From an optimization exercise on the open Yosys and OpenROAD flow, aimed at small area and a short achievable clock period; shortcuts taken in it are not production practice. The series may have gaps, and a smaller design here may also do less where the tests do not look. Function was not checked in any run shown here: the RTL went through the layout flow alone. Power and IR drop assume default switching activity.

==> flow/design.v <==
module VKSA_blocks (in_A, in_B, in_CI, out_BS, out_BG);
  input [255:0] in_A, in_B;
  input in_CI;
  output [255:0] out_BS;
  output [63:0] out_BG;
  wire [256:0] c;
  genvar i;
  generate
    for (i = 0; i < 256; i = i + 1) begin : g_bit
      wire ci;
      if (i == 0) begin : g_first
        assign ci = in_CI;
      end else if (i % 4 == 0) begin : g_block
        assign ci = 1'b0;
      end else begin : g_chain
        assign ci = c[i];
      end
      wire na = ~in_A[i], nb = ~in_B[i], nc = ~ci;
      assign out_BS[i] = ~(na ^ nb ^ nc);
      assign c[i+1] = ~((na & nb) | (na & nc) | (nb & nc));
    end
    for (i = 0; i < 64; i = i + 1) begin : g_bg
      assign out_BG[i] = c[(i+1)*4 > 256 ? 256 : (i+1)*4];
    end
  endgenerate
endmodule
module VKSA_256 (in_BS, in_BG, out_S, out_CO);
  input [255:0] in_BS;
  input [63:0] in_BG;
  output [255:0] out_S;
  output out_CO;
  wire bp_0 = &in_BS[3:0];
  wire bp_1 = &in_BS[7:4];
  wire bp_2 = &in_BS[11:8];
  wire bp_3 = &in_BS[15:12];
  wire bp_4 = &in_BS[19:16];
  wire bp_5 = &in_BS[23:20];
  wire bp_6 = &in_BS[27:24];
  wire bp_7 = &in_BS[31:28];
  wire bp_8 = &in_BS[35:32];
  wire bp_9 = &in_BS[39:36];
  wire bp_10 = &in_BS[43:40];
  wire bp_11 = &in_BS[47:44];
  wire bp_12 = &in_BS[51:48];
  wire bp_13 = &in_BS[55:52];
  wire bp_14 = &in_BS[59:56];
  wire bp_15 = &in_BS[63:60];
  wire bp_16 = &in_BS[67:64];
  wire bp_17 = &in_BS[71:68];
  wire bp_18 = &in_BS[75:72];
  wire bp_19 = &in_BS[79:76];
  wire bp_20 = &in_BS[83:80];
  wire bp_21 = &in_BS[87:84];
  wire bp_22 = &in_BS[91:88];
  wire bp_23 = &in_BS[95:92];
  wire bp_24 = &in_BS[99:96];
  wire bp_25 = &in_BS[103:100];
  wire bp_26 = &in_BS[107:104];
  wire bp_27 = &in_BS[111:108];
  wire bp_28 = &in_BS[115:112];
  wire bp_29 = &in_BS[119:116];
  wire bp_30 = &in_BS[123:120];
  wire bp_31 = &in_BS[127:124];
  wire bp_32 = &in_BS[131:128];
  wire bp_33 = &in_BS[135:132];
  wire bp_34 = &in_BS[139:136];
  wire bp_35 = &in_BS[143:140];
  wire bp_36 = &in_BS[147:144];
  wire bp_37 = &in_BS[151:148];
  wire bp_38 = &in_BS[155:152];
  wire bp_39 = &in_BS[159:156];
  wire bp_40 = &in_BS[163:160];
  wire bp_41 = &in_BS[167:164];
  wire bp_42 = &in_BS[171:168];
  wire bp_43 = &in_BS[175:172];
  wire bp_44 = &in_BS[179:176];
  wire bp_45 = &in_BS[183:180];
  wire bp_46 = &in_BS[187:184];
  wire bp_47 = &in_BS[191:188];
  wire bp_48 = &in_BS[195:192];
  wire bp_49 = &in_BS[199:196];
  wire bp_50 = &in_BS[203:200];
  wire bp_51 = &in_BS[207:204];
  wire bp_52 = &in_BS[211:208];
  wire bp_53 = &in_BS[215:212];
  wire bp_54 = &in_BS[219:216];
  wire bp_55 = &in_BS[223:220];
  wire bp_56 = &in_BS[227:224];
  wire bp_57 = &in_BS[231:228];
  wire bp_58 = &in_BS[235:232];
  wire bp_59 = &in_BS[239:236];
  wire bp_60 = &in_BS[243:240];
  wire bp_61 = &in_BS[247:244];
  wire bp_62 = &in_BS[251:248];
  wire bp_63 = &in_BS[255:252];
  wire pg_0 = in_BG[1] | (bp_1 & in_BG[0]);
  wire pg_1 = in_BG[2] | (bp_2 & in_BG[1]);
  wire pp_1 = bp_2 & bp_1;
  wire pg_2 = in_BG[3] | (bp_3 & in_BG[2]);
  wire pp_2 = bp_3 & bp_2;
  wire pg_3 = in_BG[4] | (bp_4 & in_BG[3]);
  wire pp_3 = bp_4 & bp_3;
  wire pg_4 = in_BG[5] | (bp_5 & in_BG[4]);
  wire pp_4 = bp_5 & bp_4;
  wire pg_5 = in_BG[6] | (bp_6 & in_BG[5]);
  wire pp_5 = bp_6 & bp_5;
  wire pg_6 = in_BG[7] | (bp_7 & in_BG[6]);
  wire pp_6 = bp_7 & bp_6;
  wire pg_7 = in_BG[8] | (bp_8 & in_BG[7]);
  wire pp_7 = bp_8 & bp_7;
  wire pg_8 = in_BG[9] | (bp_9 & in_BG[8]);
  wire pp_8 = bp_9 & bp_8;
  wire pg_9 = in_BG[10] | (bp_10 & in_BG[9]);
  wire pp_9 = bp_10 & bp_9;
  wire pg_10 = in_BG[11] | (bp_11 & in_BG[10]);
  wire pp_10 = bp_11 & bp_10;
  wire pg_11 = in_BG[12] | (bp_12 & in_BG[11]);
  wire pp_11 = bp_12 & bp_11;
  wire pg_12 = in_BG[13] | (bp_13 & in_BG[12]);
  wire pp_12 = bp_13 & bp_12;
  wire pg_13 = in_BG[14] | (bp_14 & in_BG[13]);
  wire pp_13 = bp_14 & bp_13;
  wire pg_14 = in_BG[15] | (bp_15 & in_BG[14]);
  wire pp_14 = bp_15 & bp_14;
  wire pg_15 = in_BG[16] | (bp_16 & in_BG[15]);
  wire pp_15 = bp_16 & bp_15;
  wire pg_16 = in_BG[17] | (bp_17 & in_BG[16]);
  wire pp_16 = bp_17 & bp_16;
  wire pg_17 = in_BG[18] | (bp_18 & in_BG[17]);
  wire pp_17 = bp_18 & bp_17;
  wire pg_18 = in_BG[19] | (bp_19 & in_BG[18]);
  wire pp_18 = bp_19 & bp_18;
  wire pg_19 = in_BG[20] | (bp_20 & in_BG[19]);
  wire pp_19 = bp_20 & bp_19;
  wire pg_20 = in_BG[21] | (bp_21 & in_BG[20]);
  wire pp_20 = bp_21 & bp_20;
  wire pg_21 = in_BG[22] | (bp_22 & in_BG[21]);
  wire pp_21 = bp_22 & bp_21;
  wire pg_22 = in_BG[23] | (bp_23 & in_BG[22]);
  wire pp_22 = bp_23 & bp_22;
  wire pg_23 = in_BG[24] | (bp_24 & in_BG[23]);
  wire pp_23 = bp_24 & bp_23;
  wire pg_24 = in_BG[25] | (bp_25 & in_BG[24]);
  wire pp_24 = bp_25 & bp_24;
  wire pg_25 = in_BG[26] | (bp_26 & in_BG[25]);
  wire pp_25 = bp_26 & bp_25;
  wire pg_26 = in_BG[27] | (bp_27 & in_BG[26]);
  wire pp_26 = bp_27 & bp_26;
  wire pg_27 = in_BG[28] | (bp_28 & in_BG[27]);
  wire pp_27 = bp_28 & bp_27;
  wire pg_28 = in_BG[29] | (bp_29 & in_BG[28]);
  wire pp_28 = bp_29 & bp_28;
  wire pg_29 = in_BG[30] | (bp_30 & in_BG[29]);
  wire pp_29 = bp_30 & bp_29;
  wire pg_30 = in_BG[31] | (bp_31 & in_BG[30]);
  wire pp_30 = bp_31 & bp_30;
  wire pg_31 = in_BG[32] | (bp_32 & in_BG[31]);
  wire pp_31 = bp_32 & bp_31;
  wire pg_32 = in_BG[33] | (bp_33 & in_BG[32]);
  wire pp_32 = bp_33 & bp_32;
  wire pg_33 = in_BG[34] | (bp_34 & in_BG[33]);
  wire pp_33 = bp_34 & bp_33;
  wire pg_34 = in_BG[35] | (bp_35 & in_BG[34]);
  wire pp_34 = bp_35 & bp_34;
  wire pg_35 = in_BG[36] | (bp_36 & in_BG[35]);
  wire pp_35 = bp_36 & bp_35;
  wire pg_36 = in_BG[37] | (bp_37 & in_BG[36]);
  wire pp_36 = bp_37 & bp_36;
  wire pg_37 = in_BG[38] | (bp_38 & in_BG[37]);
  wire pp_37 = bp_38 & bp_37;
  wire pg_38 = in_BG[39] | (bp_39 & in_BG[38]);
  wire pp_38 = bp_39 & bp_38;
  wire pg_39 = in_BG[40] | (bp_40 & in_BG[39]);
  wire pp_39 = bp_40 & bp_39;
  wire pg_40 = in_BG[41] | (bp_41 & in_BG[40]);
  wire pp_40 = bp_41 & bp_40;
  wire pg_41 = in_BG[42] | (bp_42 & in_BG[41]);
  wire pp_41 = bp_42 & bp_41;
  wire pg_42 = in_BG[43] | (bp_43 & in_BG[42]);
  wire pp_42 = bp_43 & bp_42;
  wire pg_43 = in_BG[44] | (bp_44 & in_BG[43]);
  wire pp_43 = bp_44 & bp_43;
  wire pg_44 = in_BG[45] | (bp_45 & in_BG[44]);
  wire pp_44 = bp_45 & bp_44;
  wire pg_45 = in_BG[46] | (bp_46 & in_BG[45]);
  wire pp_45 = bp_46 & bp_45;
  wire pg_46 = in_BG[47] | (bp_47 & in_BG[46]);
  wire pp_46 = bp_47 & bp_46;
  wire pg_47 = in_BG[48] | (bp_48 & in_BG[47]);
  wire pp_47 = bp_48 & bp_47;
  wire pg_48 = in_BG[49] | (bp_49 & in_BG[48]);
  wire pp_48 = bp_49 & bp_48;
  wire pg_49 = in_BG[50] | (bp_50 & in_BG[49]);
  wire pp_49 = bp_50 & bp_49;
  wire pg_50 = in_BG[51] | (bp_51 & in_BG[50]);
  wire pp_50 = bp_51 & bp_50;
  wire pg_51 = in_BG[52] | (bp_52 & in_BG[51]);
  wire pp_51 = bp_52 & bp_51;
  wire pg_52 = in_BG[53] | (bp_53 & in_BG[52]);
  wire pp_52 = bp_53 & bp_52;
  wire pg_53 = in_BG[54] | (bp_54 & in_BG[53]);
  wire pp_53 = bp_54 & bp_53;
  wire pg_54 = in_BG[55] | (bp_55 & in_BG[54]);
  wire pp_54 = bp_55 & bp_54;
  wire pg_55 = in_BG[56] | (bp_56 & in_BG[55]);
  wire pp_55 = bp_56 & bp_55;
  wire pg_56 = in_BG[57] | (bp_57 & in_BG[56]);
  wire pp_56 = bp_57 & bp_56;
  wire pg_57 = in_BG[58] | (bp_58 & in_BG[57]);
  wire pp_57 = bp_58 & bp_57;
  wire pg_58 = in_BG[59] | (bp_59 & in_BG[58]);
  wire pp_58 = bp_59 & bp_58;
  wire pg_59 = in_BG[60] | (bp_60 & in_BG[59]);
  wire pp_59 = bp_60 & bp_59;
  wire pg_60 = in_BG[61] | (bp_61 & in_BG[60]);
  wire pp_60 = bp_61 & bp_60;
  wire pg_61 = in_BG[62] | (bp_62 & in_BG[61]);
  wire pp_61 = bp_62 & bp_61;
  wire pg_62 = in_BG[63] | (bp_63 & in_BG[62]);
  wire pp_62 = bp_63 & bp_62;
  wire pg_63 = pg_1 | (pp_1 & in_BG[0]);
  wire pg_64 = pg_2 | (pp_2 & pg_0);
  wire pg_65 = pg_3 | (pp_3 & pg_1);
  wire pp_65 = pp_3 & pp_1;
  wire pg_66 = pg_4 | (pp_4 & pg_2);
  wire pp_66 = pp_4 & pp_2;
  wire pg_67 = pg_5 | (pp_5 & pg_3);
  wire pp_67 = pp_5 & pp_3;
  wire pg_68 = pg_6 | (pp_6 & pg_4);
  wire pp_68 = pp_6 & pp_4;
  wire pg_69 = pg_7 | (pp_7 & pg_5);
  wire pp_69 = pp_7 & pp_5;
  wire pg_70 = pg_8 | (pp_8 & pg_6);
  wire pp_70 = pp_8 & pp_6;
  wire pg_71 = pg_9 | (pp_9 & pg_7);
  wire pp_71 = pp_9 & pp_7;
  wire pg_72 = pg_10 | (pp_10 & pg_8);
  wire pp_72 = pp_10 & pp_8;
  wire pg_73 = pg_11 | (pp_11 & pg_9);
  wire pp_73 = pp_11 & pp_9;
  wire pg_74 = pg_12 | (pp_12 & pg_10);
  wire pp_74 = pp_12 & pp_10;
  wire pg_75 = pg_13 | (pp_13 & pg_11);
  wire pp_75 = pp_13 & pp_11;
  wire pg_76 = pg_14 | (pp_14 & pg_12);
  wire pp_76 = pp_14 & pp_12;
  wire pg_77 = pg_15 | (pp_15 & pg_13);
  wire pp_77 = pp_15 & pp_13;
  wire pg_78 = pg_16 | (pp_16 & pg_14);
  wire pp_78 = pp_16 & pp_14;
  wire pg_79 = pg_17 | (pp_17 & pg_15);
  wire pp_79 = pp_17 & pp_15;
  wire pg_80 = pg_18 | (pp_18 & pg_16);
  wire pp_80 = pp_18 & pp_16;
  wire pg_81 = pg_19 | (pp_19 & pg_17);
  wire pp_81 = pp_19 & pp_17;
  wire pg_82 = pg_20 | (pp_20 & pg_18);
  wire pp_82 = pp_20 & pp_18;
  wire pg_83 = pg_21 | (pp_21 & pg_19);
  wire pp_83 = pp_21 & pp_19;
  wire pg_84 = pg_22 | (pp_22 & pg_20);
  wire pp_84 = pp_22 & pp_20;
  wire pg_85 = pg_23 | (pp_23 & pg_21);
  wire pp_85 = pp_23 & pp_21;
  wire pg_86 = pg_24 | (pp_24 & pg_22);
  wire pp_86 = pp_24 & pp_22;
  wire pg_87 = pg_25 | (pp_25 & pg_23);
  wire pp_87 = pp_25 & pp_23;
  wire pg_88 = pg_26 | (pp_26 & pg_24);
  wire pp_88 = pp_26 & pp_24;
  wire pg_89 = pg_27 | (pp_27 & pg_25);
  wire pp_89 = pp_27 & pp_25;
  wire pg_90 = pg_28 | (pp_28 & pg_26);
  wire pp_90 = pp_28 & pp_26;
  wire pg_91 = pg_29 | (pp_29 & pg_27);
  wire pp_91 = pp_29 & pp_27;
  wire pg_92 = pg_30 | (pp_30 & pg_28);
  wire pp_92 = pp_30 & pp_28;
  wire pg_93 = pg_31 | (pp_31 & pg_29);
  wire pp_93 = pp_31 & pp_29;
  wire pg_94 = pg_32 | (pp_32 & pg_30);
  wire pp_94 = pp_32 & pp_30;
  wire pg_95 = pg_33 | (pp_33 & pg_31);
  wire pp_95 = pp_33 & pp_31;
  wire pg_96 = pg_34 | (pp_34 & pg_32);
  wire pp_96 = pp_34 & pp_32;
  wire pg_97 = pg_35 | (pp_35 & pg_33);
  wire pp_97 = pp_35 & pp_33;
  wire pg_98 = pg_36 | (pp_36 & pg_34);
  wire pp_98 = pp_36 & pp_34;
  wire pg_99 = pg_37 | (pp_37 & pg_35);
  wire pp_99 = pp_37 & pp_35;
  wire pg_100 = pg_38 | (pp_38 & pg_36);
  wire pp_100 = pp_38 & pp_36;
  wire pg_101 = pg_39 | (pp_39 & pg_37);
  wire pp_101 = pp_39 & pp_37;
  wire pg_102 = pg_40 | (pp_40 & pg_38);
  wire pp_102 = pp_40 & pp_38;
  wire pg_103 = pg_41 | (pp_41 & pg_39);
  wire pp_103 = pp_41 & pp_39;
  wire pg_104 = pg_42 | (pp_42 & pg_40);
  wire pp_104 = pp_42 & pp_40;
  wire pg_105 = pg_43 | (pp_43 & pg_41);
  wire pp_105 = pp_43 & pp_41;
  wire pg_106 = pg_44 | (pp_44 & pg_42);
  wire pp_106 = pp_44 & pp_42;
  wire pg_107 = pg_45 | (pp_45 & pg_43);
  wire pp_107 = pp_45 & pp_43;
  wire pg_108 = pg_46 | (pp_46 & pg_44);
  wire pp_108 = pp_46 & pp_44;
  wire pg_109 = pg_47 | (pp_47 & pg_45);
  wire pp_109 = pp_47 & pp_45;
  wire pg_110 = pg_48 | (pp_48 & pg_46);
  wire pp_110 = pp_48 & pp_46;
  wire pg_111 = pg_49 | (pp_49 & pg_47);
  wire pp_111 = pp_49 & pp_47;
  wire pg_112 = pg_50 | (pp_50 & pg_48);
  wire pp_112 = pp_50 & pp_48;
  wire pg_113 = pg_51 | (pp_51 & pg_49);
  wire pp_113 = pp_51 & pp_49;
  wire pg_114 = pg_52 | (pp_52 & pg_50);
  wire pp_114 = pp_52 & pp_50;
  wire pg_115 = pg_53 | (pp_53 & pg_51);
  wire pp_115 = pp_53 & pp_51;
  wire pg_116 = pg_54 | (pp_54 & pg_52);
  wire pp_116 = pp_54 & pp_52;
  wire pg_117 = pg_55 | (pp_55 & pg_53);
  wire pp_117 = pp_55 & pp_53;
  wire pg_118 = pg_56 | (pp_56 & pg_54);
  wire pp_118 = pp_56 & pp_54;
  wire pg_119 = pg_57 | (pp_57 & pg_55);
  wire pp_119 = pp_57 & pp_55;
  wire pg_120 = pg_58 | (pp_58 & pg_56);
  wire pp_120 = pp_58 & pp_56;
  wire pg_121 = pg_59 | (pp_59 & pg_57);
  wire pp_121 = pp_59 & pp_57;
  wire pg_122 = pg_60 | (pp_60 & pg_58);
  wire pp_122 = pp_60 & pp_58;
  wire pg_123 = pg_61 | (pp_61 & pg_59);
  wire pp_123 = pp_61 & pp_59;
  wire pg_124 = pg_62 | (pp_62 & pg_60);
  wire pp_124 = pp_62 & pp_60;
  wire pg_125 = pg_65 | (pp_65 & in_BG[0]);
  wire pg_126 = pg_66 | (pp_66 & pg_0);
  wire pg_127 = pg_67 | (pp_67 & pg_63);
  wire pg_128 = pg_68 | (pp_68 & pg_64);
  wire pg_129 = pg_69 | (pp_69 & pg_65);
  wire pp_129 = pp_69 & pp_65;
  wire pg_130 = pg_70 | (pp_70 & pg_66);
  wire pp_130 = pp_70 & pp_66;
  wire pg_131 = pg_71 | (pp_71 & pg_67);
  wire pp_131 = pp_71 & pp_67;
  wire pg_132 = pg_72 | (pp_72 & pg_68);
  wire pp_132 = pp_72 & pp_68;
  wire pg_133 = pg_73 | (pp_73 & pg_69);
  wire pp_133 = pp_73 & pp_69;
  wire pg_134 = pg_74 | (pp_74 & pg_70);
  wire pp_134 = pp_74 & pp_70;
  wire pg_135 = pg_75 | (pp_75 & pg_71);
  wire pp_135 = pp_75 & pp_71;
  wire pg_136 = pg_76 | (pp_76 & pg_72);
  wire pp_136 = pp_76 & pp_72;
  wire pg_137 = pg_77 | (pp_77 & pg_73);
  wire pp_137 = pp_77 & pp_73;
  wire pg_138 = pg_78 | (pp_78 & pg_74);
  wire pp_138 = pp_78 & pp_74;
  wire pg_139 = pg_79 | (pp_79 & pg_75);
  wire pp_139 = pp_79 & pp_75;
  wire pg_140 = pg_80 | (pp_80 & pg_76);
  wire pp_140 = pp_80 & pp_76;
  wire pg_141 = pg_81 | (pp_81 & pg_77);
  wire pp_141 = pp_81 & pp_77;
  wire pg_142 = pg_82 | (pp_82 & pg_78);
  wire pp_142 = pp_82 & pp_78;
  wire pg_143 = pg_83 | (pp_83 & pg_79);
  wire pp_143 = pp_83 & pp_79;
  wire pg_144 = pg_84 | (pp_84 & pg_80);
  wire pp_144 = pp_84 & pp_80;
  wire pg_145 = pg_85 | (pp_85 & pg_81);
  wire pp_145 = pp_85 & pp_81;
  wire pg_146 = pg_86 | (pp_86 & pg_82);
  wire pp_146 = pp_86 & pp_82;
  wire pg_147 = pg_87 | (pp_87 & pg_83);
  wire pp_147 = pp_87 & pp_83;
  wire pg_148 = pg_88 | (pp_88 & pg_84);
  wire pp_148 = pp_88 & pp_84;
  wire pg_149 = pg_89 | (pp_89 & pg_85);
  wire pp_149 = pp_89 & pp_85;
  wire pg_150 = pg_90 | (pp_90 & pg_86);
  wire pp_150 = pp_90 & pp_86;
  wire pg_151 = pg_91 | (pp_91 & pg_87);
  wire pp_151 = pp_91 & pp_87;
  wire pg_152 = pg_92 | (pp_92 & pg_88);
  wire pp_152 = pp_92 & pp_88;
  wire pg_153 = pg_93 | (pp_93 & pg_89);
  wire pp_153 = pp_93 & pp_89;
  wire pg_154 = pg_94 | (pp_94 & pg_90);
  wire pp_154 = pp_94 & pp_90;
  wire pg_155 = pg_95 | (pp_95 & pg_91);
  wire pp_155 = pp_95 & pp_91;
  wire pg_156 = pg_96 | (pp_96 & pg_92);
  wire pp_156 = pp_96 & pp_92;
  wire pg_157 = pg_97 | (pp_97 & pg_93);
  wire pp_157 = pp_97 & pp_93;
  wire pg_158 = pg_98 | (pp_98 & pg_94);
  wire pp_158 = pp_98 & pp_94;
  wire pg_159 = pg_99 | (pp_99 & pg_95);
  wire pp_159 = pp_99 & pp_95;
  wire pg_160 = pg_100 | (pp_100 & pg_96);
  wire pp_160 = pp_100 & pp_96;
  wire pg_161 = pg_101 | (pp_101 & pg_97);
  wire pp_161 = pp_101 & pp_97;
  wire pg_162 = pg_102 | (pp_102 & pg_98);
  wire pp_162 = pp_102 & pp_98;
  wire pg_163 = pg_103 | (pp_103 & pg_99);
  wire pp_163 = pp_103 & pp_99;
  wire pg_164 = pg_104 | (pp_104 & pg_100);
  wire pp_164 = pp_104 & pp_100;
  wire pg_165 = pg_105 | (pp_105 & pg_101);
  wire pp_165 = pp_105 & pp_101;
  wire pg_166 = pg_106 | (pp_106 & pg_102);
  wire pp_166 = pp_106 & pp_102;
  wire pg_167 = pg_107 | (pp_107 & pg_103);
  wire pp_167 = pp_107 & pp_103;
  wire pg_168 = pg_108 | (pp_108 & pg_104);
  wire pp_168 = pp_108 & pp_104;
  wire pg_169 = pg_109 | (pp_109 & pg_105);
  wire pp_169 = pp_109 & pp_105;
  wire pg_170 = pg_110 | (pp_110 & pg_106);
  wire pp_170 = pp_110 & pp_106;
  wire pg_171 = pg_111 | (pp_111 & pg_107);
  wire pp_171 = pp_111 & pp_107;
  wire pg_172 = pg_112 | (pp_112 & pg_108);
  wire pp_172 = pp_112 & pp_108;
  wire pg_173 = pg_113 | (pp_113 & pg_109);
  wire pp_173 = pp_113 & pp_109;
  wire pg_174 = pg_114 | (pp_114 & pg_110);
  wire pp_174 = pp_114 & pp_110;
  wire pg_175 = pg_115 | (pp_115 & pg_111);
  wire pp_175 = pp_115 & pp_111;
  wire pg_176 = pg_116 | (pp_116 & pg_112);
  wire pp_176 = pp_116 & pp_112;
  wire pg_177 = pg_117 | (pp_117 & pg_113);
  wire pp_177 = pp_117 & pp_113;
  wire pg_178 = pg_118 | (pp_118 & pg_114);
  wire pp_178 = pp_118 & pp_114;
  wire pg_179 = pg_119 | (pp_119 & pg_115);
  wire pp_179 = pp_119 & pp_115;
  wire pg_180 = pg_120 | (pp_120 & pg_116);
  wire pp_180 = pp_120 & pp_116;
  wire pg_181 = pg_121 | (pp_121 & pg_117);
  wire pp_181 = pp_121 & pp_117;
  wire pg_182 = pg_122 | (pp_122 & pg_118);
  wire pp_182 = pp_122 & pp_118;
  wire pg_183 = pg_123 | (pp_123 & pg_119);
  wire pp_183 = pp_123 & pp_119;
  wire pg_184 = pg_124 | (pp_124 & pg_120);
  wire pp_184 = pp_124 & pp_120;
  wire pg_185 = pg_129 | (pp_129 & in_BG[0]);
  wire pg_186 = pg_130 | (pp_130 & pg_0);
  wire pg_187 = pg_131 | (pp_131 & pg_63);
  wire pg_188 = pg_132 | (pp_132 & pg_64);
  wire pg_189 = pg_133 | (pp_133 & pg_125);
  wire pg_190 = pg_134 | (pp_134 & pg_126);
  wire pg_191 = pg_135 | (pp_135 & pg_127);
  wire pg_192 = pg_136 | (pp_136 & pg_128);
  wire pg_193 = pg_137 | (pp_137 & pg_129);
  wire pp_193 = pp_137 & pp_129;
  wire pg_194 = pg_138 | (pp_138 & pg_130);
  wire pp_194 = pp_138 & pp_130;
  wire pg_195 = pg_139 | (pp_139 & pg_131);
  wire pp_195 = pp_139 & pp_131;
  wire pg_196 = pg_140 | (pp_140 & pg_132);
  wire pp_196 = pp_140 & pp_132;
  wire pg_197 = pg_141 | (pp_141 & pg_133);
  wire pp_197 = pp_141 & pp_133;
  wire pg_198 = pg_142 | (pp_142 & pg_134);
  wire pp_198 = pp_142 & pp_134;
  wire pg_199 = pg_143 | (pp_143 & pg_135);
  wire pp_199 = pp_143 & pp_135;
  wire pg_200 = pg_144 | (pp_144 & pg_136);
  wire pp_200 = pp_144 & pp_136;
  wire pg_201 = pg_145 | (pp_145 & pg_137);
  wire pp_201 = pp_145 & pp_137;
  wire pg_202 = pg_146 | (pp_146 & pg_138);
  wire pp_202 = pp_146 & pp_138;
  wire pg_203 = pg_147 | (pp_147 & pg_139);
  wire pp_203 = pp_147 & pp_139;
  wire pg_204 = pg_148 | (pp_148 & pg_140);
  wire pp_204 = pp_148 & pp_140;
  wire pg_205 = pg_149 | (pp_149 & pg_141);
  wire pp_205 = pp_149 & pp_141;
  wire pg_206 = pg_150 | (pp_150 & pg_142);
  wire pp_206 = pp_150 & pp_142;
  wire pg_207 = pg_151 | (pp_151 & pg_143);
  wire pp_207 = pp_151 & pp_143;
  wire pg_208 = pg_152 | (pp_152 & pg_144);
  wire pp_208 = pp_152 & pp_144;
  wire pg_209 = pg_153 | (pp_153 & pg_145);
  wire pp_209 = pp_153 & pp_145;
  wire pg_210 = pg_154 | (pp_154 & pg_146);
  wire pp_210 = pp_154 & pp_146;
  wire pg_211 = pg_155 | (pp_155 & pg_147);
  wire pp_211 = pp_155 & pp_147;
  wire pg_212 = pg_156 | (pp_156 & pg_148);
  wire pp_212 = pp_156 & pp_148;
  wire pg_213 = pg_157 | (pp_157 & pg_149);
  wire pp_213 = pp_157 & pp_149;
  wire pg_214 = pg_158 | (pp_158 & pg_150);
  wire pp_214 = pp_158 & pp_150;
  wire pg_215 = pg_159 | (pp_159 & pg_151);
  wire pp_215 = pp_159 & pp_151;
  wire pg_216 = pg_160 | (pp_160 & pg_152);
  wire pp_216 = pp_160 & pp_152;
  wire pg_217 = pg_161 | (pp_161 & pg_153);
  wire pp_217 = pp_161 & pp_153;
  wire pg_218 = pg_162 | (pp_162 & pg_154);
  wire pp_218 = pp_162 & pp_154;
  wire pg_219 = pg_163 | (pp_163 & pg_155);
  wire pp_219 = pp_163 & pp_155;
  wire pg_220 = pg_164 | (pp_164 & pg_156);
  wire pp_220 = pp_164 & pp_156;
  wire pg_221 = pg_165 | (pp_165 & pg_157);
  wire pp_221 = pp_165 & pp_157;
  wire pg_222 = pg_166 | (pp_166 & pg_158);
  wire pp_222 = pp_166 & pp_158;
  wire pg_223 = pg_167 | (pp_167 & pg_159);
  wire pp_223 = pp_167 & pp_159;
  wire pg_224 = pg_168 | (pp_168 & pg_160);
  wire pp_224 = pp_168 & pp_160;
  wire pg_225 = pg_169 | (pp_169 & pg_161);
  wire pp_225 = pp_169 & pp_161;
  wire pg_226 = pg_170 | (pp_170 & pg_162);
  wire pp_226 = pp_170 & pp_162;
  wire pg_227 = pg_171 | (pp_171 & pg_163);
  wire pp_227 = pp_171 & pp_163;
  wire pg_228 = pg_172 | (pp_172 & pg_164);
  wire pp_228 = pp_172 & pp_164;
  wire pg_229 = pg_173 | (pp_173 & pg_165);
  wire pp_229 = pp_173 & pp_165;
  wire pg_230 = pg_174 | (pp_174 & pg_166);
  wire pp_230 = pp_174 & pp_166;
  wire pg_231 = pg_175 | (pp_175 & pg_167);
  wire pp_231 = pp_175 & pp_167;
  wire pg_232 = pg_176 | (pp_176 & pg_168);
  wire pp_232 = pp_176 & pp_168;
  wire pg_233 = pg_177 | (pp_177 & pg_169);
  wire pp_233 = pp_177 & pp_169;
  wire pg_234 = pg_178 | (pp_178 & pg_170);
  wire pp_234 = pp_178 & pp_170;
  wire pg_235 = pg_179 | (pp_179 & pg_171);
  wire pp_235 = pp_179 & pp_171;
  wire pg_236 = pg_180 | (pp_180 & pg_172);
  wire pp_236 = pp_180 & pp_172;
  wire pg_237 = pg_181 | (pp_181 & pg_173);
  wire pp_237 = pp_181 & pp_173;
  wire pg_238 = pg_182 | (pp_182 & pg_174);
  wire pp_238 = pp_182 & pp_174;
  wire pg_239 = pg_183 | (pp_183 & pg_175);
  wire pp_239 = pp_183 & pp_175;
  wire pg_240 = pg_184 | (pp_184 & pg_176);
  wire pp_240 = pp_184 & pp_176;
  wire pg_241 = pg_193 | (pp_193 & in_BG[0]);
  wire pg_242 = pg_194 | (pp_194 & pg_0);
  wire pg_243 = pg_195 | (pp_195 & pg_63);
  wire pg_244 = pg_196 | (pp_196 & pg_64);
  wire pg_245 = pg_197 | (pp_197 & pg_125);
  wire pg_246 = pg_198 | (pp_198 & pg_126);
  wire pg_247 = pg_199 | (pp_199 & pg_127);
  wire pg_248 = pg_200 | (pp_200 & pg_128);
  wire pg_249 = pg_201 | (pp_201 & pg_185);
  wire pg_250 = pg_202 | (pp_202 & pg_186);
  wire pg_251 = pg_203 | (pp_203 & pg_187);
  wire pg_252 = pg_204 | (pp_204 & pg_188);
  wire pg_253 = pg_205 | (pp_205 & pg_189);
  wire pg_254 = pg_206 | (pp_206 & pg_190);
  wire pg_255 = pg_207 | (pp_207 & pg_191);
  wire pg_256 = pg_208 | (pp_208 & pg_192);
  wire pg_257 = pg_209 | (pp_209 & pg_193);
  wire pp_257 = pp_209 & pp_193;
  wire pg_258 = pg_210 | (pp_210 & pg_194);
  wire pp_258 = pp_210 & pp_194;
  wire pg_259 = pg_211 | (pp_211 & pg_195);
  wire pp_259 = pp_211 & pp_195;
  wire pg_260 = pg_212 | (pp_212 & pg_196);
  wire pp_260 = pp_212 & pp_196;
  wire pg_261 = pg_213 | (pp_213 & pg_197);
  wire pp_261 = pp_213 & pp_197;
  wire pg_262 = pg_214 | (pp_214 & pg_198);
  wire pp_262 = pp_214 & pp_198;
  wire pg_263 = pg_215 | (pp_215 & pg_199);
  wire pp_263 = pp_215 & pp_199;
  wire pg_264 = pg_216 | (pp_216 & pg_200);
  wire pp_264 = pp_216 & pp_200;
  wire pg_265 = pg_217 | (pp_217 & pg_201);
  wire pp_265 = pp_217 & pp_201;
  wire pg_266 = pg_218 | (pp_218 & pg_202);
  wire pp_266 = pp_218 & pp_202;
  wire pg_267 = pg_219 | (pp_219 & pg_203);
  wire pp_267 = pp_219 & pp_203;
  wire pg_268 = pg_220 | (pp_220 & pg_204);
  wire pp_268 = pp_220 & pp_204;
  wire pg_269 = pg_221 | (pp_221 & pg_205);
  wire pp_269 = pp_221 & pp_205;
  wire pg_270 = pg_222 | (pp_222 & pg_206);
  wire pp_270 = pp_222 & pp_206;
  wire pg_271 = pg_223 | (pp_223 & pg_207);
  wire pp_271 = pp_223 & pp_207;
  wire pg_272 = pg_224 | (pp_224 & pg_208);
  wire pp_272 = pp_224 & pp_208;
  wire pg_273 = pg_225 | (pp_225 & pg_209);
  wire pp_273 = pp_225 & pp_209;
  wire pg_274 = pg_226 | (pp_226 & pg_210);
  wire pp_274 = pp_226 & pp_210;
  wire pg_275 = pg_227 | (pp_227 & pg_211);
  wire pp_275 = pp_227 & pp_211;
  wire pg_276 = pg_228 | (pp_228 & pg_212);
  wire pp_276 = pp_228 & pp_212;
  wire pg_277 = pg_229 | (pp_229 & pg_213);
  wire pp_277 = pp_229 & pp_213;
  wire pg_278 = pg_230 | (pp_230 & pg_214);
  wire pp_278 = pp_230 & pp_214;
  wire pg_279 = pg_231 | (pp_231 & pg_215);
  wire pp_279 = pp_231 & pp_215;
  wire pg_280 = pg_232 | (pp_232 & pg_216);
  wire pp_280 = pp_232 & pp_216;
  wire pg_281 = pg_233 | (pp_233 & pg_217);
  wire pp_281 = pp_233 & pp_217;
  wire pg_282 = pg_234 | (pp_234 & pg_218);
  wire pp_282 = pp_234 & pp_218;
  wire pg_283 = pg_235 | (pp_235 & pg_219);
  wire pp_283 = pp_235 & pp_219;
  wire pg_284 = pg_236 | (pp_236 & pg_220);
  wire pp_284 = pp_236 & pp_220;
  wire pg_285 = pg_237 | (pp_237 & pg_221);
  wire pp_285 = pp_237 & pp_221;
  wire pg_286 = pg_238 | (pp_238 & pg_222);
  wire pp_286 = pp_238 & pp_222;
  wire pg_287 = pg_239 | (pp_239 & pg_223);
  wire pp_287 = pp_239 & pp_223;
  wire pg_288 = pg_240 | (pp_240 & pg_224);
  wire pp_288 = pp_240 & pp_224;
  wire pg_289 = pg_257 | (pp_257 & in_BG[0]);
  wire pg_290 = pg_258 | (pp_258 & pg_0);
  wire pg_291 = pg_259 | (pp_259 & pg_63);
  wire pg_292 = pg_260 | (pp_260 & pg_64);
  wire pg_293 = pg_261 | (pp_261 & pg_125);
  wire pg_294 = pg_262 | (pp_262 & pg_126);
  wire pg_295 = pg_263 | (pp_263 & pg_127);
  wire pg_296 = pg_264 | (pp_264 & pg_128);
  wire pg_297 = pg_265 | (pp_265 & pg_185);
  wire pg_298 = pg_266 | (pp_266 & pg_186);
  wire pg_299 = pg_267 | (pp_267 & pg_187);
  wire pg_300 = pg_268 | (pp_268 & pg_188);
  wire pg_301 = pg_269 | (pp_269 & pg_189);
  wire pg_302 = pg_270 | (pp_270 & pg_190);
  wire pg_303 = pg_271 | (pp_271 & pg_191);
  wire pg_304 = pg_272 | (pp_272 & pg_192);
  wire pg_305 = pg_273 | (pp_273 & pg_241);
  wire pg_306 = pg_274 | (pp_274 & pg_242);
  wire pg_307 = pg_275 | (pp_275 & pg_243);
  wire pg_308 = pg_276 | (pp_276 & pg_244);
  wire pg_309 = pg_277 | (pp_277 & pg_245);
  wire pg_310 = pg_278 | (pp_278 & pg_246);
  wire pg_311 = pg_279 | (pp_279 & pg_247);
  wire pg_312 = pg_280 | (pp_280 & pg_248);
  wire pg_313 = pg_281 | (pp_281 & pg_249);
  wire pg_314 = pg_282 | (pp_282 & pg_250);
  wire pg_315 = pg_283 | (pp_283 & pg_251);
  wire pg_316 = pg_284 | (pp_284 & pg_252);
  wire pg_317 = pg_285 | (pp_285 & pg_253);
  wire pg_318 = pg_286 | (pp_286 & pg_254);
  wire pg_319 = pg_287 | (pp_287 & pg_255);
  wire pg_320 = pg_288 | (pp_288 & pg_256);
  wire bc_0 = 1'b0;
  assign out_S[0] = in_BS[0] ^ bc_0;
  assign out_S[1] = in_BS[1] ^ (bc_0 & (&in_BS[0:0]));
  assign out_S[2] = in_BS[2] ^ (bc_0 & (&in_BS[1:0]));
  assign out_S[3] = in_BS[3] ^ (bc_0 & (&in_BS[2:0]));
  wire bc_1 = in_BG[0];
  assign out_S[4] = in_BS[4] ^ bc_1;
  assign out_S[5] = in_BS[5] ^ (bc_1 & (&in_BS[4:4]));
  assign out_S[6] = in_BS[6] ^ (bc_1 & (&in_BS[5:4]));
  assign out_S[7] = in_BS[7] ^ (bc_1 & (&in_BS[6:4]));
  wire bc_2 = pg_0;
  assign out_S[8] = in_BS[8] ^ bc_2;
  assign out_S[9] = in_BS[9] ^ (bc_2 & (&in_BS[8:8]));
  assign out_S[10] = in_BS[10] ^ (bc_2 & (&in_BS[9:8]));
  assign out_S[11] = in_BS[11] ^ (bc_2 & (&in_BS[10:8]));
  wire bc_3 = pg_63;
  assign out_S[12] = in_BS[12] ^ bc_3;
  assign out_S[13] = in_BS[13] ^ (bc_3 & (&in_BS[12:12]));
  assign out_S[14] = in_BS[14] ^ (bc_3 & (&in_BS[13:12]));
  assign out_S[15] = in_BS[15] ^ (bc_3 & (&in_BS[14:12]));
  wire bc_4 = pg_64;
  assign out_S[16] = in_BS[16] ^ bc_4;
  assign out_S[17] = in_BS[17] ^ (bc_4 & (&in_BS[16:16]));
  assign out_S[18] = in_BS[18] ^ (bc_4 & (&in_BS[17:16]));
  assign out_S[19] = in_BS[19] ^ (bc_4 & (&in_BS[18:16]));
  wire bc_5 = pg_125;
  assign out_S[20] = in_BS[20] ^ bc_5;
  assign out_S[21] = in_BS[21] ^ (bc_5 & (&in_BS[20:20]));
  assign out_S[22] = in_BS[22] ^ (bc_5 & (&in_BS[21:20]));
  assign out_S[23] = in_BS[23] ^ (bc_5 & (&in_BS[22:20]));
  wire bc_6 = pg_126;
  assign out_S[24] = in_BS[24] ^ bc_6;
  assign out_S[25] = in_BS[25] ^ (bc_6 & (&in_BS[24:24]));
  assign out_S[26] = in_BS[26] ^ (bc_6 & (&in_BS[25:24]));
  assign out_S[27] = in_BS[27] ^ (bc_6 & (&in_BS[26:24]));
  wire bc_7 = pg_127;
  assign out_S[28] = in_BS[28] ^ bc_7;
  assign out_S[29] = in_BS[29] ^ (bc_7 & (&in_BS[28:28]));
  assign out_S[30] = in_BS[30] ^ (bc_7 & (&in_BS[29:28]));
  assign out_S[31] = in_BS[31] ^ (bc_7 & (&in_BS[30:28]));
  wire bc_8 = pg_128;
  assign out_S[32] = in_BS[32] ^ bc_8;
  assign out_S[33] = in_BS[33] ^ (bc_8 & (&in_BS[32:32]));
  assign out_S[34] = in_BS[34] ^ (bc_8 & (&in_BS[33:32]));
  assign out_S[35] = in_BS[35] ^ (bc_8 & (&in_BS[34:32]));
  wire bc_9 = pg_185;
  assign out_S[36] = in_BS[36] ^ bc_9;
  assign out_S[37] = in_BS[37] ^ (bc_9 & (&in_BS[36:36]));
  assign out_S[38] = in_BS[38] ^ (bc_9 & (&in_BS[37:36]));
  assign out_S[39] = in_BS[39] ^ (bc_9 & (&in_BS[38:36]));
  wire bc_10 = pg_186;
  assign out_S[40] = in_BS[40] ^ bc_10;
  assign out_S[41] = in_BS[41] ^ (bc_10 & (&in_BS[40:40]));
  assign out_S[42] = in_BS[42] ^ (bc_10 & (&in_BS[41:40]));
  assign out_S[43] = in_BS[43] ^ (bc_10 & (&in_BS[42:40]));
  wire bc_11 = pg_187;
  assign out_S[44] = in_BS[44] ^ bc_11;
  assign out_S[45] = in_BS[45] ^ (bc_11 & (&in_BS[44:44]));
  assign out_S[46] = in_BS[46] ^ (bc_11 & (&in_BS[45:44]));
  assign out_S[47] = in_BS[47] ^ (bc_11 & (&in_BS[46:44]));
  wire bc_12 = pg_188;
  assign out_S[48] = in_BS[48] ^ bc_12;
  assign out_S[49] = in_BS[49] ^ (bc_12 & (&in_BS[48:48]));
  assign out_S[50] = in_BS[50] ^ (bc_12 & (&in_BS[49:48]));
  assign out_S[51] = in_BS[51] ^ (bc_12 & (&in_BS[50:48]));
  wire bc_13 = pg_189;
  assign out_S[52] = in_BS[52] ^ bc_13;
  assign out_S[53] = in_BS[53] ^ (bc_13 & (&in_BS[52:52]));
  assign out_S[54] = in_BS[54] ^ (bc_13 & (&in_BS[53:52]));
  assign out_S[55] = in_BS[55] ^ (bc_13 & (&in_BS[54:52]));
  wire bc_14 = pg_190;
  assign out_S[56] = in_BS[56] ^ bc_14;
  assign out_S[57] = in_BS[57] ^ (bc_14 & (&in_BS[56:56]));
  assign out_S[58] = in_BS[58] ^ (bc_14 & (&in_BS[57:56]));
  assign out_S[59] = in_BS[59] ^ (bc_14 & (&in_BS[58:56]));
  wire bc_15 = pg_191;
  assign out_S[60] = in_BS[60] ^ bc_15;
  assign out_S[61] = in_BS[61] ^ (bc_15 & (&in_BS[60:60]));
  assign out_S[62] = in_BS[62] ^ (bc_15 & (&in_BS[61:60]));
  assign out_S[63] = in_BS[63] ^ (bc_15 & (&in_BS[62:60]));
  wire bc_16 = pg_192;
  assign out_S[64] = in_BS[64] ^ bc_16;
  assign out_S[65] = in_BS[65] ^ (bc_16 & (&in_BS[64:64]));
  assign out_S[66] = in_BS[66] ^ (bc_16 & (&in_BS[65:64]));
  assign out_S[67] = in_BS[67] ^ (bc_16 & (&in_BS[66:64]));
  wire bc_17 = pg_241;
  assign out_S[68] = in_BS[68] ^ bc_17;
  assign out_S[69] = in_BS[69] ^ (bc_17 & (&in_BS[68:68]));
  assign out_S[70] = in_BS[70] ^ (bc_17 & (&in_BS[69:68]));
  assign out_S[71] = in_BS[71] ^ (bc_17 & (&in_BS[70:68]));
  wire bc_18 = pg_242;
  assign out_S[72] = in_BS[72] ^ bc_18;
  assign out_S[73] = in_BS[73] ^ (bc_18 & (&in_BS[72:72]));
  assign out_S[74] = in_BS[74] ^ (bc_18 & (&in_BS[73:72]));
  assign out_S[75] = in_BS[75] ^ (bc_18 & (&in_BS[74:72]));
  wire bc_19 = pg_243;
  assign out_S[76] = in_BS[76] ^ bc_19;
  assign out_S[77] = in_BS[77] ^ (bc_19 & (&in_BS[76:76]));
  assign out_S[78] = in_BS[78] ^ (bc_19 & (&in_BS[77:76]));
  assign out_S[79] = in_BS[79] ^ (bc_19 & (&in_BS[78:76]));
  wire bc_20 = pg_244;
  assign out_S[80] = in_BS[80] ^ bc_20;
  assign out_S[81] = in_BS[81] ^ (bc_20 & (&in_BS[80:80]));
  assign out_S[82] = in_BS[82] ^ (bc_20 & (&in_BS[81:80]));
  assign out_S[83] = in_BS[83] ^ (bc_20 & (&in_BS[82:80]));
  wire bc_21 = pg_245;
  assign out_S[84] = in_BS[84] ^ bc_21;
  assign out_S[85] = in_BS[85] ^ (bc_21 & (&in_BS[84:84]));
  assign out_S[86] = in_BS[86] ^ (bc_21 & (&in_BS[85:84]));
  assign out_S[87] = in_BS[87] ^ (bc_21 & (&in_BS[86:84]));
  wire bc_22 = pg_246;
  assign out_S[88] = in_BS[88] ^ bc_22;
  assign out_S[89] = in_BS[89] ^ (bc_22 & (&in_BS[88:88]));
  assign out_S[90] = in_BS[90] ^ (bc_22 & (&in_BS[89:88]));
  assign out_S[91] = in_BS[91] ^ (bc_22 & (&in_BS[90:88]));
  wire bc_23 = pg_247;
  assign out_S[92] = in_BS[92] ^ bc_23;
  assign out_S[93] = in_BS[93] ^ (bc_23 & (&in_BS[92:92]));
  assign out_S[94] = in_BS[94] ^ (bc_23 & (&in_BS[93:92]));
  assign out_S[95] = in_BS[95] ^ (bc_23 & (&in_BS[94:92]));
  wire bc_24 = pg_248;
  assign out_S[96] = in_BS[96] ^ bc_24;
  assign out_S[97] = in_BS[97] ^ (bc_24 & (&in_BS[96:96]));
  assign out_S[98] = in_BS[98] ^ (bc_24 & (&in_BS[97:96]));
  assign out_S[99] = in_BS[99] ^ (bc_24 & (&in_BS[98:96]));
  wire bc_25 = pg_249;
  assign out_S[100] = in_BS[100] ^ bc_25;
  assign out_S[101] = in_BS[101] ^ (bc_25 & (&in_BS[100:100]));
  assign out_S[102] = in_BS[102] ^ (bc_25 & (&in_BS[101:100]));
  assign out_S[103] = in_BS[103] ^ (bc_25 & (&in_BS[102:100]));
  wire bc_26 = pg_250;
  assign out_S[104] = in_BS[104] ^ bc_26;
  assign out_S[105] = in_BS[105] ^ (bc_26 & (&in_BS[104:104]));
  assign out_S[106] = in_BS[106] ^ (bc_26 & (&in_BS[105:104]));
  assign out_S[107] = in_BS[107] ^ (bc_26 & (&in_BS[106:104]));
  wire bc_27 = pg_251;
  assign out_S[108] = in_BS[108] ^ bc_27;
  assign out_S[109] = in_BS[109] ^ (bc_27 & (&in_BS[108:108]));
  assign out_S[110] = in_BS[110] ^ (bc_27 & (&in_BS[109:108]));
  assign out_S[111] = in_BS[111] ^ (bc_27 & (&in_BS[110:108]));
  wire bc_28 = pg_252;
  assign out_S[112] = in_BS[112] ^ bc_28;
  assign out_S[113] = in_BS[113] ^ (bc_28 & (&in_BS[112:112]));
  assign out_S[114] = in_BS[114] ^ (bc_28 & (&in_BS[113:112]));
  assign out_S[115] = in_BS[115] ^ (bc_28 & (&in_BS[114:112]));
  wire bc_29 = pg_253;
  assign out_S[116] = in_BS[116] ^ bc_29;
  assign out_S[117] = in_BS[117] ^ (bc_29 & (&in_BS[116:116]));
  assign out_S[118] = in_BS[118] ^ (bc_29 & (&in_BS[117:116]));
  assign out_S[119] = in_BS[119] ^ (bc_29 & (&in_BS[118:116]));
  wire bc_30 = pg_254;
  assign out_S[120] = in_BS[120] ^ bc_30;
  assign out_S[121] = in_BS[121] ^ (bc_30 & (&in_BS[120:120]));
  assign out_S[122] = in_BS[122] ^ (bc_30 & (&in_BS[121:120]));
  assign out_S[123] = in_BS[123] ^ (bc_30 & (&in_BS[122:120]));
  wire bc_31 = pg_255;
  assign out_S[124] = in_BS[124] ^ bc_31;
  assign out_S[125] = in_BS[125] ^ (bc_31 & (&in_BS[124:124]));
  assign out_S[126] = in_BS[126] ^ (bc_31 & (&in_BS[125:124]));
  assign out_S[127] = in_BS[127] ^ (bc_31 & (&in_BS[126:124]));
  wire bc_32 = pg_256;
  assign out_S[128] = in_BS[128] ^ bc_32;
  assign out_S[129] = in_BS[129] ^ (bc_32 & (&in_BS[128:128]));
  assign out_S[130] = in_BS[130] ^ (bc_32 & (&in_BS[129:128]));
  assign out_S[131] = in_BS[131] ^ (bc_32 & (&in_BS[130:128]));
  wire bc_33 = pg_289;
  assign out_S[132] = in_BS[132] ^ bc_33;
  assign out_S[133] = in_BS[133] ^ (bc_33 & (&in_BS[132:132]));
  assign out_S[134] = in_BS[134] ^ (bc_33 & (&in_BS[133:132]));
  assign out_S[135] = in_BS[135] ^ (bc_33 & (&in_BS[134:132]));
  wire bc_34 = pg_290;
  assign out_S[136] = in_BS[136] ^ bc_34;
  assign out_S[137] = in_BS[137] ^ (bc_34 & (&in_BS[136:136]));
  assign out_S[138] = in_BS[138] ^ (bc_34 & (&in_BS[137:136]));
  assign out_S[139] = in_BS[139] ^ (bc_34 & (&in_BS[138:136]));
  wire bc_35 = pg_291;
  assign out_S[140] = in_BS[140] ^ bc_35;
  assign out_S[141] = in_BS[141] ^ (bc_35 & (&in_BS[140:140]));
  assign out_S[142] = in_BS[142] ^ (bc_35 & (&in_BS[141:140]));
  assign out_S[143] = in_BS[143] ^ (bc_35 & (&in_BS[142:140]));
  wire bc_36 = pg_292;
  assign out_S[144] = in_BS[144] ^ bc_36;
  assign out_S[145] = in_BS[145] ^ (bc_36 & (&in_BS[144:144]));
  assign out_S[146] = in_BS[146] ^ (bc_36 & (&in_BS[145:144]));
  assign out_S[147] = in_BS[147] ^ (bc_36 & (&in_BS[146:144]));
  wire bc_37 = pg_293;
  assign out_S[148] = in_BS[148] ^ bc_37;
  assign out_S[149] = in_BS[149] ^ (bc_37 & (&in_BS[148:148]));
  assign out_S[150] = in_BS[150] ^ (bc_37 & (&in_BS[149:148]));
  assign out_S[151] = in_BS[151] ^ (bc_37 & (&in_BS[150:148]));
  wire bc_38 = pg_294;
  assign out_S[152] = in_BS[152] ^ bc_38;
  assign out_S[153] = in_BS[153] ^ (bc_38 & (&in_BS[152:152]));
  assign out_S[154] = in_BS[154] ^ (bc_38 & (&in_BS[153:152]));
  assign out_S[155] = in_BS[155] ^ (bc_38 & (&in_BS[154:152]));
  wire bc_39 = pg_295;
  assign out_S[156] = in_BS[156] ^ bc_39;
  assign out_S[157] = in_BS[157] ^ (bc_39 & (&in_BS[156:156]));
  assign out_S[158] = in_BS[158] ^ (bc_39 & (&in_BS[157:156]));
  assign out_S[159] = in_BS[159] ^ (bc_39 & (&in_BS[158:156]));
  wire bc_40 = pg_296;
  assign out_S[160] = in_BS[160] ^ bc_40;
  assign out_S[161] = in_BS[161] ^ (bc_40 & (&in_BS[160:160]));
  assign out_S[162] = in_BS[162] ^ (bc_40 & (&in_BS[161:160]));
  assign out_S[163] = in_BS[163] ^ (bc_40 & (&in_BS[162:160]));
  wire bc_41 = pg_297;
  assign out_S[164] = in_BS[164] ^ bc_41;
  assign out_S[165] = in_BS[165] ^ (bc_41 & (&in_BS[164:164]));
  assign out_S[166] = in_BS[166] ^ (bc_41 & (&in_BS[165:164]));
  assign out_S[167] = in_BS[167] ^ (bc_41 & (&in_BS[166:164]));
  wire bc_42 = pg_298;
  assign out_S[168] = in_BS[168] ^ bc_42;
  assign out_S[169] = in_BS[169] ^ (bc_42 & (&in_BS[168:168]));
  assign out_S[170] = in_BS[170] ^ (bc_42 & (&in_BS[169:168]));
  assign out_S[171] = in_BS[171] ^ (bc_42 & (&in_BS[170:168]));
  wire bc_43 = pg_299;
  assign out_S[172] = in_BS[172] ^ bc_43;
  assign out_S[173] = in_BS[173] ^ (bc_43 & (&in_BS[172:172]));
  assign out_S[174] = in_BS[174] ^ (bc_43 & (&in_BS[173:172]));
  assign out_S[175] = in_BS[175] ^ (bc_43 & (&in_BS[174:172]));
  wire bc_44 = pg_300;
  assign out_S[176] = in_BS[176] ^ bc_44;
  assign out_S[177] = in_BS[177] ^ (bc_44 & (&in_BS[176:176]));
  assign out_S[178] = in_BS[178] ^ (bc_44 & (&in_BS[177:176]));
  assign out_S[179] = in_BS[179] ^ (bc_44 & (&in_BS[178:176]));
  wire bc_45 = pg_301;
  assign out_S[180] = in_BS[180] ^ bc_45;
  assign out_S[181] = in_BS[181] ^ (bc_45 & (&in_BS[180:180]));
  assign out_S[182] = in_BS[182] ^ (bc_45 & (&in_BS[181:180]));
  assign out_S[183] = in_BS[183] ^ (bc_45 & (&in_BS[182:180]));
  wire bc_46 = pg_302;
  assign out_S[184] = in_BS[184] ^ bc_46;
  assign out_S[185] = in_BS[185] ^ (bc_46 & (&in_BS[184:184]));
  assign out_S[186] = in_BS[186] ^ (bc_46 & (&in_BS[185:184]));
  assign out_S[187] = in_BS[187] ^ (bc_46 & (&in_BS[186:184]));
  wire bc_47 = pg_303;
  assign out_S[188] = in_BS[188] ^ bc_47;
  assign out_S[189] = in_BS[189] ^ (bc_47 & (&in_BS[188:188]));
  assign out_S[190] = in_BS[190] ^ (bc_47 & (&in_BS[189:188]));
  assign out_S[191] = in_BS[191] ^ (bc_47 & (&in_BS[190:188]));
  wire bc_48 = pg_304;
  assign out_S[192] = in_BS[192] ^ bc_48;
  assign out_S[193] = in_BS[193] ^ (bc_48 & (&in_BS[192:192]));
  assign out_S[194] = in_BS[194] ^ (bc_48 & (&in_BS[193:192]));
  assign out_S[195] = in_BS[195] ^ (bc_48 & (&in_BS[194:192]));
  wire bc_49 = pg_305;
  assign out_S[196] = in_BS[196] ^ bc_49;
  assign out_S[197] = in_BS[197] ^ (bc_49 & (&in_BS[196:196]));
  assign out_S[198] = in_BS[198] ^ (bc_49 & (&in_BS[197:196]));
  assign out_S[199] = in_BS[199] ^ (bc_49 & (&in_BS[198:196]));
  wire bc_50 = pg_306;
  assign out_S[200] = in_BS[200] ^ bc_50;
  assign out_S[201] = in_BS[201] ^ (bc_50 & (&in_BS[200:200]));
  assign out_S[202] = in_BS[202] ^ (bc_50 & (&in_BS[201:200]));
  assign out_S[203] = in_BS[203] ^ (bc_50 & (&in_BS[202:200]));
  wire bc_51 = pg_307;
  assign out_S[204] = in_BS[204] ^ bc_51;
  assign out_S[205] = in_BS[205] ^ (bc_51 & (&in_BS[204:204]));
  assign out_S[206] = in_BS[206] ^ (bc_51 & (&in_BS[205:204]));
  assign out_S[207] = in_BS[207] ^ (bc_51 & (&in_BS[206:204]));
  wire bc_52 = pg_308;
  assign out_S[208] = in_BS[208] ^ bc_52;
  assign out_S[209] = in_BS[209] ^ (bc_52 & (&in_BS[208:208]));
  assign out_S[210] = in_BS[210] ^ (bc_52 & (&in_BS[209:208]));
  assign out_S[211] = in_BS[211] ^ (bc_52 & (&in_BS[210:208]));
  wire bc_53 = pg_309;
  assign out_S[212] = in_BS[212] ^ bc_53;
  assign out_S[213] = in_BS[213] ^ (bc_53 & (&in_BS[212:212]));
  assign out_S[214] = in_BS[214] ^ (bc_53 & (&in_BS[213:212]));
  assign out_S[215] = in_BS[215] ^ (bc_53 & (&in_BS[214:212]));
  wire bc_54 = pg_310;
  assign out_S[216] = in_BS[216] ^ bc_54;
  assign out_S[217] = in_BS[217] ^ (bc_54 & (&in_BS[216:216]));
  assign out_S[218] = in_BS[218] ^ (bc_54 & (&in_BS[217:216]));
  assign out_S[219] = in_BS[219] ^ (bc_54 & (&in_BS[218:216]));
  wire bc_55 = pg_311;
  assign out_S[220] = in_BS[220] ^ bc_55;
  assign out_S[221] = in_BS[221] ^ (bc_55 & (&in_BS[220:220]));
  assign out_S[222] = in_BS[222] ^ (bc_55 & (&in_BS[221:220]));
  assign out_S[223] = in_BS[223] ^ (bc_55 & (&in_BS[222:220]));
  wire bc_56 = pg_312;
  assign out_S[224] = in_BS[224] ^ bc_56;
  assign out_S[225] = in_BS[225] ^ (bc_56 & (&in_BS[224:224]));
  assign out_S[226] = in_BS[226] ^ (bc_56 & (&in_BS[225:224]));
  assign out_S[227] = in_BS[227] ^ (bc_56 & (&in_BS[226:224]));
  wire bc_57 = pg_313;
  assign out_S[228] = in_BS[228] ^ bc_57;
  assign out_S[229] = in_BS[229] ^ (bc_57 & (&in_BS[228:228]));
  assign out_S[230] = in_BS[230] ^ (bc_57 & (&in_BS[229:228]));
  assign out_S[231] = in_BS[231] ^ (bc_57 & (&in_BS[230:228]));
  wire bc_58 = pg_314;
  assign out_S[232] = in_BS[232] ^ bc_58;
  assign out_S[233] = in_BS[233] ^ (bc_58 & (&in_BS[232:232]));
  assign out_S[234] = in_BS[234] ^ (bc_58 & (&in_BS[233:232]));
  assign out_S[235] = in_BS[235] ^ (bc_58 & (&in_BS[234:232]));
  wire bc_59 = pg_315;
  assign out_S[236] = in_BS[236] ^ bc_59;
  assign out_S[237] = in_BS[237] ^ (bc_59 & (&in_BS[236:236]));
  assign out_S[238] = in_BS[238] ^ (bc_59 & (&in_BS[237:236]));
  assign out_S[239] = in_BS[239] ^ (bc_59 & (&in_BS[238:236]));
  wire bc_60 = pg_316;
  assign out_S[240] = in_BS[240] ^ bc_60;
  assign out_S[241] = in_BS[241] ^ (bc_60 & (&in_BS[240:240]));
  assign out_S[242] = in_BS[242] ^ (bc_60 & (&in_BS[241:240]));
  assign out_S[243] = in_BS[243] ^ (bc_60 & (&in_BS[242:240]));
  wire bc_61 = pg_317;
  assign out_S[244] = in_BS[244] ^ bc_61;
  assign out_S[245] = in_BS[245] ^ (bc_61 & (&in_BS[244:244]));
  assign out_S[246] = in_BS[246] ^ (bc_61 & (&in_BS[245:244]));
  assign out_S[247] = in_BS[247] ^ (bc_61 & (&in_BS[246:244]));
  wire bc_62 = pg_318;
  assign out_S[248] = in_BS[248] ^ bc_62;
  assign out_S[249] = in_BS[249] ^ (bc_62 & (&in_BS[248:248]));
  assign out_S[250] = in_BS[250] ^ (bc_62 & (&in_BS[249:248]));
  assign out_S[251] = in_BS[251] ^ (bc_62 & (&in_BS[250:248]));
  wire bc_63 = pg_319;
  assign out_S[252] = in_BS[252] ^ bc_63;
  assign out_S[253] = in_BS[253] ^ (bc_63 & (&in_BS[252:252]));
  assign out_S[254] = in_BS[254] ^ (bc_63 & (&in_BS[253:252]));
  assign out_S[255] = in_BS[255] ^ (bc_63 & (&in_BS[254:252]));
  assign out_CO = pg_320;
endmodule
module VKSA_256_top (in_clk, in_A, in_B, in_CI, out_S, out_CO);
  input in_clk;
  input [255:0] in_A, in_B;
  input in_CI;
  output reg [255:0] out_S;
  output reg out_CO;
  wire [255:0] w_bs;
  wire [63:0] w_bg;
  reg [255:0] r_bs;
  reg [63:0] r_bg;
  wire [255:0] w_S;
  wire w_CO;
  VKSA_blocks U0 (.in_A(in_A), .in_B(in_B), .in_CI(in_CI), .out_BS(w_bs), .out_BG(w_bg));
  always @(posedge in_clk) begin
    r_bs <= w_bs;
    r_bg <= w_bg;
    out_S <= w_S;
    out_CO <= w_CO;
  end
  VKSA_256 U1 (.in_BS(r_bs), .in_BG(r_bg), .out_S(w_S), .out_CO(w_CO));
endmodule
==> flow/flow/run.sh <==
#!/bin/bash
# Standard synthesis and layout, but with plain buffers on the ports
# (buffer_ports would otherwise pick clkdlybuf4s50_1, a slow delay cell).
set -euo pipefail
bash standard.sh synth > synth.log 2>&1
bash standard.sh "BUFFER_PORTS_ARGS=-buffer_cell ${PORT_BUF:-sky130_fd_sc_hd__buf_1}" finish > layout.log 2>&1
==> flow/standard.sh <==
#!/bin/bash
# synth_recipe.tcl (not shown) runs the flow's synth.tcl, then flattens the netlist and writes it again
# the make line also repeats each setting of config.mk as NAME=value (left out here)
make -C /OpenROAD-flow-scripts/flow DESIGN_CONFIG=/design/flow/config.mk WORK_HOME=/design/flow/orfs CLKGATE_MAP_FILE= SYNTH_SCRIPT=/design/flow/synth_recipe.tcl "${@:-finish}"
==> flow/config.mk <==
export PLATFORM = sky130hd
export DESIGN_NAME = VKSA_256_top
export DESIGN_NICKNAME = VKSA_256_top
export VERILOG_FILES = /design/flow/design.v
export SDC_FILE = /design/flow/constraint.sdc
export NUM_CORES = 4
export LEC_CHECK = 0
export ABC_AREA = 1
export CAP_MARGIN = 20
export CORE_MARGIN = 2
export CORE_UTILIZATION = 40
export SETUP_SLACK_MARGIN = 3.2
export SLEW_MARGIN = 20
==> flow/constraint.sdc <==
create_clock -name core_clock -period 5.5 [get_ports {in_clk}]
set_input_delay 1.1000 -clock core_clock [delete_from_list [all_inputs] [get_ports {in_clk}]]
set_output_delay 1.1000 -clock core_clock [all_outputs]
set_load 0.01 [all_outputs]
Figure 1. Cell outlines without signal wires (run 1).
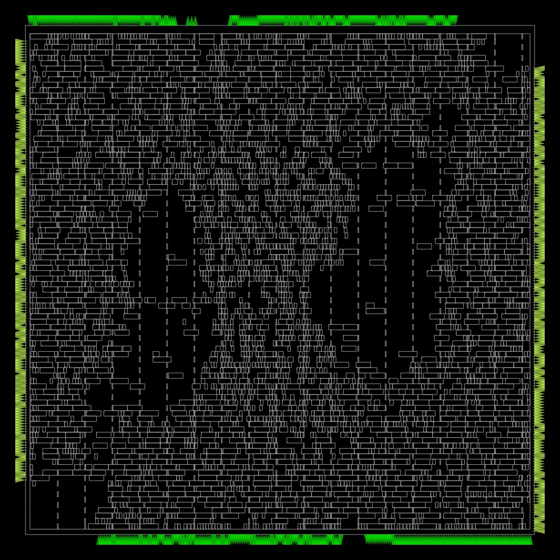
fillers: 5870
Cell Rows: 92
n_taps: 846

Figure 2. The metal 4 layer (run 1).
Drawn at 2 px/um. Supply wires on this layer in gray.
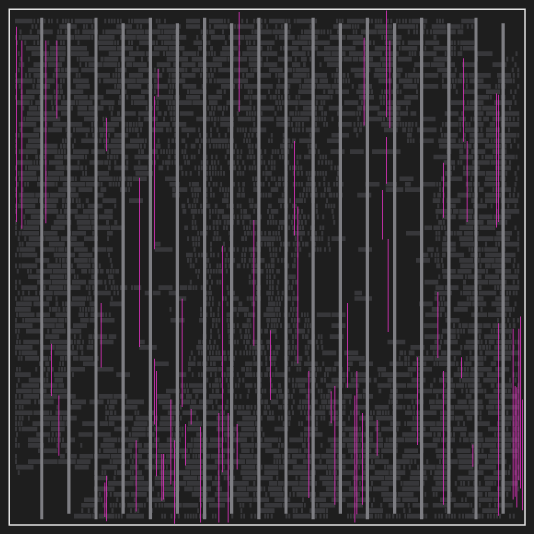
The longest straight run is 113 um. The layer holds 3.8% of the routed length.

Figure 3. Floorplan with the power grid (run 1).
Drawn at 2 px/um. Pins as bars on the die edge.
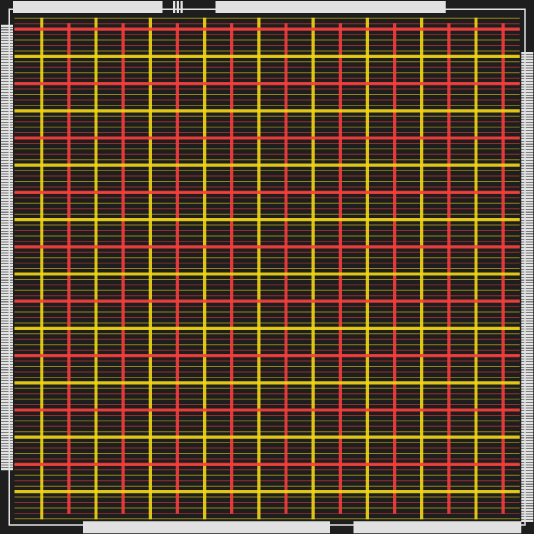
VSS: in yellow. VDD: in red.
93 met1 rails follow the rows. 771 signal pins sit on the boundary. 18 straps on met5.
total core area: 63200 um2
die width: 257 um
Peak VDD IR: 237 uV
overall die height: 257 um

Figure 4. Nets reached from selected ports (run 1).
Drawn at 2 px/um.
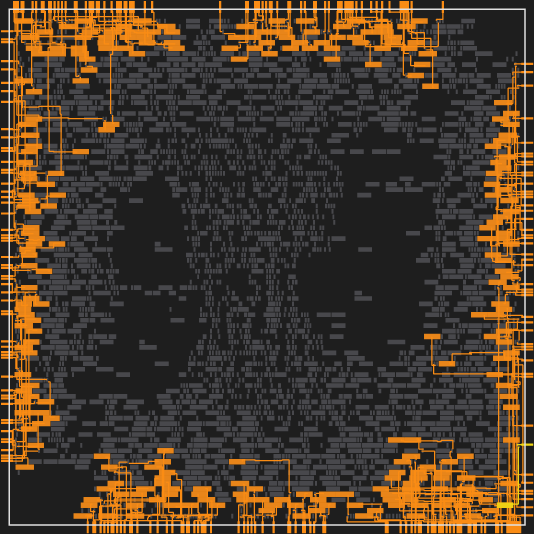
in_CI: in yellow, direction input, edge right, end cells 1, buffers 1, wire 37.2 um. in_B: in orange, direction input, edge 82 bottom, 75 top, 53 left, 46 right, end cells 256, buffers 256, wire 7940 um.

==> reports/metrics.cfg, run 1 <==
[run_status]
status = timing/DRC/antenna clean

[finish]
instances_no_fill = 4521
drive_gt1_share_pct = 17.7
post-route-util_pct = 53.3
syn2layout_area_growth_pct = 31.4
fin_area_um2 = 33700
nets = 4453

[pwr]
power_frac_clock_pct = 34.7
p_int_mw = 8.56
total_power_mw = 12.3
power.switching_mw = 3.78
pwr-share-seq_pct = 43.8
power.density_nw_per_um2 = 367
cellLeakagePower_nw = 15.1
combPwrFrac_pct = 21.5
p_sw_share_pct = 30.6

[global_routing]
grt_pass1_vias = 20400
grt_max_degree = 16
gr-total-overflow = 0
antenna_found_initial = 7
grt_use_total_pct = 24.3

[setup_path]
cp_num_buf_inv = 1
start_kind = register
cp_slowest_cell = dfxtp_1
arrival_ns = 1.15
critPathMaxStageDelay_ns = 0.31
end_kind = output port
cp.required_ns = 4.40
critPathTopFamily = flip-flops
cp_max_fo = 1
crit_type = register to output port
crit_chain = buf_1

[clock_tree]
clk_latency_ns = 0.61
numCtsBuffers = 59
clockBufferDepth = 3
cts_tree = done
h-tree-depth = 2
clockRootBuffer = clkbuf_16
clk_pin_slew_ns = 0.06
postCtsHoldBufs = 0
clock-sinks = 577

[yosys]
synth_edf_count = 0
syn_area_um2 = 25600
yosysTopAreaCellShare_pct = 45.1
synth.avg_cell_area_um2 = 9.22
synth_cell_types = 34
ys_warn_count = 1
yosys-top-cells-area = dfxtp_1, fa_1, nand2_1
yosysSeqAreaShare_pct = 45.1
ys_ff_latch = 577
yosys.area.top_type = dfxtp_1
synthMostInstantiatedCell = nand2_1
async_reset_ff_share_pct = 0
synth_fp_nets = 3612
synth_commonest_cells = nand2_1, dfxtp_1, inv_1, fa_1, nor2_1
synthCells = 2779
synth_ff_type = dfxtp_1

[sta]
setup_violations = 0
hold_violations = 0
final_max_slew_viol_count = 0
final.setup.tns_ns = 0
fin_crit_ns = 2.25
holdWs_ns = 0.329
worst_clock_skew_ns = 0.0250
clock.fmax_ghz = 0.444
rsz0062_at_grt = yes
tightest_slew_ns = 0.333
fin_ws_ns = 3.25
fin_crit_sh_pct = 41.0
slew_headroom_pct = 77.8

[die]
fp.dieArea_um2 = 66100
io-pin-count = 771
start_util_pct = 40.6

[place]
place_ws_ns = 2.63
hpwl_um = 70300
place_inst = 4395
io_buffer_count = 770
place_area_um2 = 30800
globalplace.congestion = 0.907

[routing]
num_vias = 20000
viasPerCell = 4.43
drt.antenna.violating_nets = 0
route.detailed.drc = 0
drt_wl_total_um = 81200
drtIter0Drc = 897
wire_per_inst_um = 18.0

[run]
cap_violations = 0

[run 1: final cells by class]
type | instances | area [um2] | area share [%]
clock buffer | 79 | 1670 | 4.97
inverter | 434 | 1630 | 4.84
sequential | 577 | 11600 | 34.3
tap | 846 | 1060 | 3.14
timing repair buffer | 780 | 2990 | 8.87
multi-input combinational | 1768 | 14300 | 42.5
antenna | 4 | 10.0 | 0.0297
clock inverter | 33 | 447 | 1.33
[run 1: state kept, by name, summed over array words and instances (netlist names)]
signal  count
out_CO      1
out_S     256
r_bg       64
r_bs      256
[run 1: power groups by stage]
stage | logic (mW) | clock network, mW | registers (mW)
finish | 2.65 | 4.28 | 5.41
global placement | 2.58 | 0 | 5.47
detailed placement | 2.58 | 0 | 5.49
global route | 2.94 | 4.56 | 5.50
floorplan | 1.07 | 0 | 5.66
CTS | 2.63 | 4.38 | 5.41
[run 1: logic make-up (layout without fill, tap and decap cells)]
group           count (synthesis)  in the layout  share of synthesized area (%)
simple gates                 1263           1263                           22.0
flops                         577            577                           45.1
buf+inv                       434           1326                           6.36
fa+ha+maj                     319            319                           21.2
xor+xnor                      109            109                           3.73
compound gates                 77             77                           1.65
other cells                     0              4                              0
[run 1: layer usage]
layer	GRT usage, %	vias up	wire, um
li1	-	10100	-
met1	30.1	9241	34600
met2	41.4	579	38700
met3	5.05	145	4860
met4	9.38	2	3060
met5	0	-	13
[run 1: timing repair]
item | CTS | global route
endpoints found under the setup margin | 105 | 117
gates cloned | 0 | 0
setup buffers | 2 | 8
pin swaps | 1 | 18
gates resized for setup | 38 | 132
[run 1: cells in the final DEF (no fill, tap or decap), drive strengths merged, types with 17 or more instances in the layout]
cell type / instances
dfxtp: 577
inv: 436
clkinv: 17
a21oi: 63
xor2: 76
xnor2: 33
buf: 774
nand3: 87
nand2: 892
ha: 126
fa: 193
clkbuf: 85
nor2: 230
[run 1: worst paths after layout]
path / startpoint / endpoint / slack [ns] / depth (start not counted)
setup reg to reg: r_bs[75]$_DFF_P_ / out_S[233]$_DFF_P_ / 3.30 / 13
setup / recovery: out_S[93]$_DFF_P_ / out_S[93] / 3.25 / 1
hold / removal: r_bs[1]$_DFF_P_ / out_S[1]$_DFF_P_ / 0.33 / 0
hold reg to reg: r_bs[1]$_DFF_P_ / out_S[1]$_DFF_P_ / 0.33 / 0
## Run 2: large edit since run 1, in outline
flow/design.v: 1017 -> 2257 lines; modules unchanged: 1
  ksa_inv: new, 5 lines
  ksa_nand2: new, 5 lines
  ksa_nor2: new, 5 lines
  ksa_nand3: new, 5 lines
  ksa_nand4: new, 5 lines
  ksa_and2: new, 5 lines
  ksa_and3: new, 5 lines
  ksa_xor2: new, 5 lines
  ksa_xnor2: new, 5 lines
  ksa_aoi21: new, 5 lines
  ksa_oai21: new, 5 lines
  ksa_fa: new, 7 lines
  ksa_ha: new, 6 lines
  VKSA_blocks: edited, 26 -> 263 lines
  VKSA_256: edited, 970 -> 1905 lines
==> module ksa_and2 as of run 2 <==
module ksa_and2 (a, b, y);
  input a, b;
  output y;
  assign y = a & b;
endmodule
==> module ksa_inv as of run 2 <==
module ksa_inv (a, y);
  input a;
  output y;
  assign y = ~a;
endmodule
==> module ksa_fa as of run 2 <==
module ksa_fa (a, b, ci, s, co);
  input a, b, ci;
  output s, co;
  wire na = ~a, nb = ~b, nc = ~ci;
  assign s = ~(na ^ nb ^ nc);
  assign co = ~((na & nb) | (na & nc) | (nb & nc));
endmodule
==> module ksa_nor2 as of run 2 <==
module ksa_nor2 (a, b, y);
  input a, b;
  output y;
  assign y = ~(a | b);
endmodule
==> module ksa_nand2 as of run 2 <==
module ksa_nand2 (a, b, y);
  input a, b;
  output y;
  assign y = ~(a & b);
endmodule
==> module ksa_nand3 as of run 2 <==
module ksa_nand3 (a, b, c, y);
  input a, b, c;
  output y;
  assign y = ~(a & b & c);
endmodule
==> module ksa_and3 as of run 2 <==
module ksa_and3 (a, b, c, y);
  input a, b, c;
  output y;
  assign y = a & b & c;
endmodule
==> module ksa_nand4 as of run 2 <==
module ksa_nand4 (a, b, c, d, y);
  input a, b, c, d;
  output y;
  assign y = ~(a & b & c & d);
endmodule
==> module ksa_aoi21 as of run 2 <==
module ksa_aoi21 (p, c, g, y);
  input p, c, g;
  output y;
  assign y = ~((p & c) | g);
endmodule
==> module ksa_oai21 as of run 2 <==
module ksa_oai21 (np, nc, ng, y);
  input np, nc, ng;
  output y;
  assign y = ~((np | nc) & ng);
endmodule
==> module ksa_xnor2 as of run 2 <==
module ksa_xnor2 (a, b, y);
  input a, b;
  output y;
  assign y = ~(a ^ b);
endmodule
==> module ksa_xor2 as of run 2 <==
module ksa_xor2 (a, b, y);
  input a, b;
  output y;
  assign y = a ^ b;
endmodule
==> module ksa_ha as of run 2 <==
module ksa_ha (a, b, s, co);
  input a, b;
  output s, co;
  assign s = a ^ b;
  assign co = a & b;
endmodule
--- a/flow/config.mk
+++ b/flow/config.mk
@@ -6,8 +6,7 @@
 export NUM_CORES = 4
 export LEC_CHECK = 0
-export ABC_AREA = 1
 export CAP_MARGIN = 20
 export CORE_MARGIN = 2
 export CORE_UTILIZATION = 40
-export SETUP_SLACK_MARGIN = 3.2
 export SLEW_MARGIN = 20
+export SYNTH_HIERARCHICAL = 1
Figure 5. Close-up of the layout (run 2).
Region (161, 161) to (201, 201) um. Cells in gray, sequential cells in the stronger gray; small squares are vias.
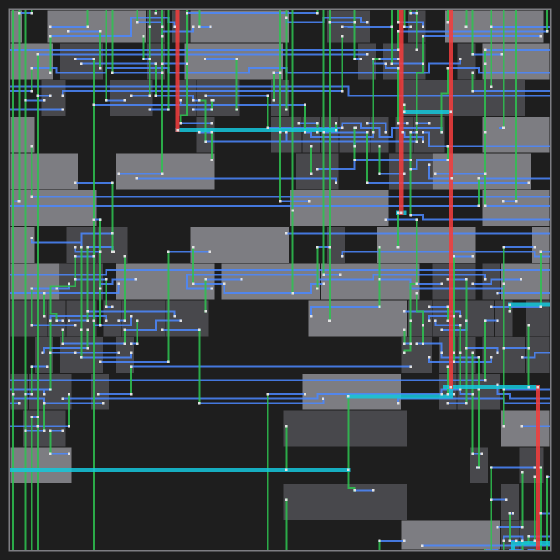
metal 4: in red. metal 2: in green. metal 1: in blue. metal 3: in cyan.
Sequential cells in the window: 22. Most frequent: dfxtp_1 (22), nand2_1 (11), buf_1 (9). Netlist names of flops here include r_bs (12), out_S (8), r_bg (2). 83 logic cells have their middle in the window.

Figure 6. Nets reached from selected ports (run 2).
Drawn at 2 px/um.
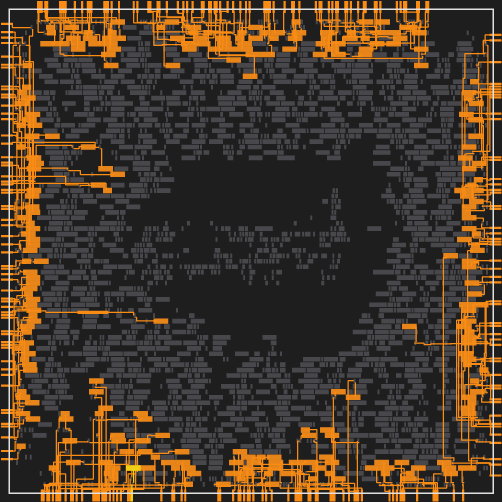
in_CI: in yellow, direction input, edge bottom, end cells 1, buffers 1, wire 11.8 um. in_B: in orange, direction input, edge 75 top, 73 bottom, 58 left, 50 right, end cells 256, buffers 256, wire 7530 um.

==> run 2 against run 1 <==
Power decreased by 3.6%; sequential power increased by 3%; design area decreased by 16%; critical path type is now register to register.
==> reports/metrics.cfg, run 2 <==
[run_status]
status = timing/DRC/antenna clean

[setup_path]
reg2reg_depth = 11  ; -2
regToRegSetupSlack_ns = 1.81  ; -1.49 ns
cp.required_ns = 6.02  ; +1.62 ns
crit_type = register to register
rr_endpoint = out_S[245]$_DFF_P_
cp_max_fo = 8  ; +7
arrival_ns = 4.21  ; +3.06 ns
start_kind = register
rr_startpoint = r_bs[4]$_DFF_P_
end_kind = register

[yosys]
synth_compound_area_share_pct = 6.22  ; +4.6 points
async_reset_ff_share_pct = 0  ; unchanged
synth.avg_cell_area_um2 = 11.8  ; +28%
ys_ff_latch = 577  ; unchanged
synth_edf_count = 0  ; unchanged
synth-simple-area-share_pct = 9.85  ; -12 points
synth_xor_area_share_pct = 9.80  ; +6.1 points
synthMostInstantiatedCell = dfxtp_1
synth_fp_nets = 2679  ; -26%
synthMuxAreaShare_pct = 0  ; unchanged
synth_commonest_cells = dfxtp_1, fa_1, nand2_1, nor2_1, xor2_1
yosysSeqAreaShare_pct = 51.3  ; +6.2 points
synth_top_family_by_area = adder cells
synth_cell_types = 15  ; -56%
syn_area_um2 = 22500  ; -12%
synth_ff_type = dfxtp_1
synthCells = 1909  ; -31%
yosysTopAreaCellShare_pct = 51.3  ; +6.2 points
synthAdderAreaFrac_pct = 20.7  ; -0.56 points
yosys-top-cells-area = dfxtp_1, fa_1, xor2_1
ys_warn_count = 7  ; +6
yosys.area.top_type = dfxtp_1

[die]
die_x_um = 241  ; -6.2%
core_area_um2 = 55400  ; -12%
fp.dieArea_um2 = 58200  ; -12%
die_height_um = 241  ; -6.2%
start_util_pct = 40.6  ; +0.071 points
core.rowCount = 86  ; -6.5%
io-pin-count = 771  ; unchanged

[clock_tree]
clockRootBuffer = clkbuf_16
clock-sinks = 577  ; unchanged
cts_resized = 0  ; -100%
clk_pin_slew_ns = 0.06  ; about the same
clockBufferDepth = 3  ; unchanged
numCtsBuffers = 58  ; -1.7%
post_cts_buffers = 0  ; -2
clk_latency_ns = 0.60  ; about the same
h-tree-depth = 2  ; unchanged
cts_tree = done
postCtsHoldBufs = 0  ; unchanged

[routing]
viasPerCell = 4.62  ; +4.2%
drtIter0Drc = 637  ; -29%
wire_per_inst_um = 19.9  ; +11%
route.detailed.drc = 0  ; unchanged
drt.antenna.violating_nets = 0  ; unchanged

[pwr]
cellLeakagePower_nw = 11.7  ; -22%
total_power_mw = 11.9  ; -3.6%
peakVddDrop_uv = 248  ; +5.0%
power.density_nw_per_um2 = 419  ; +14%

[place]
place_ws_ns = 1.85  ; -0.782 ns
place_inst = 3424  ; -22%
hpwl_um = 60800  ; -13%
globalplace.congestion = 1.03  ; +13%
place_area_um2 = 26300  ; -15%
io_buffer_count = 770  ; unchanged

[finish]
nets = 3506  ; -21%
mostFrequentLayoutCells = buf_1, dfxtp_1, fa_1
regArea_um2 = 11600  ; about the same
fin_area_um2 = 28400  ; -16%
fillers = 5092  ; -13%
reg_top3 = out_S: 256 flops, r_bs: 256 flops, r_bg: 64 flops
instances_no_fill = 3533  ; -22%
post-route-util_pct = 51.2  ; -2.1 points
drive_gt1_share_pct = 7.94  ; -9.7 points
mostFrequentLayoutCell = buf_1
multi_input_area_um2 = 10500  ; -27%
syn2layout_area_growth_pct = 26.0

[sta]
hold_violations = 0  ; unchanged
worst_clock_skew_ns = 0.0130  ; -0.0120 ns
final_max_slew_viol_count = 0  ; unchanged
tightest_slew_ns = 1.09  ; +0.760 ns
final.setup.tns_ns = 0  ; unchanged
fin_crit_sh_pct = 67.1  ; +26 points
setup_violations = 0  ; unchanged
rsz0062_at_grt = no
slew_headroom_pct = 26.7  ; -51 points
fin_crit_ns = 3.69  ; +1.44 ns
clock.fmax_ghz = 0.271  ; -39%
holdWs_ns = 0.325  ; -0.00362 ns
fin_ws_ns = 1.81  ; -1.44 ns

[global_routing]
grt_max_degree = 16  ; unchanged
gr-total-overflow = 0  ; unchanged
grt_use_total_pct = 23.6  ; -0.68 points
grt_pass1_vias = 17000  ; -17%
antenna_found_initial = 4  ; -3

[hold_path]
min_path_cells = 0  ; unchanged
holdCritStartpoint = r_bs[3]$_DFF_P_
min_to = out_S[3]$_DFF_P_

[run]
cap_violations = 0  ; unchanged

Figure 7. The metal 4 layer (run 2).
Drawn at 2 px/um. Supply wires on this layer in gray.
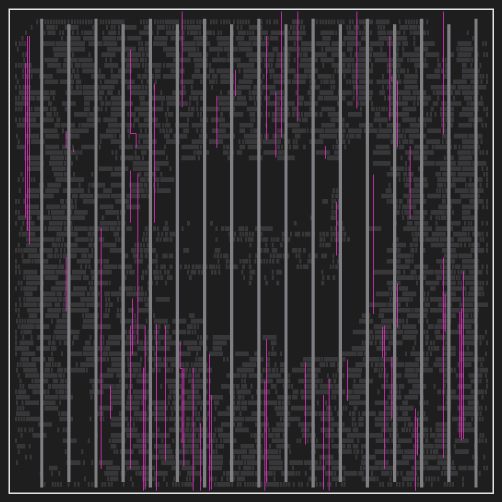
The longest straight run is 120 um. 39 nets have wire on it. The layer holds 4.0% of the routed length. The layer carries 2810 um of wire.
via count: 16300
final wirelength: 70500 um

==> run 2: cell types whose count changed in the layout (fill, tap and decap cells not counted), moves of 75 or more <==
| cell | previous run | this run |
|---|---|---|
| o21ai_1 | 0 | 75 |
| inv_1 | 423 | 121 |
| fa_1 | 1 | 193 |
| a21oi_2 | 3 | 117 |
| nand2_1 | 794 | 180 |
| fa_2 | 192 | 0 |
==> run 2: worst max-delay path by stage <==
| stage | cells past startpoint | to | startpoint | slack (ns) |
|---|---|---|---|---|
| final | 11 | out_S[245]$_DFF_P_ | r_bs[4]$_DFF_P_ | 1.81 |
| after global routing | 11 | out_S[197]$_DFF_P_ | r_bs[4]$_DFF_P_ | 1.49 |
| after CTS | 11 | out_S[245]$_DFF_P_ | r_bs[4]$_DFF_P_ | 1.83 |
| after detailed placement | 11 | out_S[197]$_DFF_P_ | r_bs[4]$_DFF_P_ | 1.85 |
| after global placement | 11 | out_S[198]$_DFF_P_ | r_bs[4]$_DFF_P_ | 1.98 |
| after floorplan | 4 | r_bs[3]$_DFF_P_ | in_A[0] | 2.68 |
==> run 2: metal layers <==
metal / share of wire, % / wire length [um] / track usage (%) / up-vias
li1: - / - / - / 7804
met1: 38 / 26700 / 26.5 / 7795
met2: 51 / 36000 / 42.5 / 582
met3: 7.0 / 4940 / 6.10 / 134
met4: 4.0 / 2810 / 9.69 / 4
met5: 0.038 / 27 / 0 / -
==> run 2: layout make-up <==
cell class                      instances  area share, %
Sequential cell                       577           40.7
Inverter                              121           1.60
Clock inverter                         33           1.33
Multi-Input combinational cell       1207           36.9
Tap cell                              748           3.30
Clock buffer                           75           5.88
Antenna cell                            1        0.00882
Timing Repair Buffer                  771           10.2
==> run 2: worst max-delay path, cell delays in order, from the launching register on <==
cell,delay (ns)
dfxtp_1,0.39
nand4_1,0.10
inv_1,0.08
a21oi_2,0.12
o21ai_1,0.74
inv_1,0.13
o21ai_1,0.76
a21oi_2,0.25
o21ai_1,0.47
a21oi_2,0.17
nor2_1,0.20
xor2_1,0.21
==> run 2: power by group <==
part | switching [mW] | leakage (nW) | internal [mW]
Clock | 1.66 | 1.00 | 2.47
Sequential | 0.520 | 4.87 | 5.04
Combinational | 1.37 | 5.85 | 0.837
Total | 3.54 | 11.7 | 8.35
Figure 8. Cell outlines without signal wires (run 2).
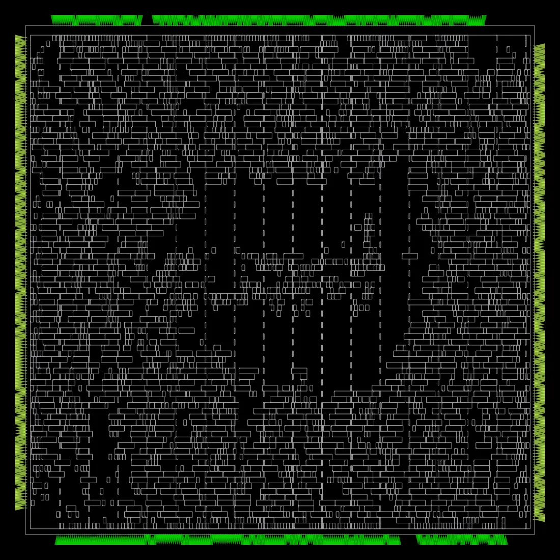

==> run 3, diff against run 2 <==
--- a/flow/config.mk
+++ b/flow/config.mk
@@ -8,5 +8,6 @@
 export CAP_MARGIN = 20
 export CORE_MARGIN = 2
 export CORE_UTILIZATION = 40
+export SETUP_SLACK_MARGIN = 3.2
 export SLEW_MARGIN = 20
 export SYNTH_HIERARCHICAL = 1
Figure 9. Cell outlines without signal wires (run 3).
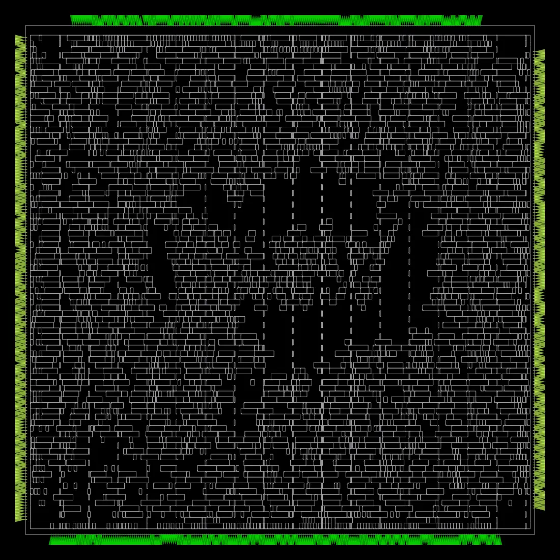
non-filler cells, final: 3587
FFs & Latches: 577
fillers: 4746
Seq area share: 36.7%

Figure 10. Close-up of the layout (run 3).
Region (161, 161) to (201, 201) um. Cells in gray, sequential cells in the stronger gray; small squares are vias.
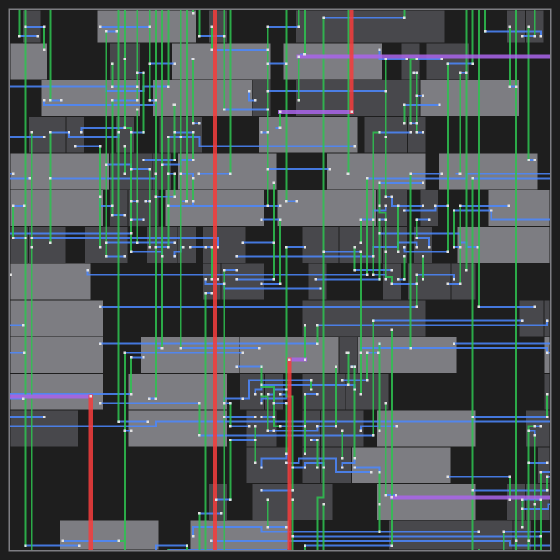
metal 4: in red. metal 2: in green. metal 3: in purple. metal 1: in blue.
Most frequent: dfxtp_1 (30), nand2_1 (7), buf_1 (7). 88 logic cells have their middle in the window. Netlist names of flops here include out_S (16), r_bs (10), r_bg (4). Sequential cells in the window: 30.

Figure 11. Floorplan with the power grid (run 3).
Drawn at 2 px/um. Pins as bars on the die edge.
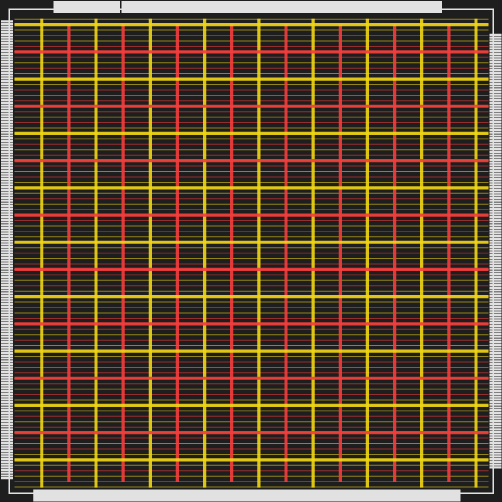
VSS: in yellow. VDD: in red.
771 signal pins sit on the boundary. The core has 86 rows. 87 met1 rails follow the rows. 17 straps on met4.

==> run 3 against run 2 <==
Still clean; via count grew 1.3%; clock power grew 3%; utilization grew 5.9 points; critical path type unchanged; critical endpoint is now out_S[166]$_DFF_P_.
==> reports/metrics.cfg, run 3 <==
[routing]
drt_wl_total_um = 73700  ; +4.5%
drt.antenna.violating_nets = 0  ; unchanged
wire_per_inst_um = 20.5  ; +2.9%
drtIter0Drc = 455  ; -29%
viasPerCell = 4.61  ; -0.27%
num_vias = 16500  ; +1.3%

[clock_tree]
clock-sinks = 577  ; unchanged
cts_tree = done
clk_pin_slew_ns = 0.06  ; about the same
clockBufferDepth = 3  ; unchanged
clockRootBuffer = clkbuf_16
clk_latency_ns = 0.61  ; about the same
postCtsHoldBufs = 0  ; unchanged
h-tree-depth = 2  ; unchanged
numCtsBuffers = 58  ; unchanged

[yosys]
synthCells = 1909  ; unchanged
ys_ff_latch = 577  ; unchanged
yosysSeqAreaShare_pct = 51.3  ; unchanged
synthMostInstantiatedCell = dfxtp_1
synth_commonest_cells = dfxtp_1, fa_1, nand2_1, nor2_1, xor2_1
ys_warn_count = 7  ; unchanged
yosys.area.top_type = dfxtp_1
synth_cell_types = 15  ; unchanged
async_reset_ff_share_pct = 0  ; unchanged
synth_fp_nets = 2679  ; unchanged
yosys-top-cells-area = dfxtp_1, fa_1, xor2_1
synth_ff_type = dfxtp_1
yosysTopAreaCellShare_pct = 51.3  ; unchanged
synth_edf_count = 0  ; unchanged
syn_area_um2 = 22500  ; unchanged
synth.avg_cell_area_um2 = 11.8  ; unchanged

[sta]
final.setup.tns_ns = 0  ; unchanged
rsz0062_at_grt = yes
fin_crit_sh_pct = 41.4  ; -26 points
fin_crit_ns = 2.28  ; -1.41 ns
tightest_slew_ns = 0.339  ; -0.754 ns
setup_violations = 0  ; unchanged
worst_clock_skew_ns = 0.0125  ; -0.000500 ns
slew_headroom_pct = 77.3  ; +51 points
clock.fmax_ghz = 0.439  ; +62%

[die]
start_util_pct = 40.6  ; unchanged
core_area_um2 = 55400  ; unchanged
core.rowCount = 86  ; unchanged
die_height_um = 241  ; unchanged
fp.dieArea_um2 = 58200  ; unchanged
io-pin-count = 771  ; unchanged
die_x_um = 241  ; unchanged

[setup_path]
cp_max_fo = 4  ; -4
start_kind = register
critPathLaunch = r_bs[68]$_DFF_P_
cp_slowest_cell = dfxtp_4
crit_chain = nand4_1, inv_2, a21oi_4, o21ai_4, a21oi_2, buf_4, o21ai_4, buf_6, a21oi_4, o21ai_4, a21oi_4, nor2_2, xor2_1
end_kind = register
cp.required_ns = 5.99  ; -0.03 ns
critPathMaxStageDelay_ns = 0.35  ; -0.41 ns
rr_startpoint = r_bs[68]$_DFF_P_
critPathTopFamily = compound AO/OA/AOI/OAI gates
crit_type = register to register

[global_routing]
gr-total-overflow = 0  ; unchanged
grt_use_total_pct = 24.4  ; +0.83 points
antenna_found_initial = 1  ; -3
grt_pass1_vias = 17600  ; +3.7%

[finish]
antennaDiodeCount = 0  ; -1
fin_area_um2 = 31600  ; +12%
mostFrequentLayoutCell = buf_1
multi_input_area_um2 = 13100  ; +25%
nets = 3565  ; +1.7%
reg_top3 = out_S: 256 flops, r_bs: 256 flops, r_bg: 64 flops
drive_gt1_share_pct = 28.4  ; +20 points
regArea_um2 = 11600  ; +0.58%

[place]
place_area_um2 = 27600  ; +4.9%
io_buffer_count = 770  ; unchanged
globalplace.congestion = 0.958  ; -6.8%
place_inst = 3423  ; -0.029%
hpwl_um = 62700  ; +3.0%

[run]
cap_violations = 0  ; unchanged

[pwr]
peakVddDrop_uv = 252  ; +1.3%
power.density_nw_per_um2 = 393  ; -6.3%
cellLeakagePower_nw = 12.3  ; +5.0%

[hold_path]
holdCritStartpoint = r_bs[2]$_DFF_P_

[run_status]
status = timing/DRC/antenna clean

run 3: cell counts after synthesis:
Identical to the previous run, type by type.
run 3: logic make-up (layout without fill, tap and decap cells):
logic type,after synthesis,in the layout,synth area share [%]
fa+ha+maj,256,256,20.7
simple gates,507,507,9.85
xor+xnor,252,252,9.80
compound gates,192,192,6.22
buf+inv,125,1055,2.15
flops,577,577,51.3
run 3: final timing paths:
check	end	cells past startpoint	slack, ns
worst min register to register	out_S[2]$_DFF_P_	0	0.33
worst min-delay path	out_S[2]$_DFF_P_	0	0.33
worst max register to register	out_S[166]$_DFF_P_	13	3.22
worst max-delay path	out_S[166]$_DFF_P_	13	3.22
run 3: layout make-up:
| class | count | share of cell area (%) |
|---|---|---|
| repair buffers | 830 | 10.9 |
| inverters | 121 | 1.44 |
| clock buffers | 77 | 5.36 |
| flip-flops and latches | 577 | 36.7 |
| clock inverters | 27 | 1.29 |
| well taps | 748 | 2.96 |
| multi-input cells | 1207 | 41.3 |
run 3: routing by layer:
layer	track usage, %	routed length (um)
met5	0	0
met4	7.54	2100
met3	5.21	4310
met2	46.3	39400
met1	27.1	27800
run 3: power breakdown:
| part | total (mW) | leakage (nW) | internal (mW) | switching (mW) |
|---|---|---|---|---|
| combinational | 2.62 | 6.40 | 1.07 | 1.55 |
| sequential | 5.55 | 4.87 | 5.05 | 0.502 |
| clock | 4.26 | 1.04 | 2.63 | 1.63 |
run 3: modules after synthesis, one instance, submodules excluded, excerpt:
module / cell area, um2 / flops+latches
ksa_xor2: 8.76 / 0
ksa_nand2: 3.75 / 0
ksa_oai21: 5.00 / 0
ksa_nand3: 5.00 / 0
ksa_inv: 3.75 / 0
ksa_nand4: 6.26 / 0
VKSA_256_top: 11600 / 577
ksa_aoi21: 8.76 / 0
run 3: what timing repair did:
item                       4_1_cts  5_1_grt
setup buffers                   38       22
setup endpoints to repair      215      168
gates cloned                     0        0
gates resized for setup        162      244
pin swaps                       30       55
run 3: stage by stage:
stage / hold slack [ns] / utilization [%] / setup WS [ns] / total power [mW]
floorplan: 0.400 / - / 2.78 / 6.67
global route: 0.331 / 57.1 / 3.08 / 13.0
detailed placement: 0.312 / 49.8 / 2.24 / 8.04
CTS: 0.327 / 55.3 / 3.14 / 12.5
finish: 0.327 / 57.1 / 3.22 / 12.4
global placement: 0.312 / 49.8 / 2.36 / 8.01
==> run 4: too many edits to list; what changed since run 3 <==
flow/design.v: 2257 -> 2878 lines; modules unchanged: 13
  ksa_a21boi: new, 5 lines
  VKSA_blocks: edited, 263 -> 519 lines
  VKSA_256: edited, 1905 -> 2265 lines
  VKSA_256_top: edited, 21 -> 21 lines
==> module ksa_a21boi as of run 4 <==
module ksa_a21boi (p, c, ng, y);
  input p, c, ng;
  output y;
  assign y = ~((p & c) | ~ng);
endmodule
==> module VKSA_256_top as of run 4 <==
module VKSA_256_top (in_clk, in_A, in_B, in_CI, out_S, out_CO);
  input in_clk;
  input [255:0] in_A, in_B;
  input in_CI;
  output reg [255:0] out_S;
  output reg out_CO;
  wire [255:0] w_bs;
  wire [64:0] w_bg;
  reg [255:0] r_bs;
  reg [64:0] r_bg;
  wire [255:0] w_S;
  wire w_CO;
  VKSA_blocks U0 (.in_A(in_A), .in_B(in_B), .in_CI(in_CI), .out_BS(w_bs), .out_BG(w_bg));
  always @(posedge in_clk) begin
    r_bs <= w_bs;
    r_bg <= w_bg;
    out_S <= w_S;
    out_CO <= w_CO;
  end
  VKSA_256 U1 (.in_BS(r_bs), .in_BG(r_bg), .out_S(w_S), .out_CO(w_CO));
endmodule
--- a/flow/config.mk
+++ b/flow/config.mk
@@ -7,7 +7,10 @@
 export LEC_CHECK = 0
 export CAP_MARGIN = 20
-export CORE_MARGIN = 2
-export CORE_UTILIZATION = 40
-export SETUP_SLACK_MARGIN = 3.2
+export CORE_AREA = 17 17 227 227
+export CTS_CLUSTER_DIAMETER = 120
+export CTS_CLUSTER_SIZE = 24
+export DIE_AREA = 0 0 244 244
+export SETUP_SLACK_MARGIN = 3.25
 export SLEW_MARGIN = 20
 export SYNTH_HIERARCHICAL = 1
+export TNS_END_PERCENT = 5
Figure 12. Floorplan with the power grid (run 4).
Drawn at 2 px/um. Pins as bars on the die edge.
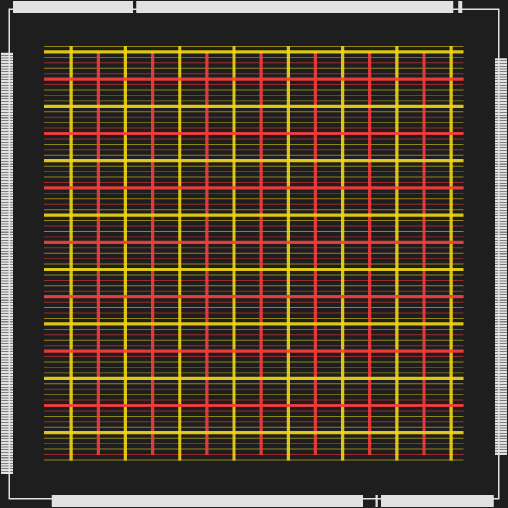
VSS: in yellow. VDD: in red.
15 straps on met4. 77 met1 rails follow the rows. The core has 76 rows. 771 signal pins sit on the boundary.

Figure 13. Nets reached from selected ports (run 4).
Drawn at 2 px/um.
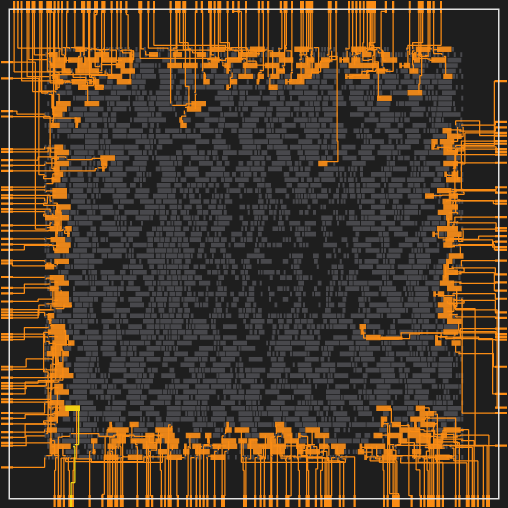
in_CI: in yellow, direction input, edge bottom, end cells 1, buffers 1, wire 49.0 um. in_B: in orange, direction input, edge 86 top, 81 bottom, 51 left, 38 right, end cells 320, buffers 256, wire 9910 um.
Ports: 771
PortBufs: 770

Figure 14. Cell outlines without signal wires (run 4).
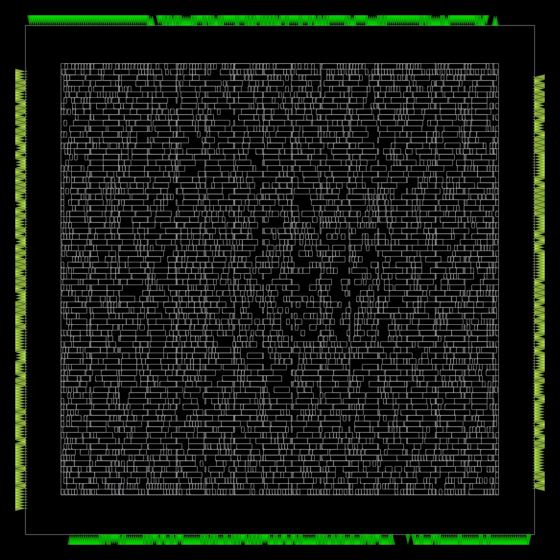
total core area: 43400 um2
Cell Rows: 76
fillers: 3460
Seq area share: 38.3%

==> run 4 against run 3 <==
Cell count increased by 4.2%; register-to-register slack improved by 0.02 ns; clock power fell by 48%; routed wire length grew 19%; setup slack worse by 0.014 ns; global-route usage grew 2.9 points; first-iteration DRC count is 120% higher; sequential power rose by 0.7%; maximum frequency shrank 0.60%; highest routed layer is now met5; non-clock buffer count is 12 higher; critical path depth shrank 12.
==> reports/metrics.cfg, run 4 <==
[place]
hpwl_um = 76900  ; +23%
globalplace.congestion = 0.941  ; -1.8%

[setup_path]
reg2reg_depth = 10  ; -3
critPathTopFamily = flip-flops
regToRegSetupSlack_ns = 3.24  ; +0.02 ns
rr_endpoint = out_S[110]$_DFF_P_
critPathMaxStageDelay_ns = 0.32  ; -0.03 ns
cp.required_ns = 4.40  ; -1.59 ns
rr_startpoint = r_bs[55]$_DFF_P_

[yosys]
ys_ff_latch = 578  ; +0.17%
synth_cell_types = 14  ; -1
synth_fp_nets = 2989  ; +12%
yosys.area.top_type = dfxtp_1
yosys-top-cells-area = dfxtp_1, fa_1, xor2_1
synth_ff_type = dfxtp_1

[clock_tree]
clockRootBuffer = clkbuf_16
h-tree-depth = 1  ; -1
clk_pin_slew_ns = 0.09  ; +0.03 ns
clk_latency_ns = 0.59  ; -0.02 ns
post_cts_buffers = 31  ; -18%
numCtsBuffers = 28  ; -52%

[die]
fp.dieArea_um2 = 59500  ; +2.3%
die_x_um = 244  ; +1.1%

[global_routing]
use_met2_pct = 51.7  ; +5.3 points
antenna_found_initial = 2  ; +1
busiest_layer = met2
grt_use_met1_pct = 29.2  ; +2.0 points

[routing]
drtIter0Drc = 994  ; +120%
num_vias = 19300  ; +17%
wire_per_inst_um = 23.5  ; +14%
drt.antenna.violating_nets = 0  ; unchanged
drt_wl_total_um = 87700  ; +19%

[hold_path]
holdCritStartpoint = r_bs[0]$_DFF_P_
min_path_cells = 0  ; unchanged

[finish]
drive_gt1_share_pct = 16.4  ; -12 points
mostFrequentLayoutCell = buf_1
reg_top3 = out_S: 256 flops, r_bs: 256 flops, r_bg: 65 flops
nets = 3858  ; +8.2%

[run_status]
status = timing/DRC/antenna clean

[sta]
worst_clock_skew_ns = 0.0220  ; +0.00957 ns
rsz0062_at_grt = yes

## run 4: changes by cell type in the layout (fill, tap and decap cells not counted), sizes merged, moves of 37 or more
cell | previous run | this run
a21boi | 0 | 64
a21oi | 117 | 154
clkbuf | 88 | 33
fa | 193 | 128
inv | 124 | 73
nand2 | 180 | 238
nor2 | 180 | 279
o21ai | 75 | 174
xor2 | 147 | 275
## run 4: layout make-up
class	count	area, um2	area share, %
Inverter	73	274	0.905
Clock inverter	1	30.0	0.0991
Multi-Input combinational cell	1629	13400	44.4
Timing Repair Buffer	842	3500	11.6
Antenna cell	1	2.50	0.00826
Clock buffer	29	726	2.40
Tap cell	585	732	2.42
Sequential cell	578	11600	38.3
## run 4: cells by family after synthesis
kind of cell,after synthesis,synth area share [%]
buffers and inverters,76,1.22
and+or+nand+nor,664,11.5
AOI/OAI and AO/OA,392,12.1
DFF,578,47.6
xor gates and xnor gates,381,13.7
adders and majority gates,192,13.8
## run 4: per-layer routing
layer	routed length (um)	vias up
li1	-	9281
met1	32100	9189
met2	46500	637
met3	6120	146
met4	2960	6
met5	48	-
## run 4: per-module statistics from Yosys (local to each module, per instance), excerpt
module	cell area, um2	cells inside	copies in the design
ksa_inv	3.75	1	73
ksa_fa	20.0	1	128
ksa_aoi21	8.76	1	154
ksa_oai21	5.00	1	174
VKSA_256_top	11600	578	1
ksa_xor2	8.76	1	275
VKSA_256	22.5	3	1
ksa_nor2	3.75	1	279
ksa_nand3	5.00	1	63
ksa_xnor2	8.76	1	106
ksa_a21boi	11.3	1	64
ksa_nand4	6.26	1	84
## run 4: power by group
| part | total [mW] | leakage (nW) | switching (mW) | internal (mW) |
|---|---|---|---|---|
| clock | 2.20 | 0.369 | 1.25 | 0.948 |
| combinational | 2.72 | 6.36 | 1.70 | 1.03 |
| sequential | 5.59 | 4.88 | 0.541 | 5.05 |
| total | 10.5 | 11.6 | 3.49 | 7.03 |
## run 4: through the flow
step,total power [mW],util [%],hold WS [ns],instance area [um2],worst slack (ns)
3_3_place_gp,8.17,64.3,0.310,27900,2.58
5_1_grt,11.0,69.8,0.341,30300,3.15
6_report,10.5,69.8,0.333,30300,3.21
4_1_cts,10.5,67.8,0.336,29400,3.17
2_1_floorplan,6.86,-,0.400,24300,3.14
3_5_place_dp,8.21,64.3,0.314,27900,2.47

[re-timing with driven ports]
Ports are ideal in the flow. The routed layouts listed here were re-timed in OpenROAD. Step 1 sets driving cells, clkbuf_16 on the clock port and buf_2 on the other inputs (assumed; they add their load-dependent delay and slew). Step 2 moves the port delays by t, midway between the first and last clock arrival at a register: inputs arrive t later, outputs are due t later. That takes back most of the time a late clock gives input paths. a / b / c = ideal / step 1 / step 2; a / b = the first two.
run | shift t [ns] | slack for setup (ns) | latest minus earliest clock arrival (ns) | slew at the worst register clock pin (ns)
run 1 | 0.656 | 3.247 / 3.186 / 2.638 | 0.026 / 0.026 | 0.07 / 0.07
run 2 | 0.661 | 1.811 / 1.811 / 1.811 | 0.013 / 0.014 | 0.07 / 0.07
run 3 | 0.668 | 3.221 / 3.174 / 2.619 | 0.013 / 0.012 | 0.06 / 0.06
run 4 | 0.639 | 3.208 / 3.145 / 2.854 | 0.022 / 0.023 | 0.10 / 0.10
After both steps every run listed still meets setup and hold. For run 1, which loses most, drivers alone change the setup slack by -0.061 ns; drivers and shift together by -0.609 ns.
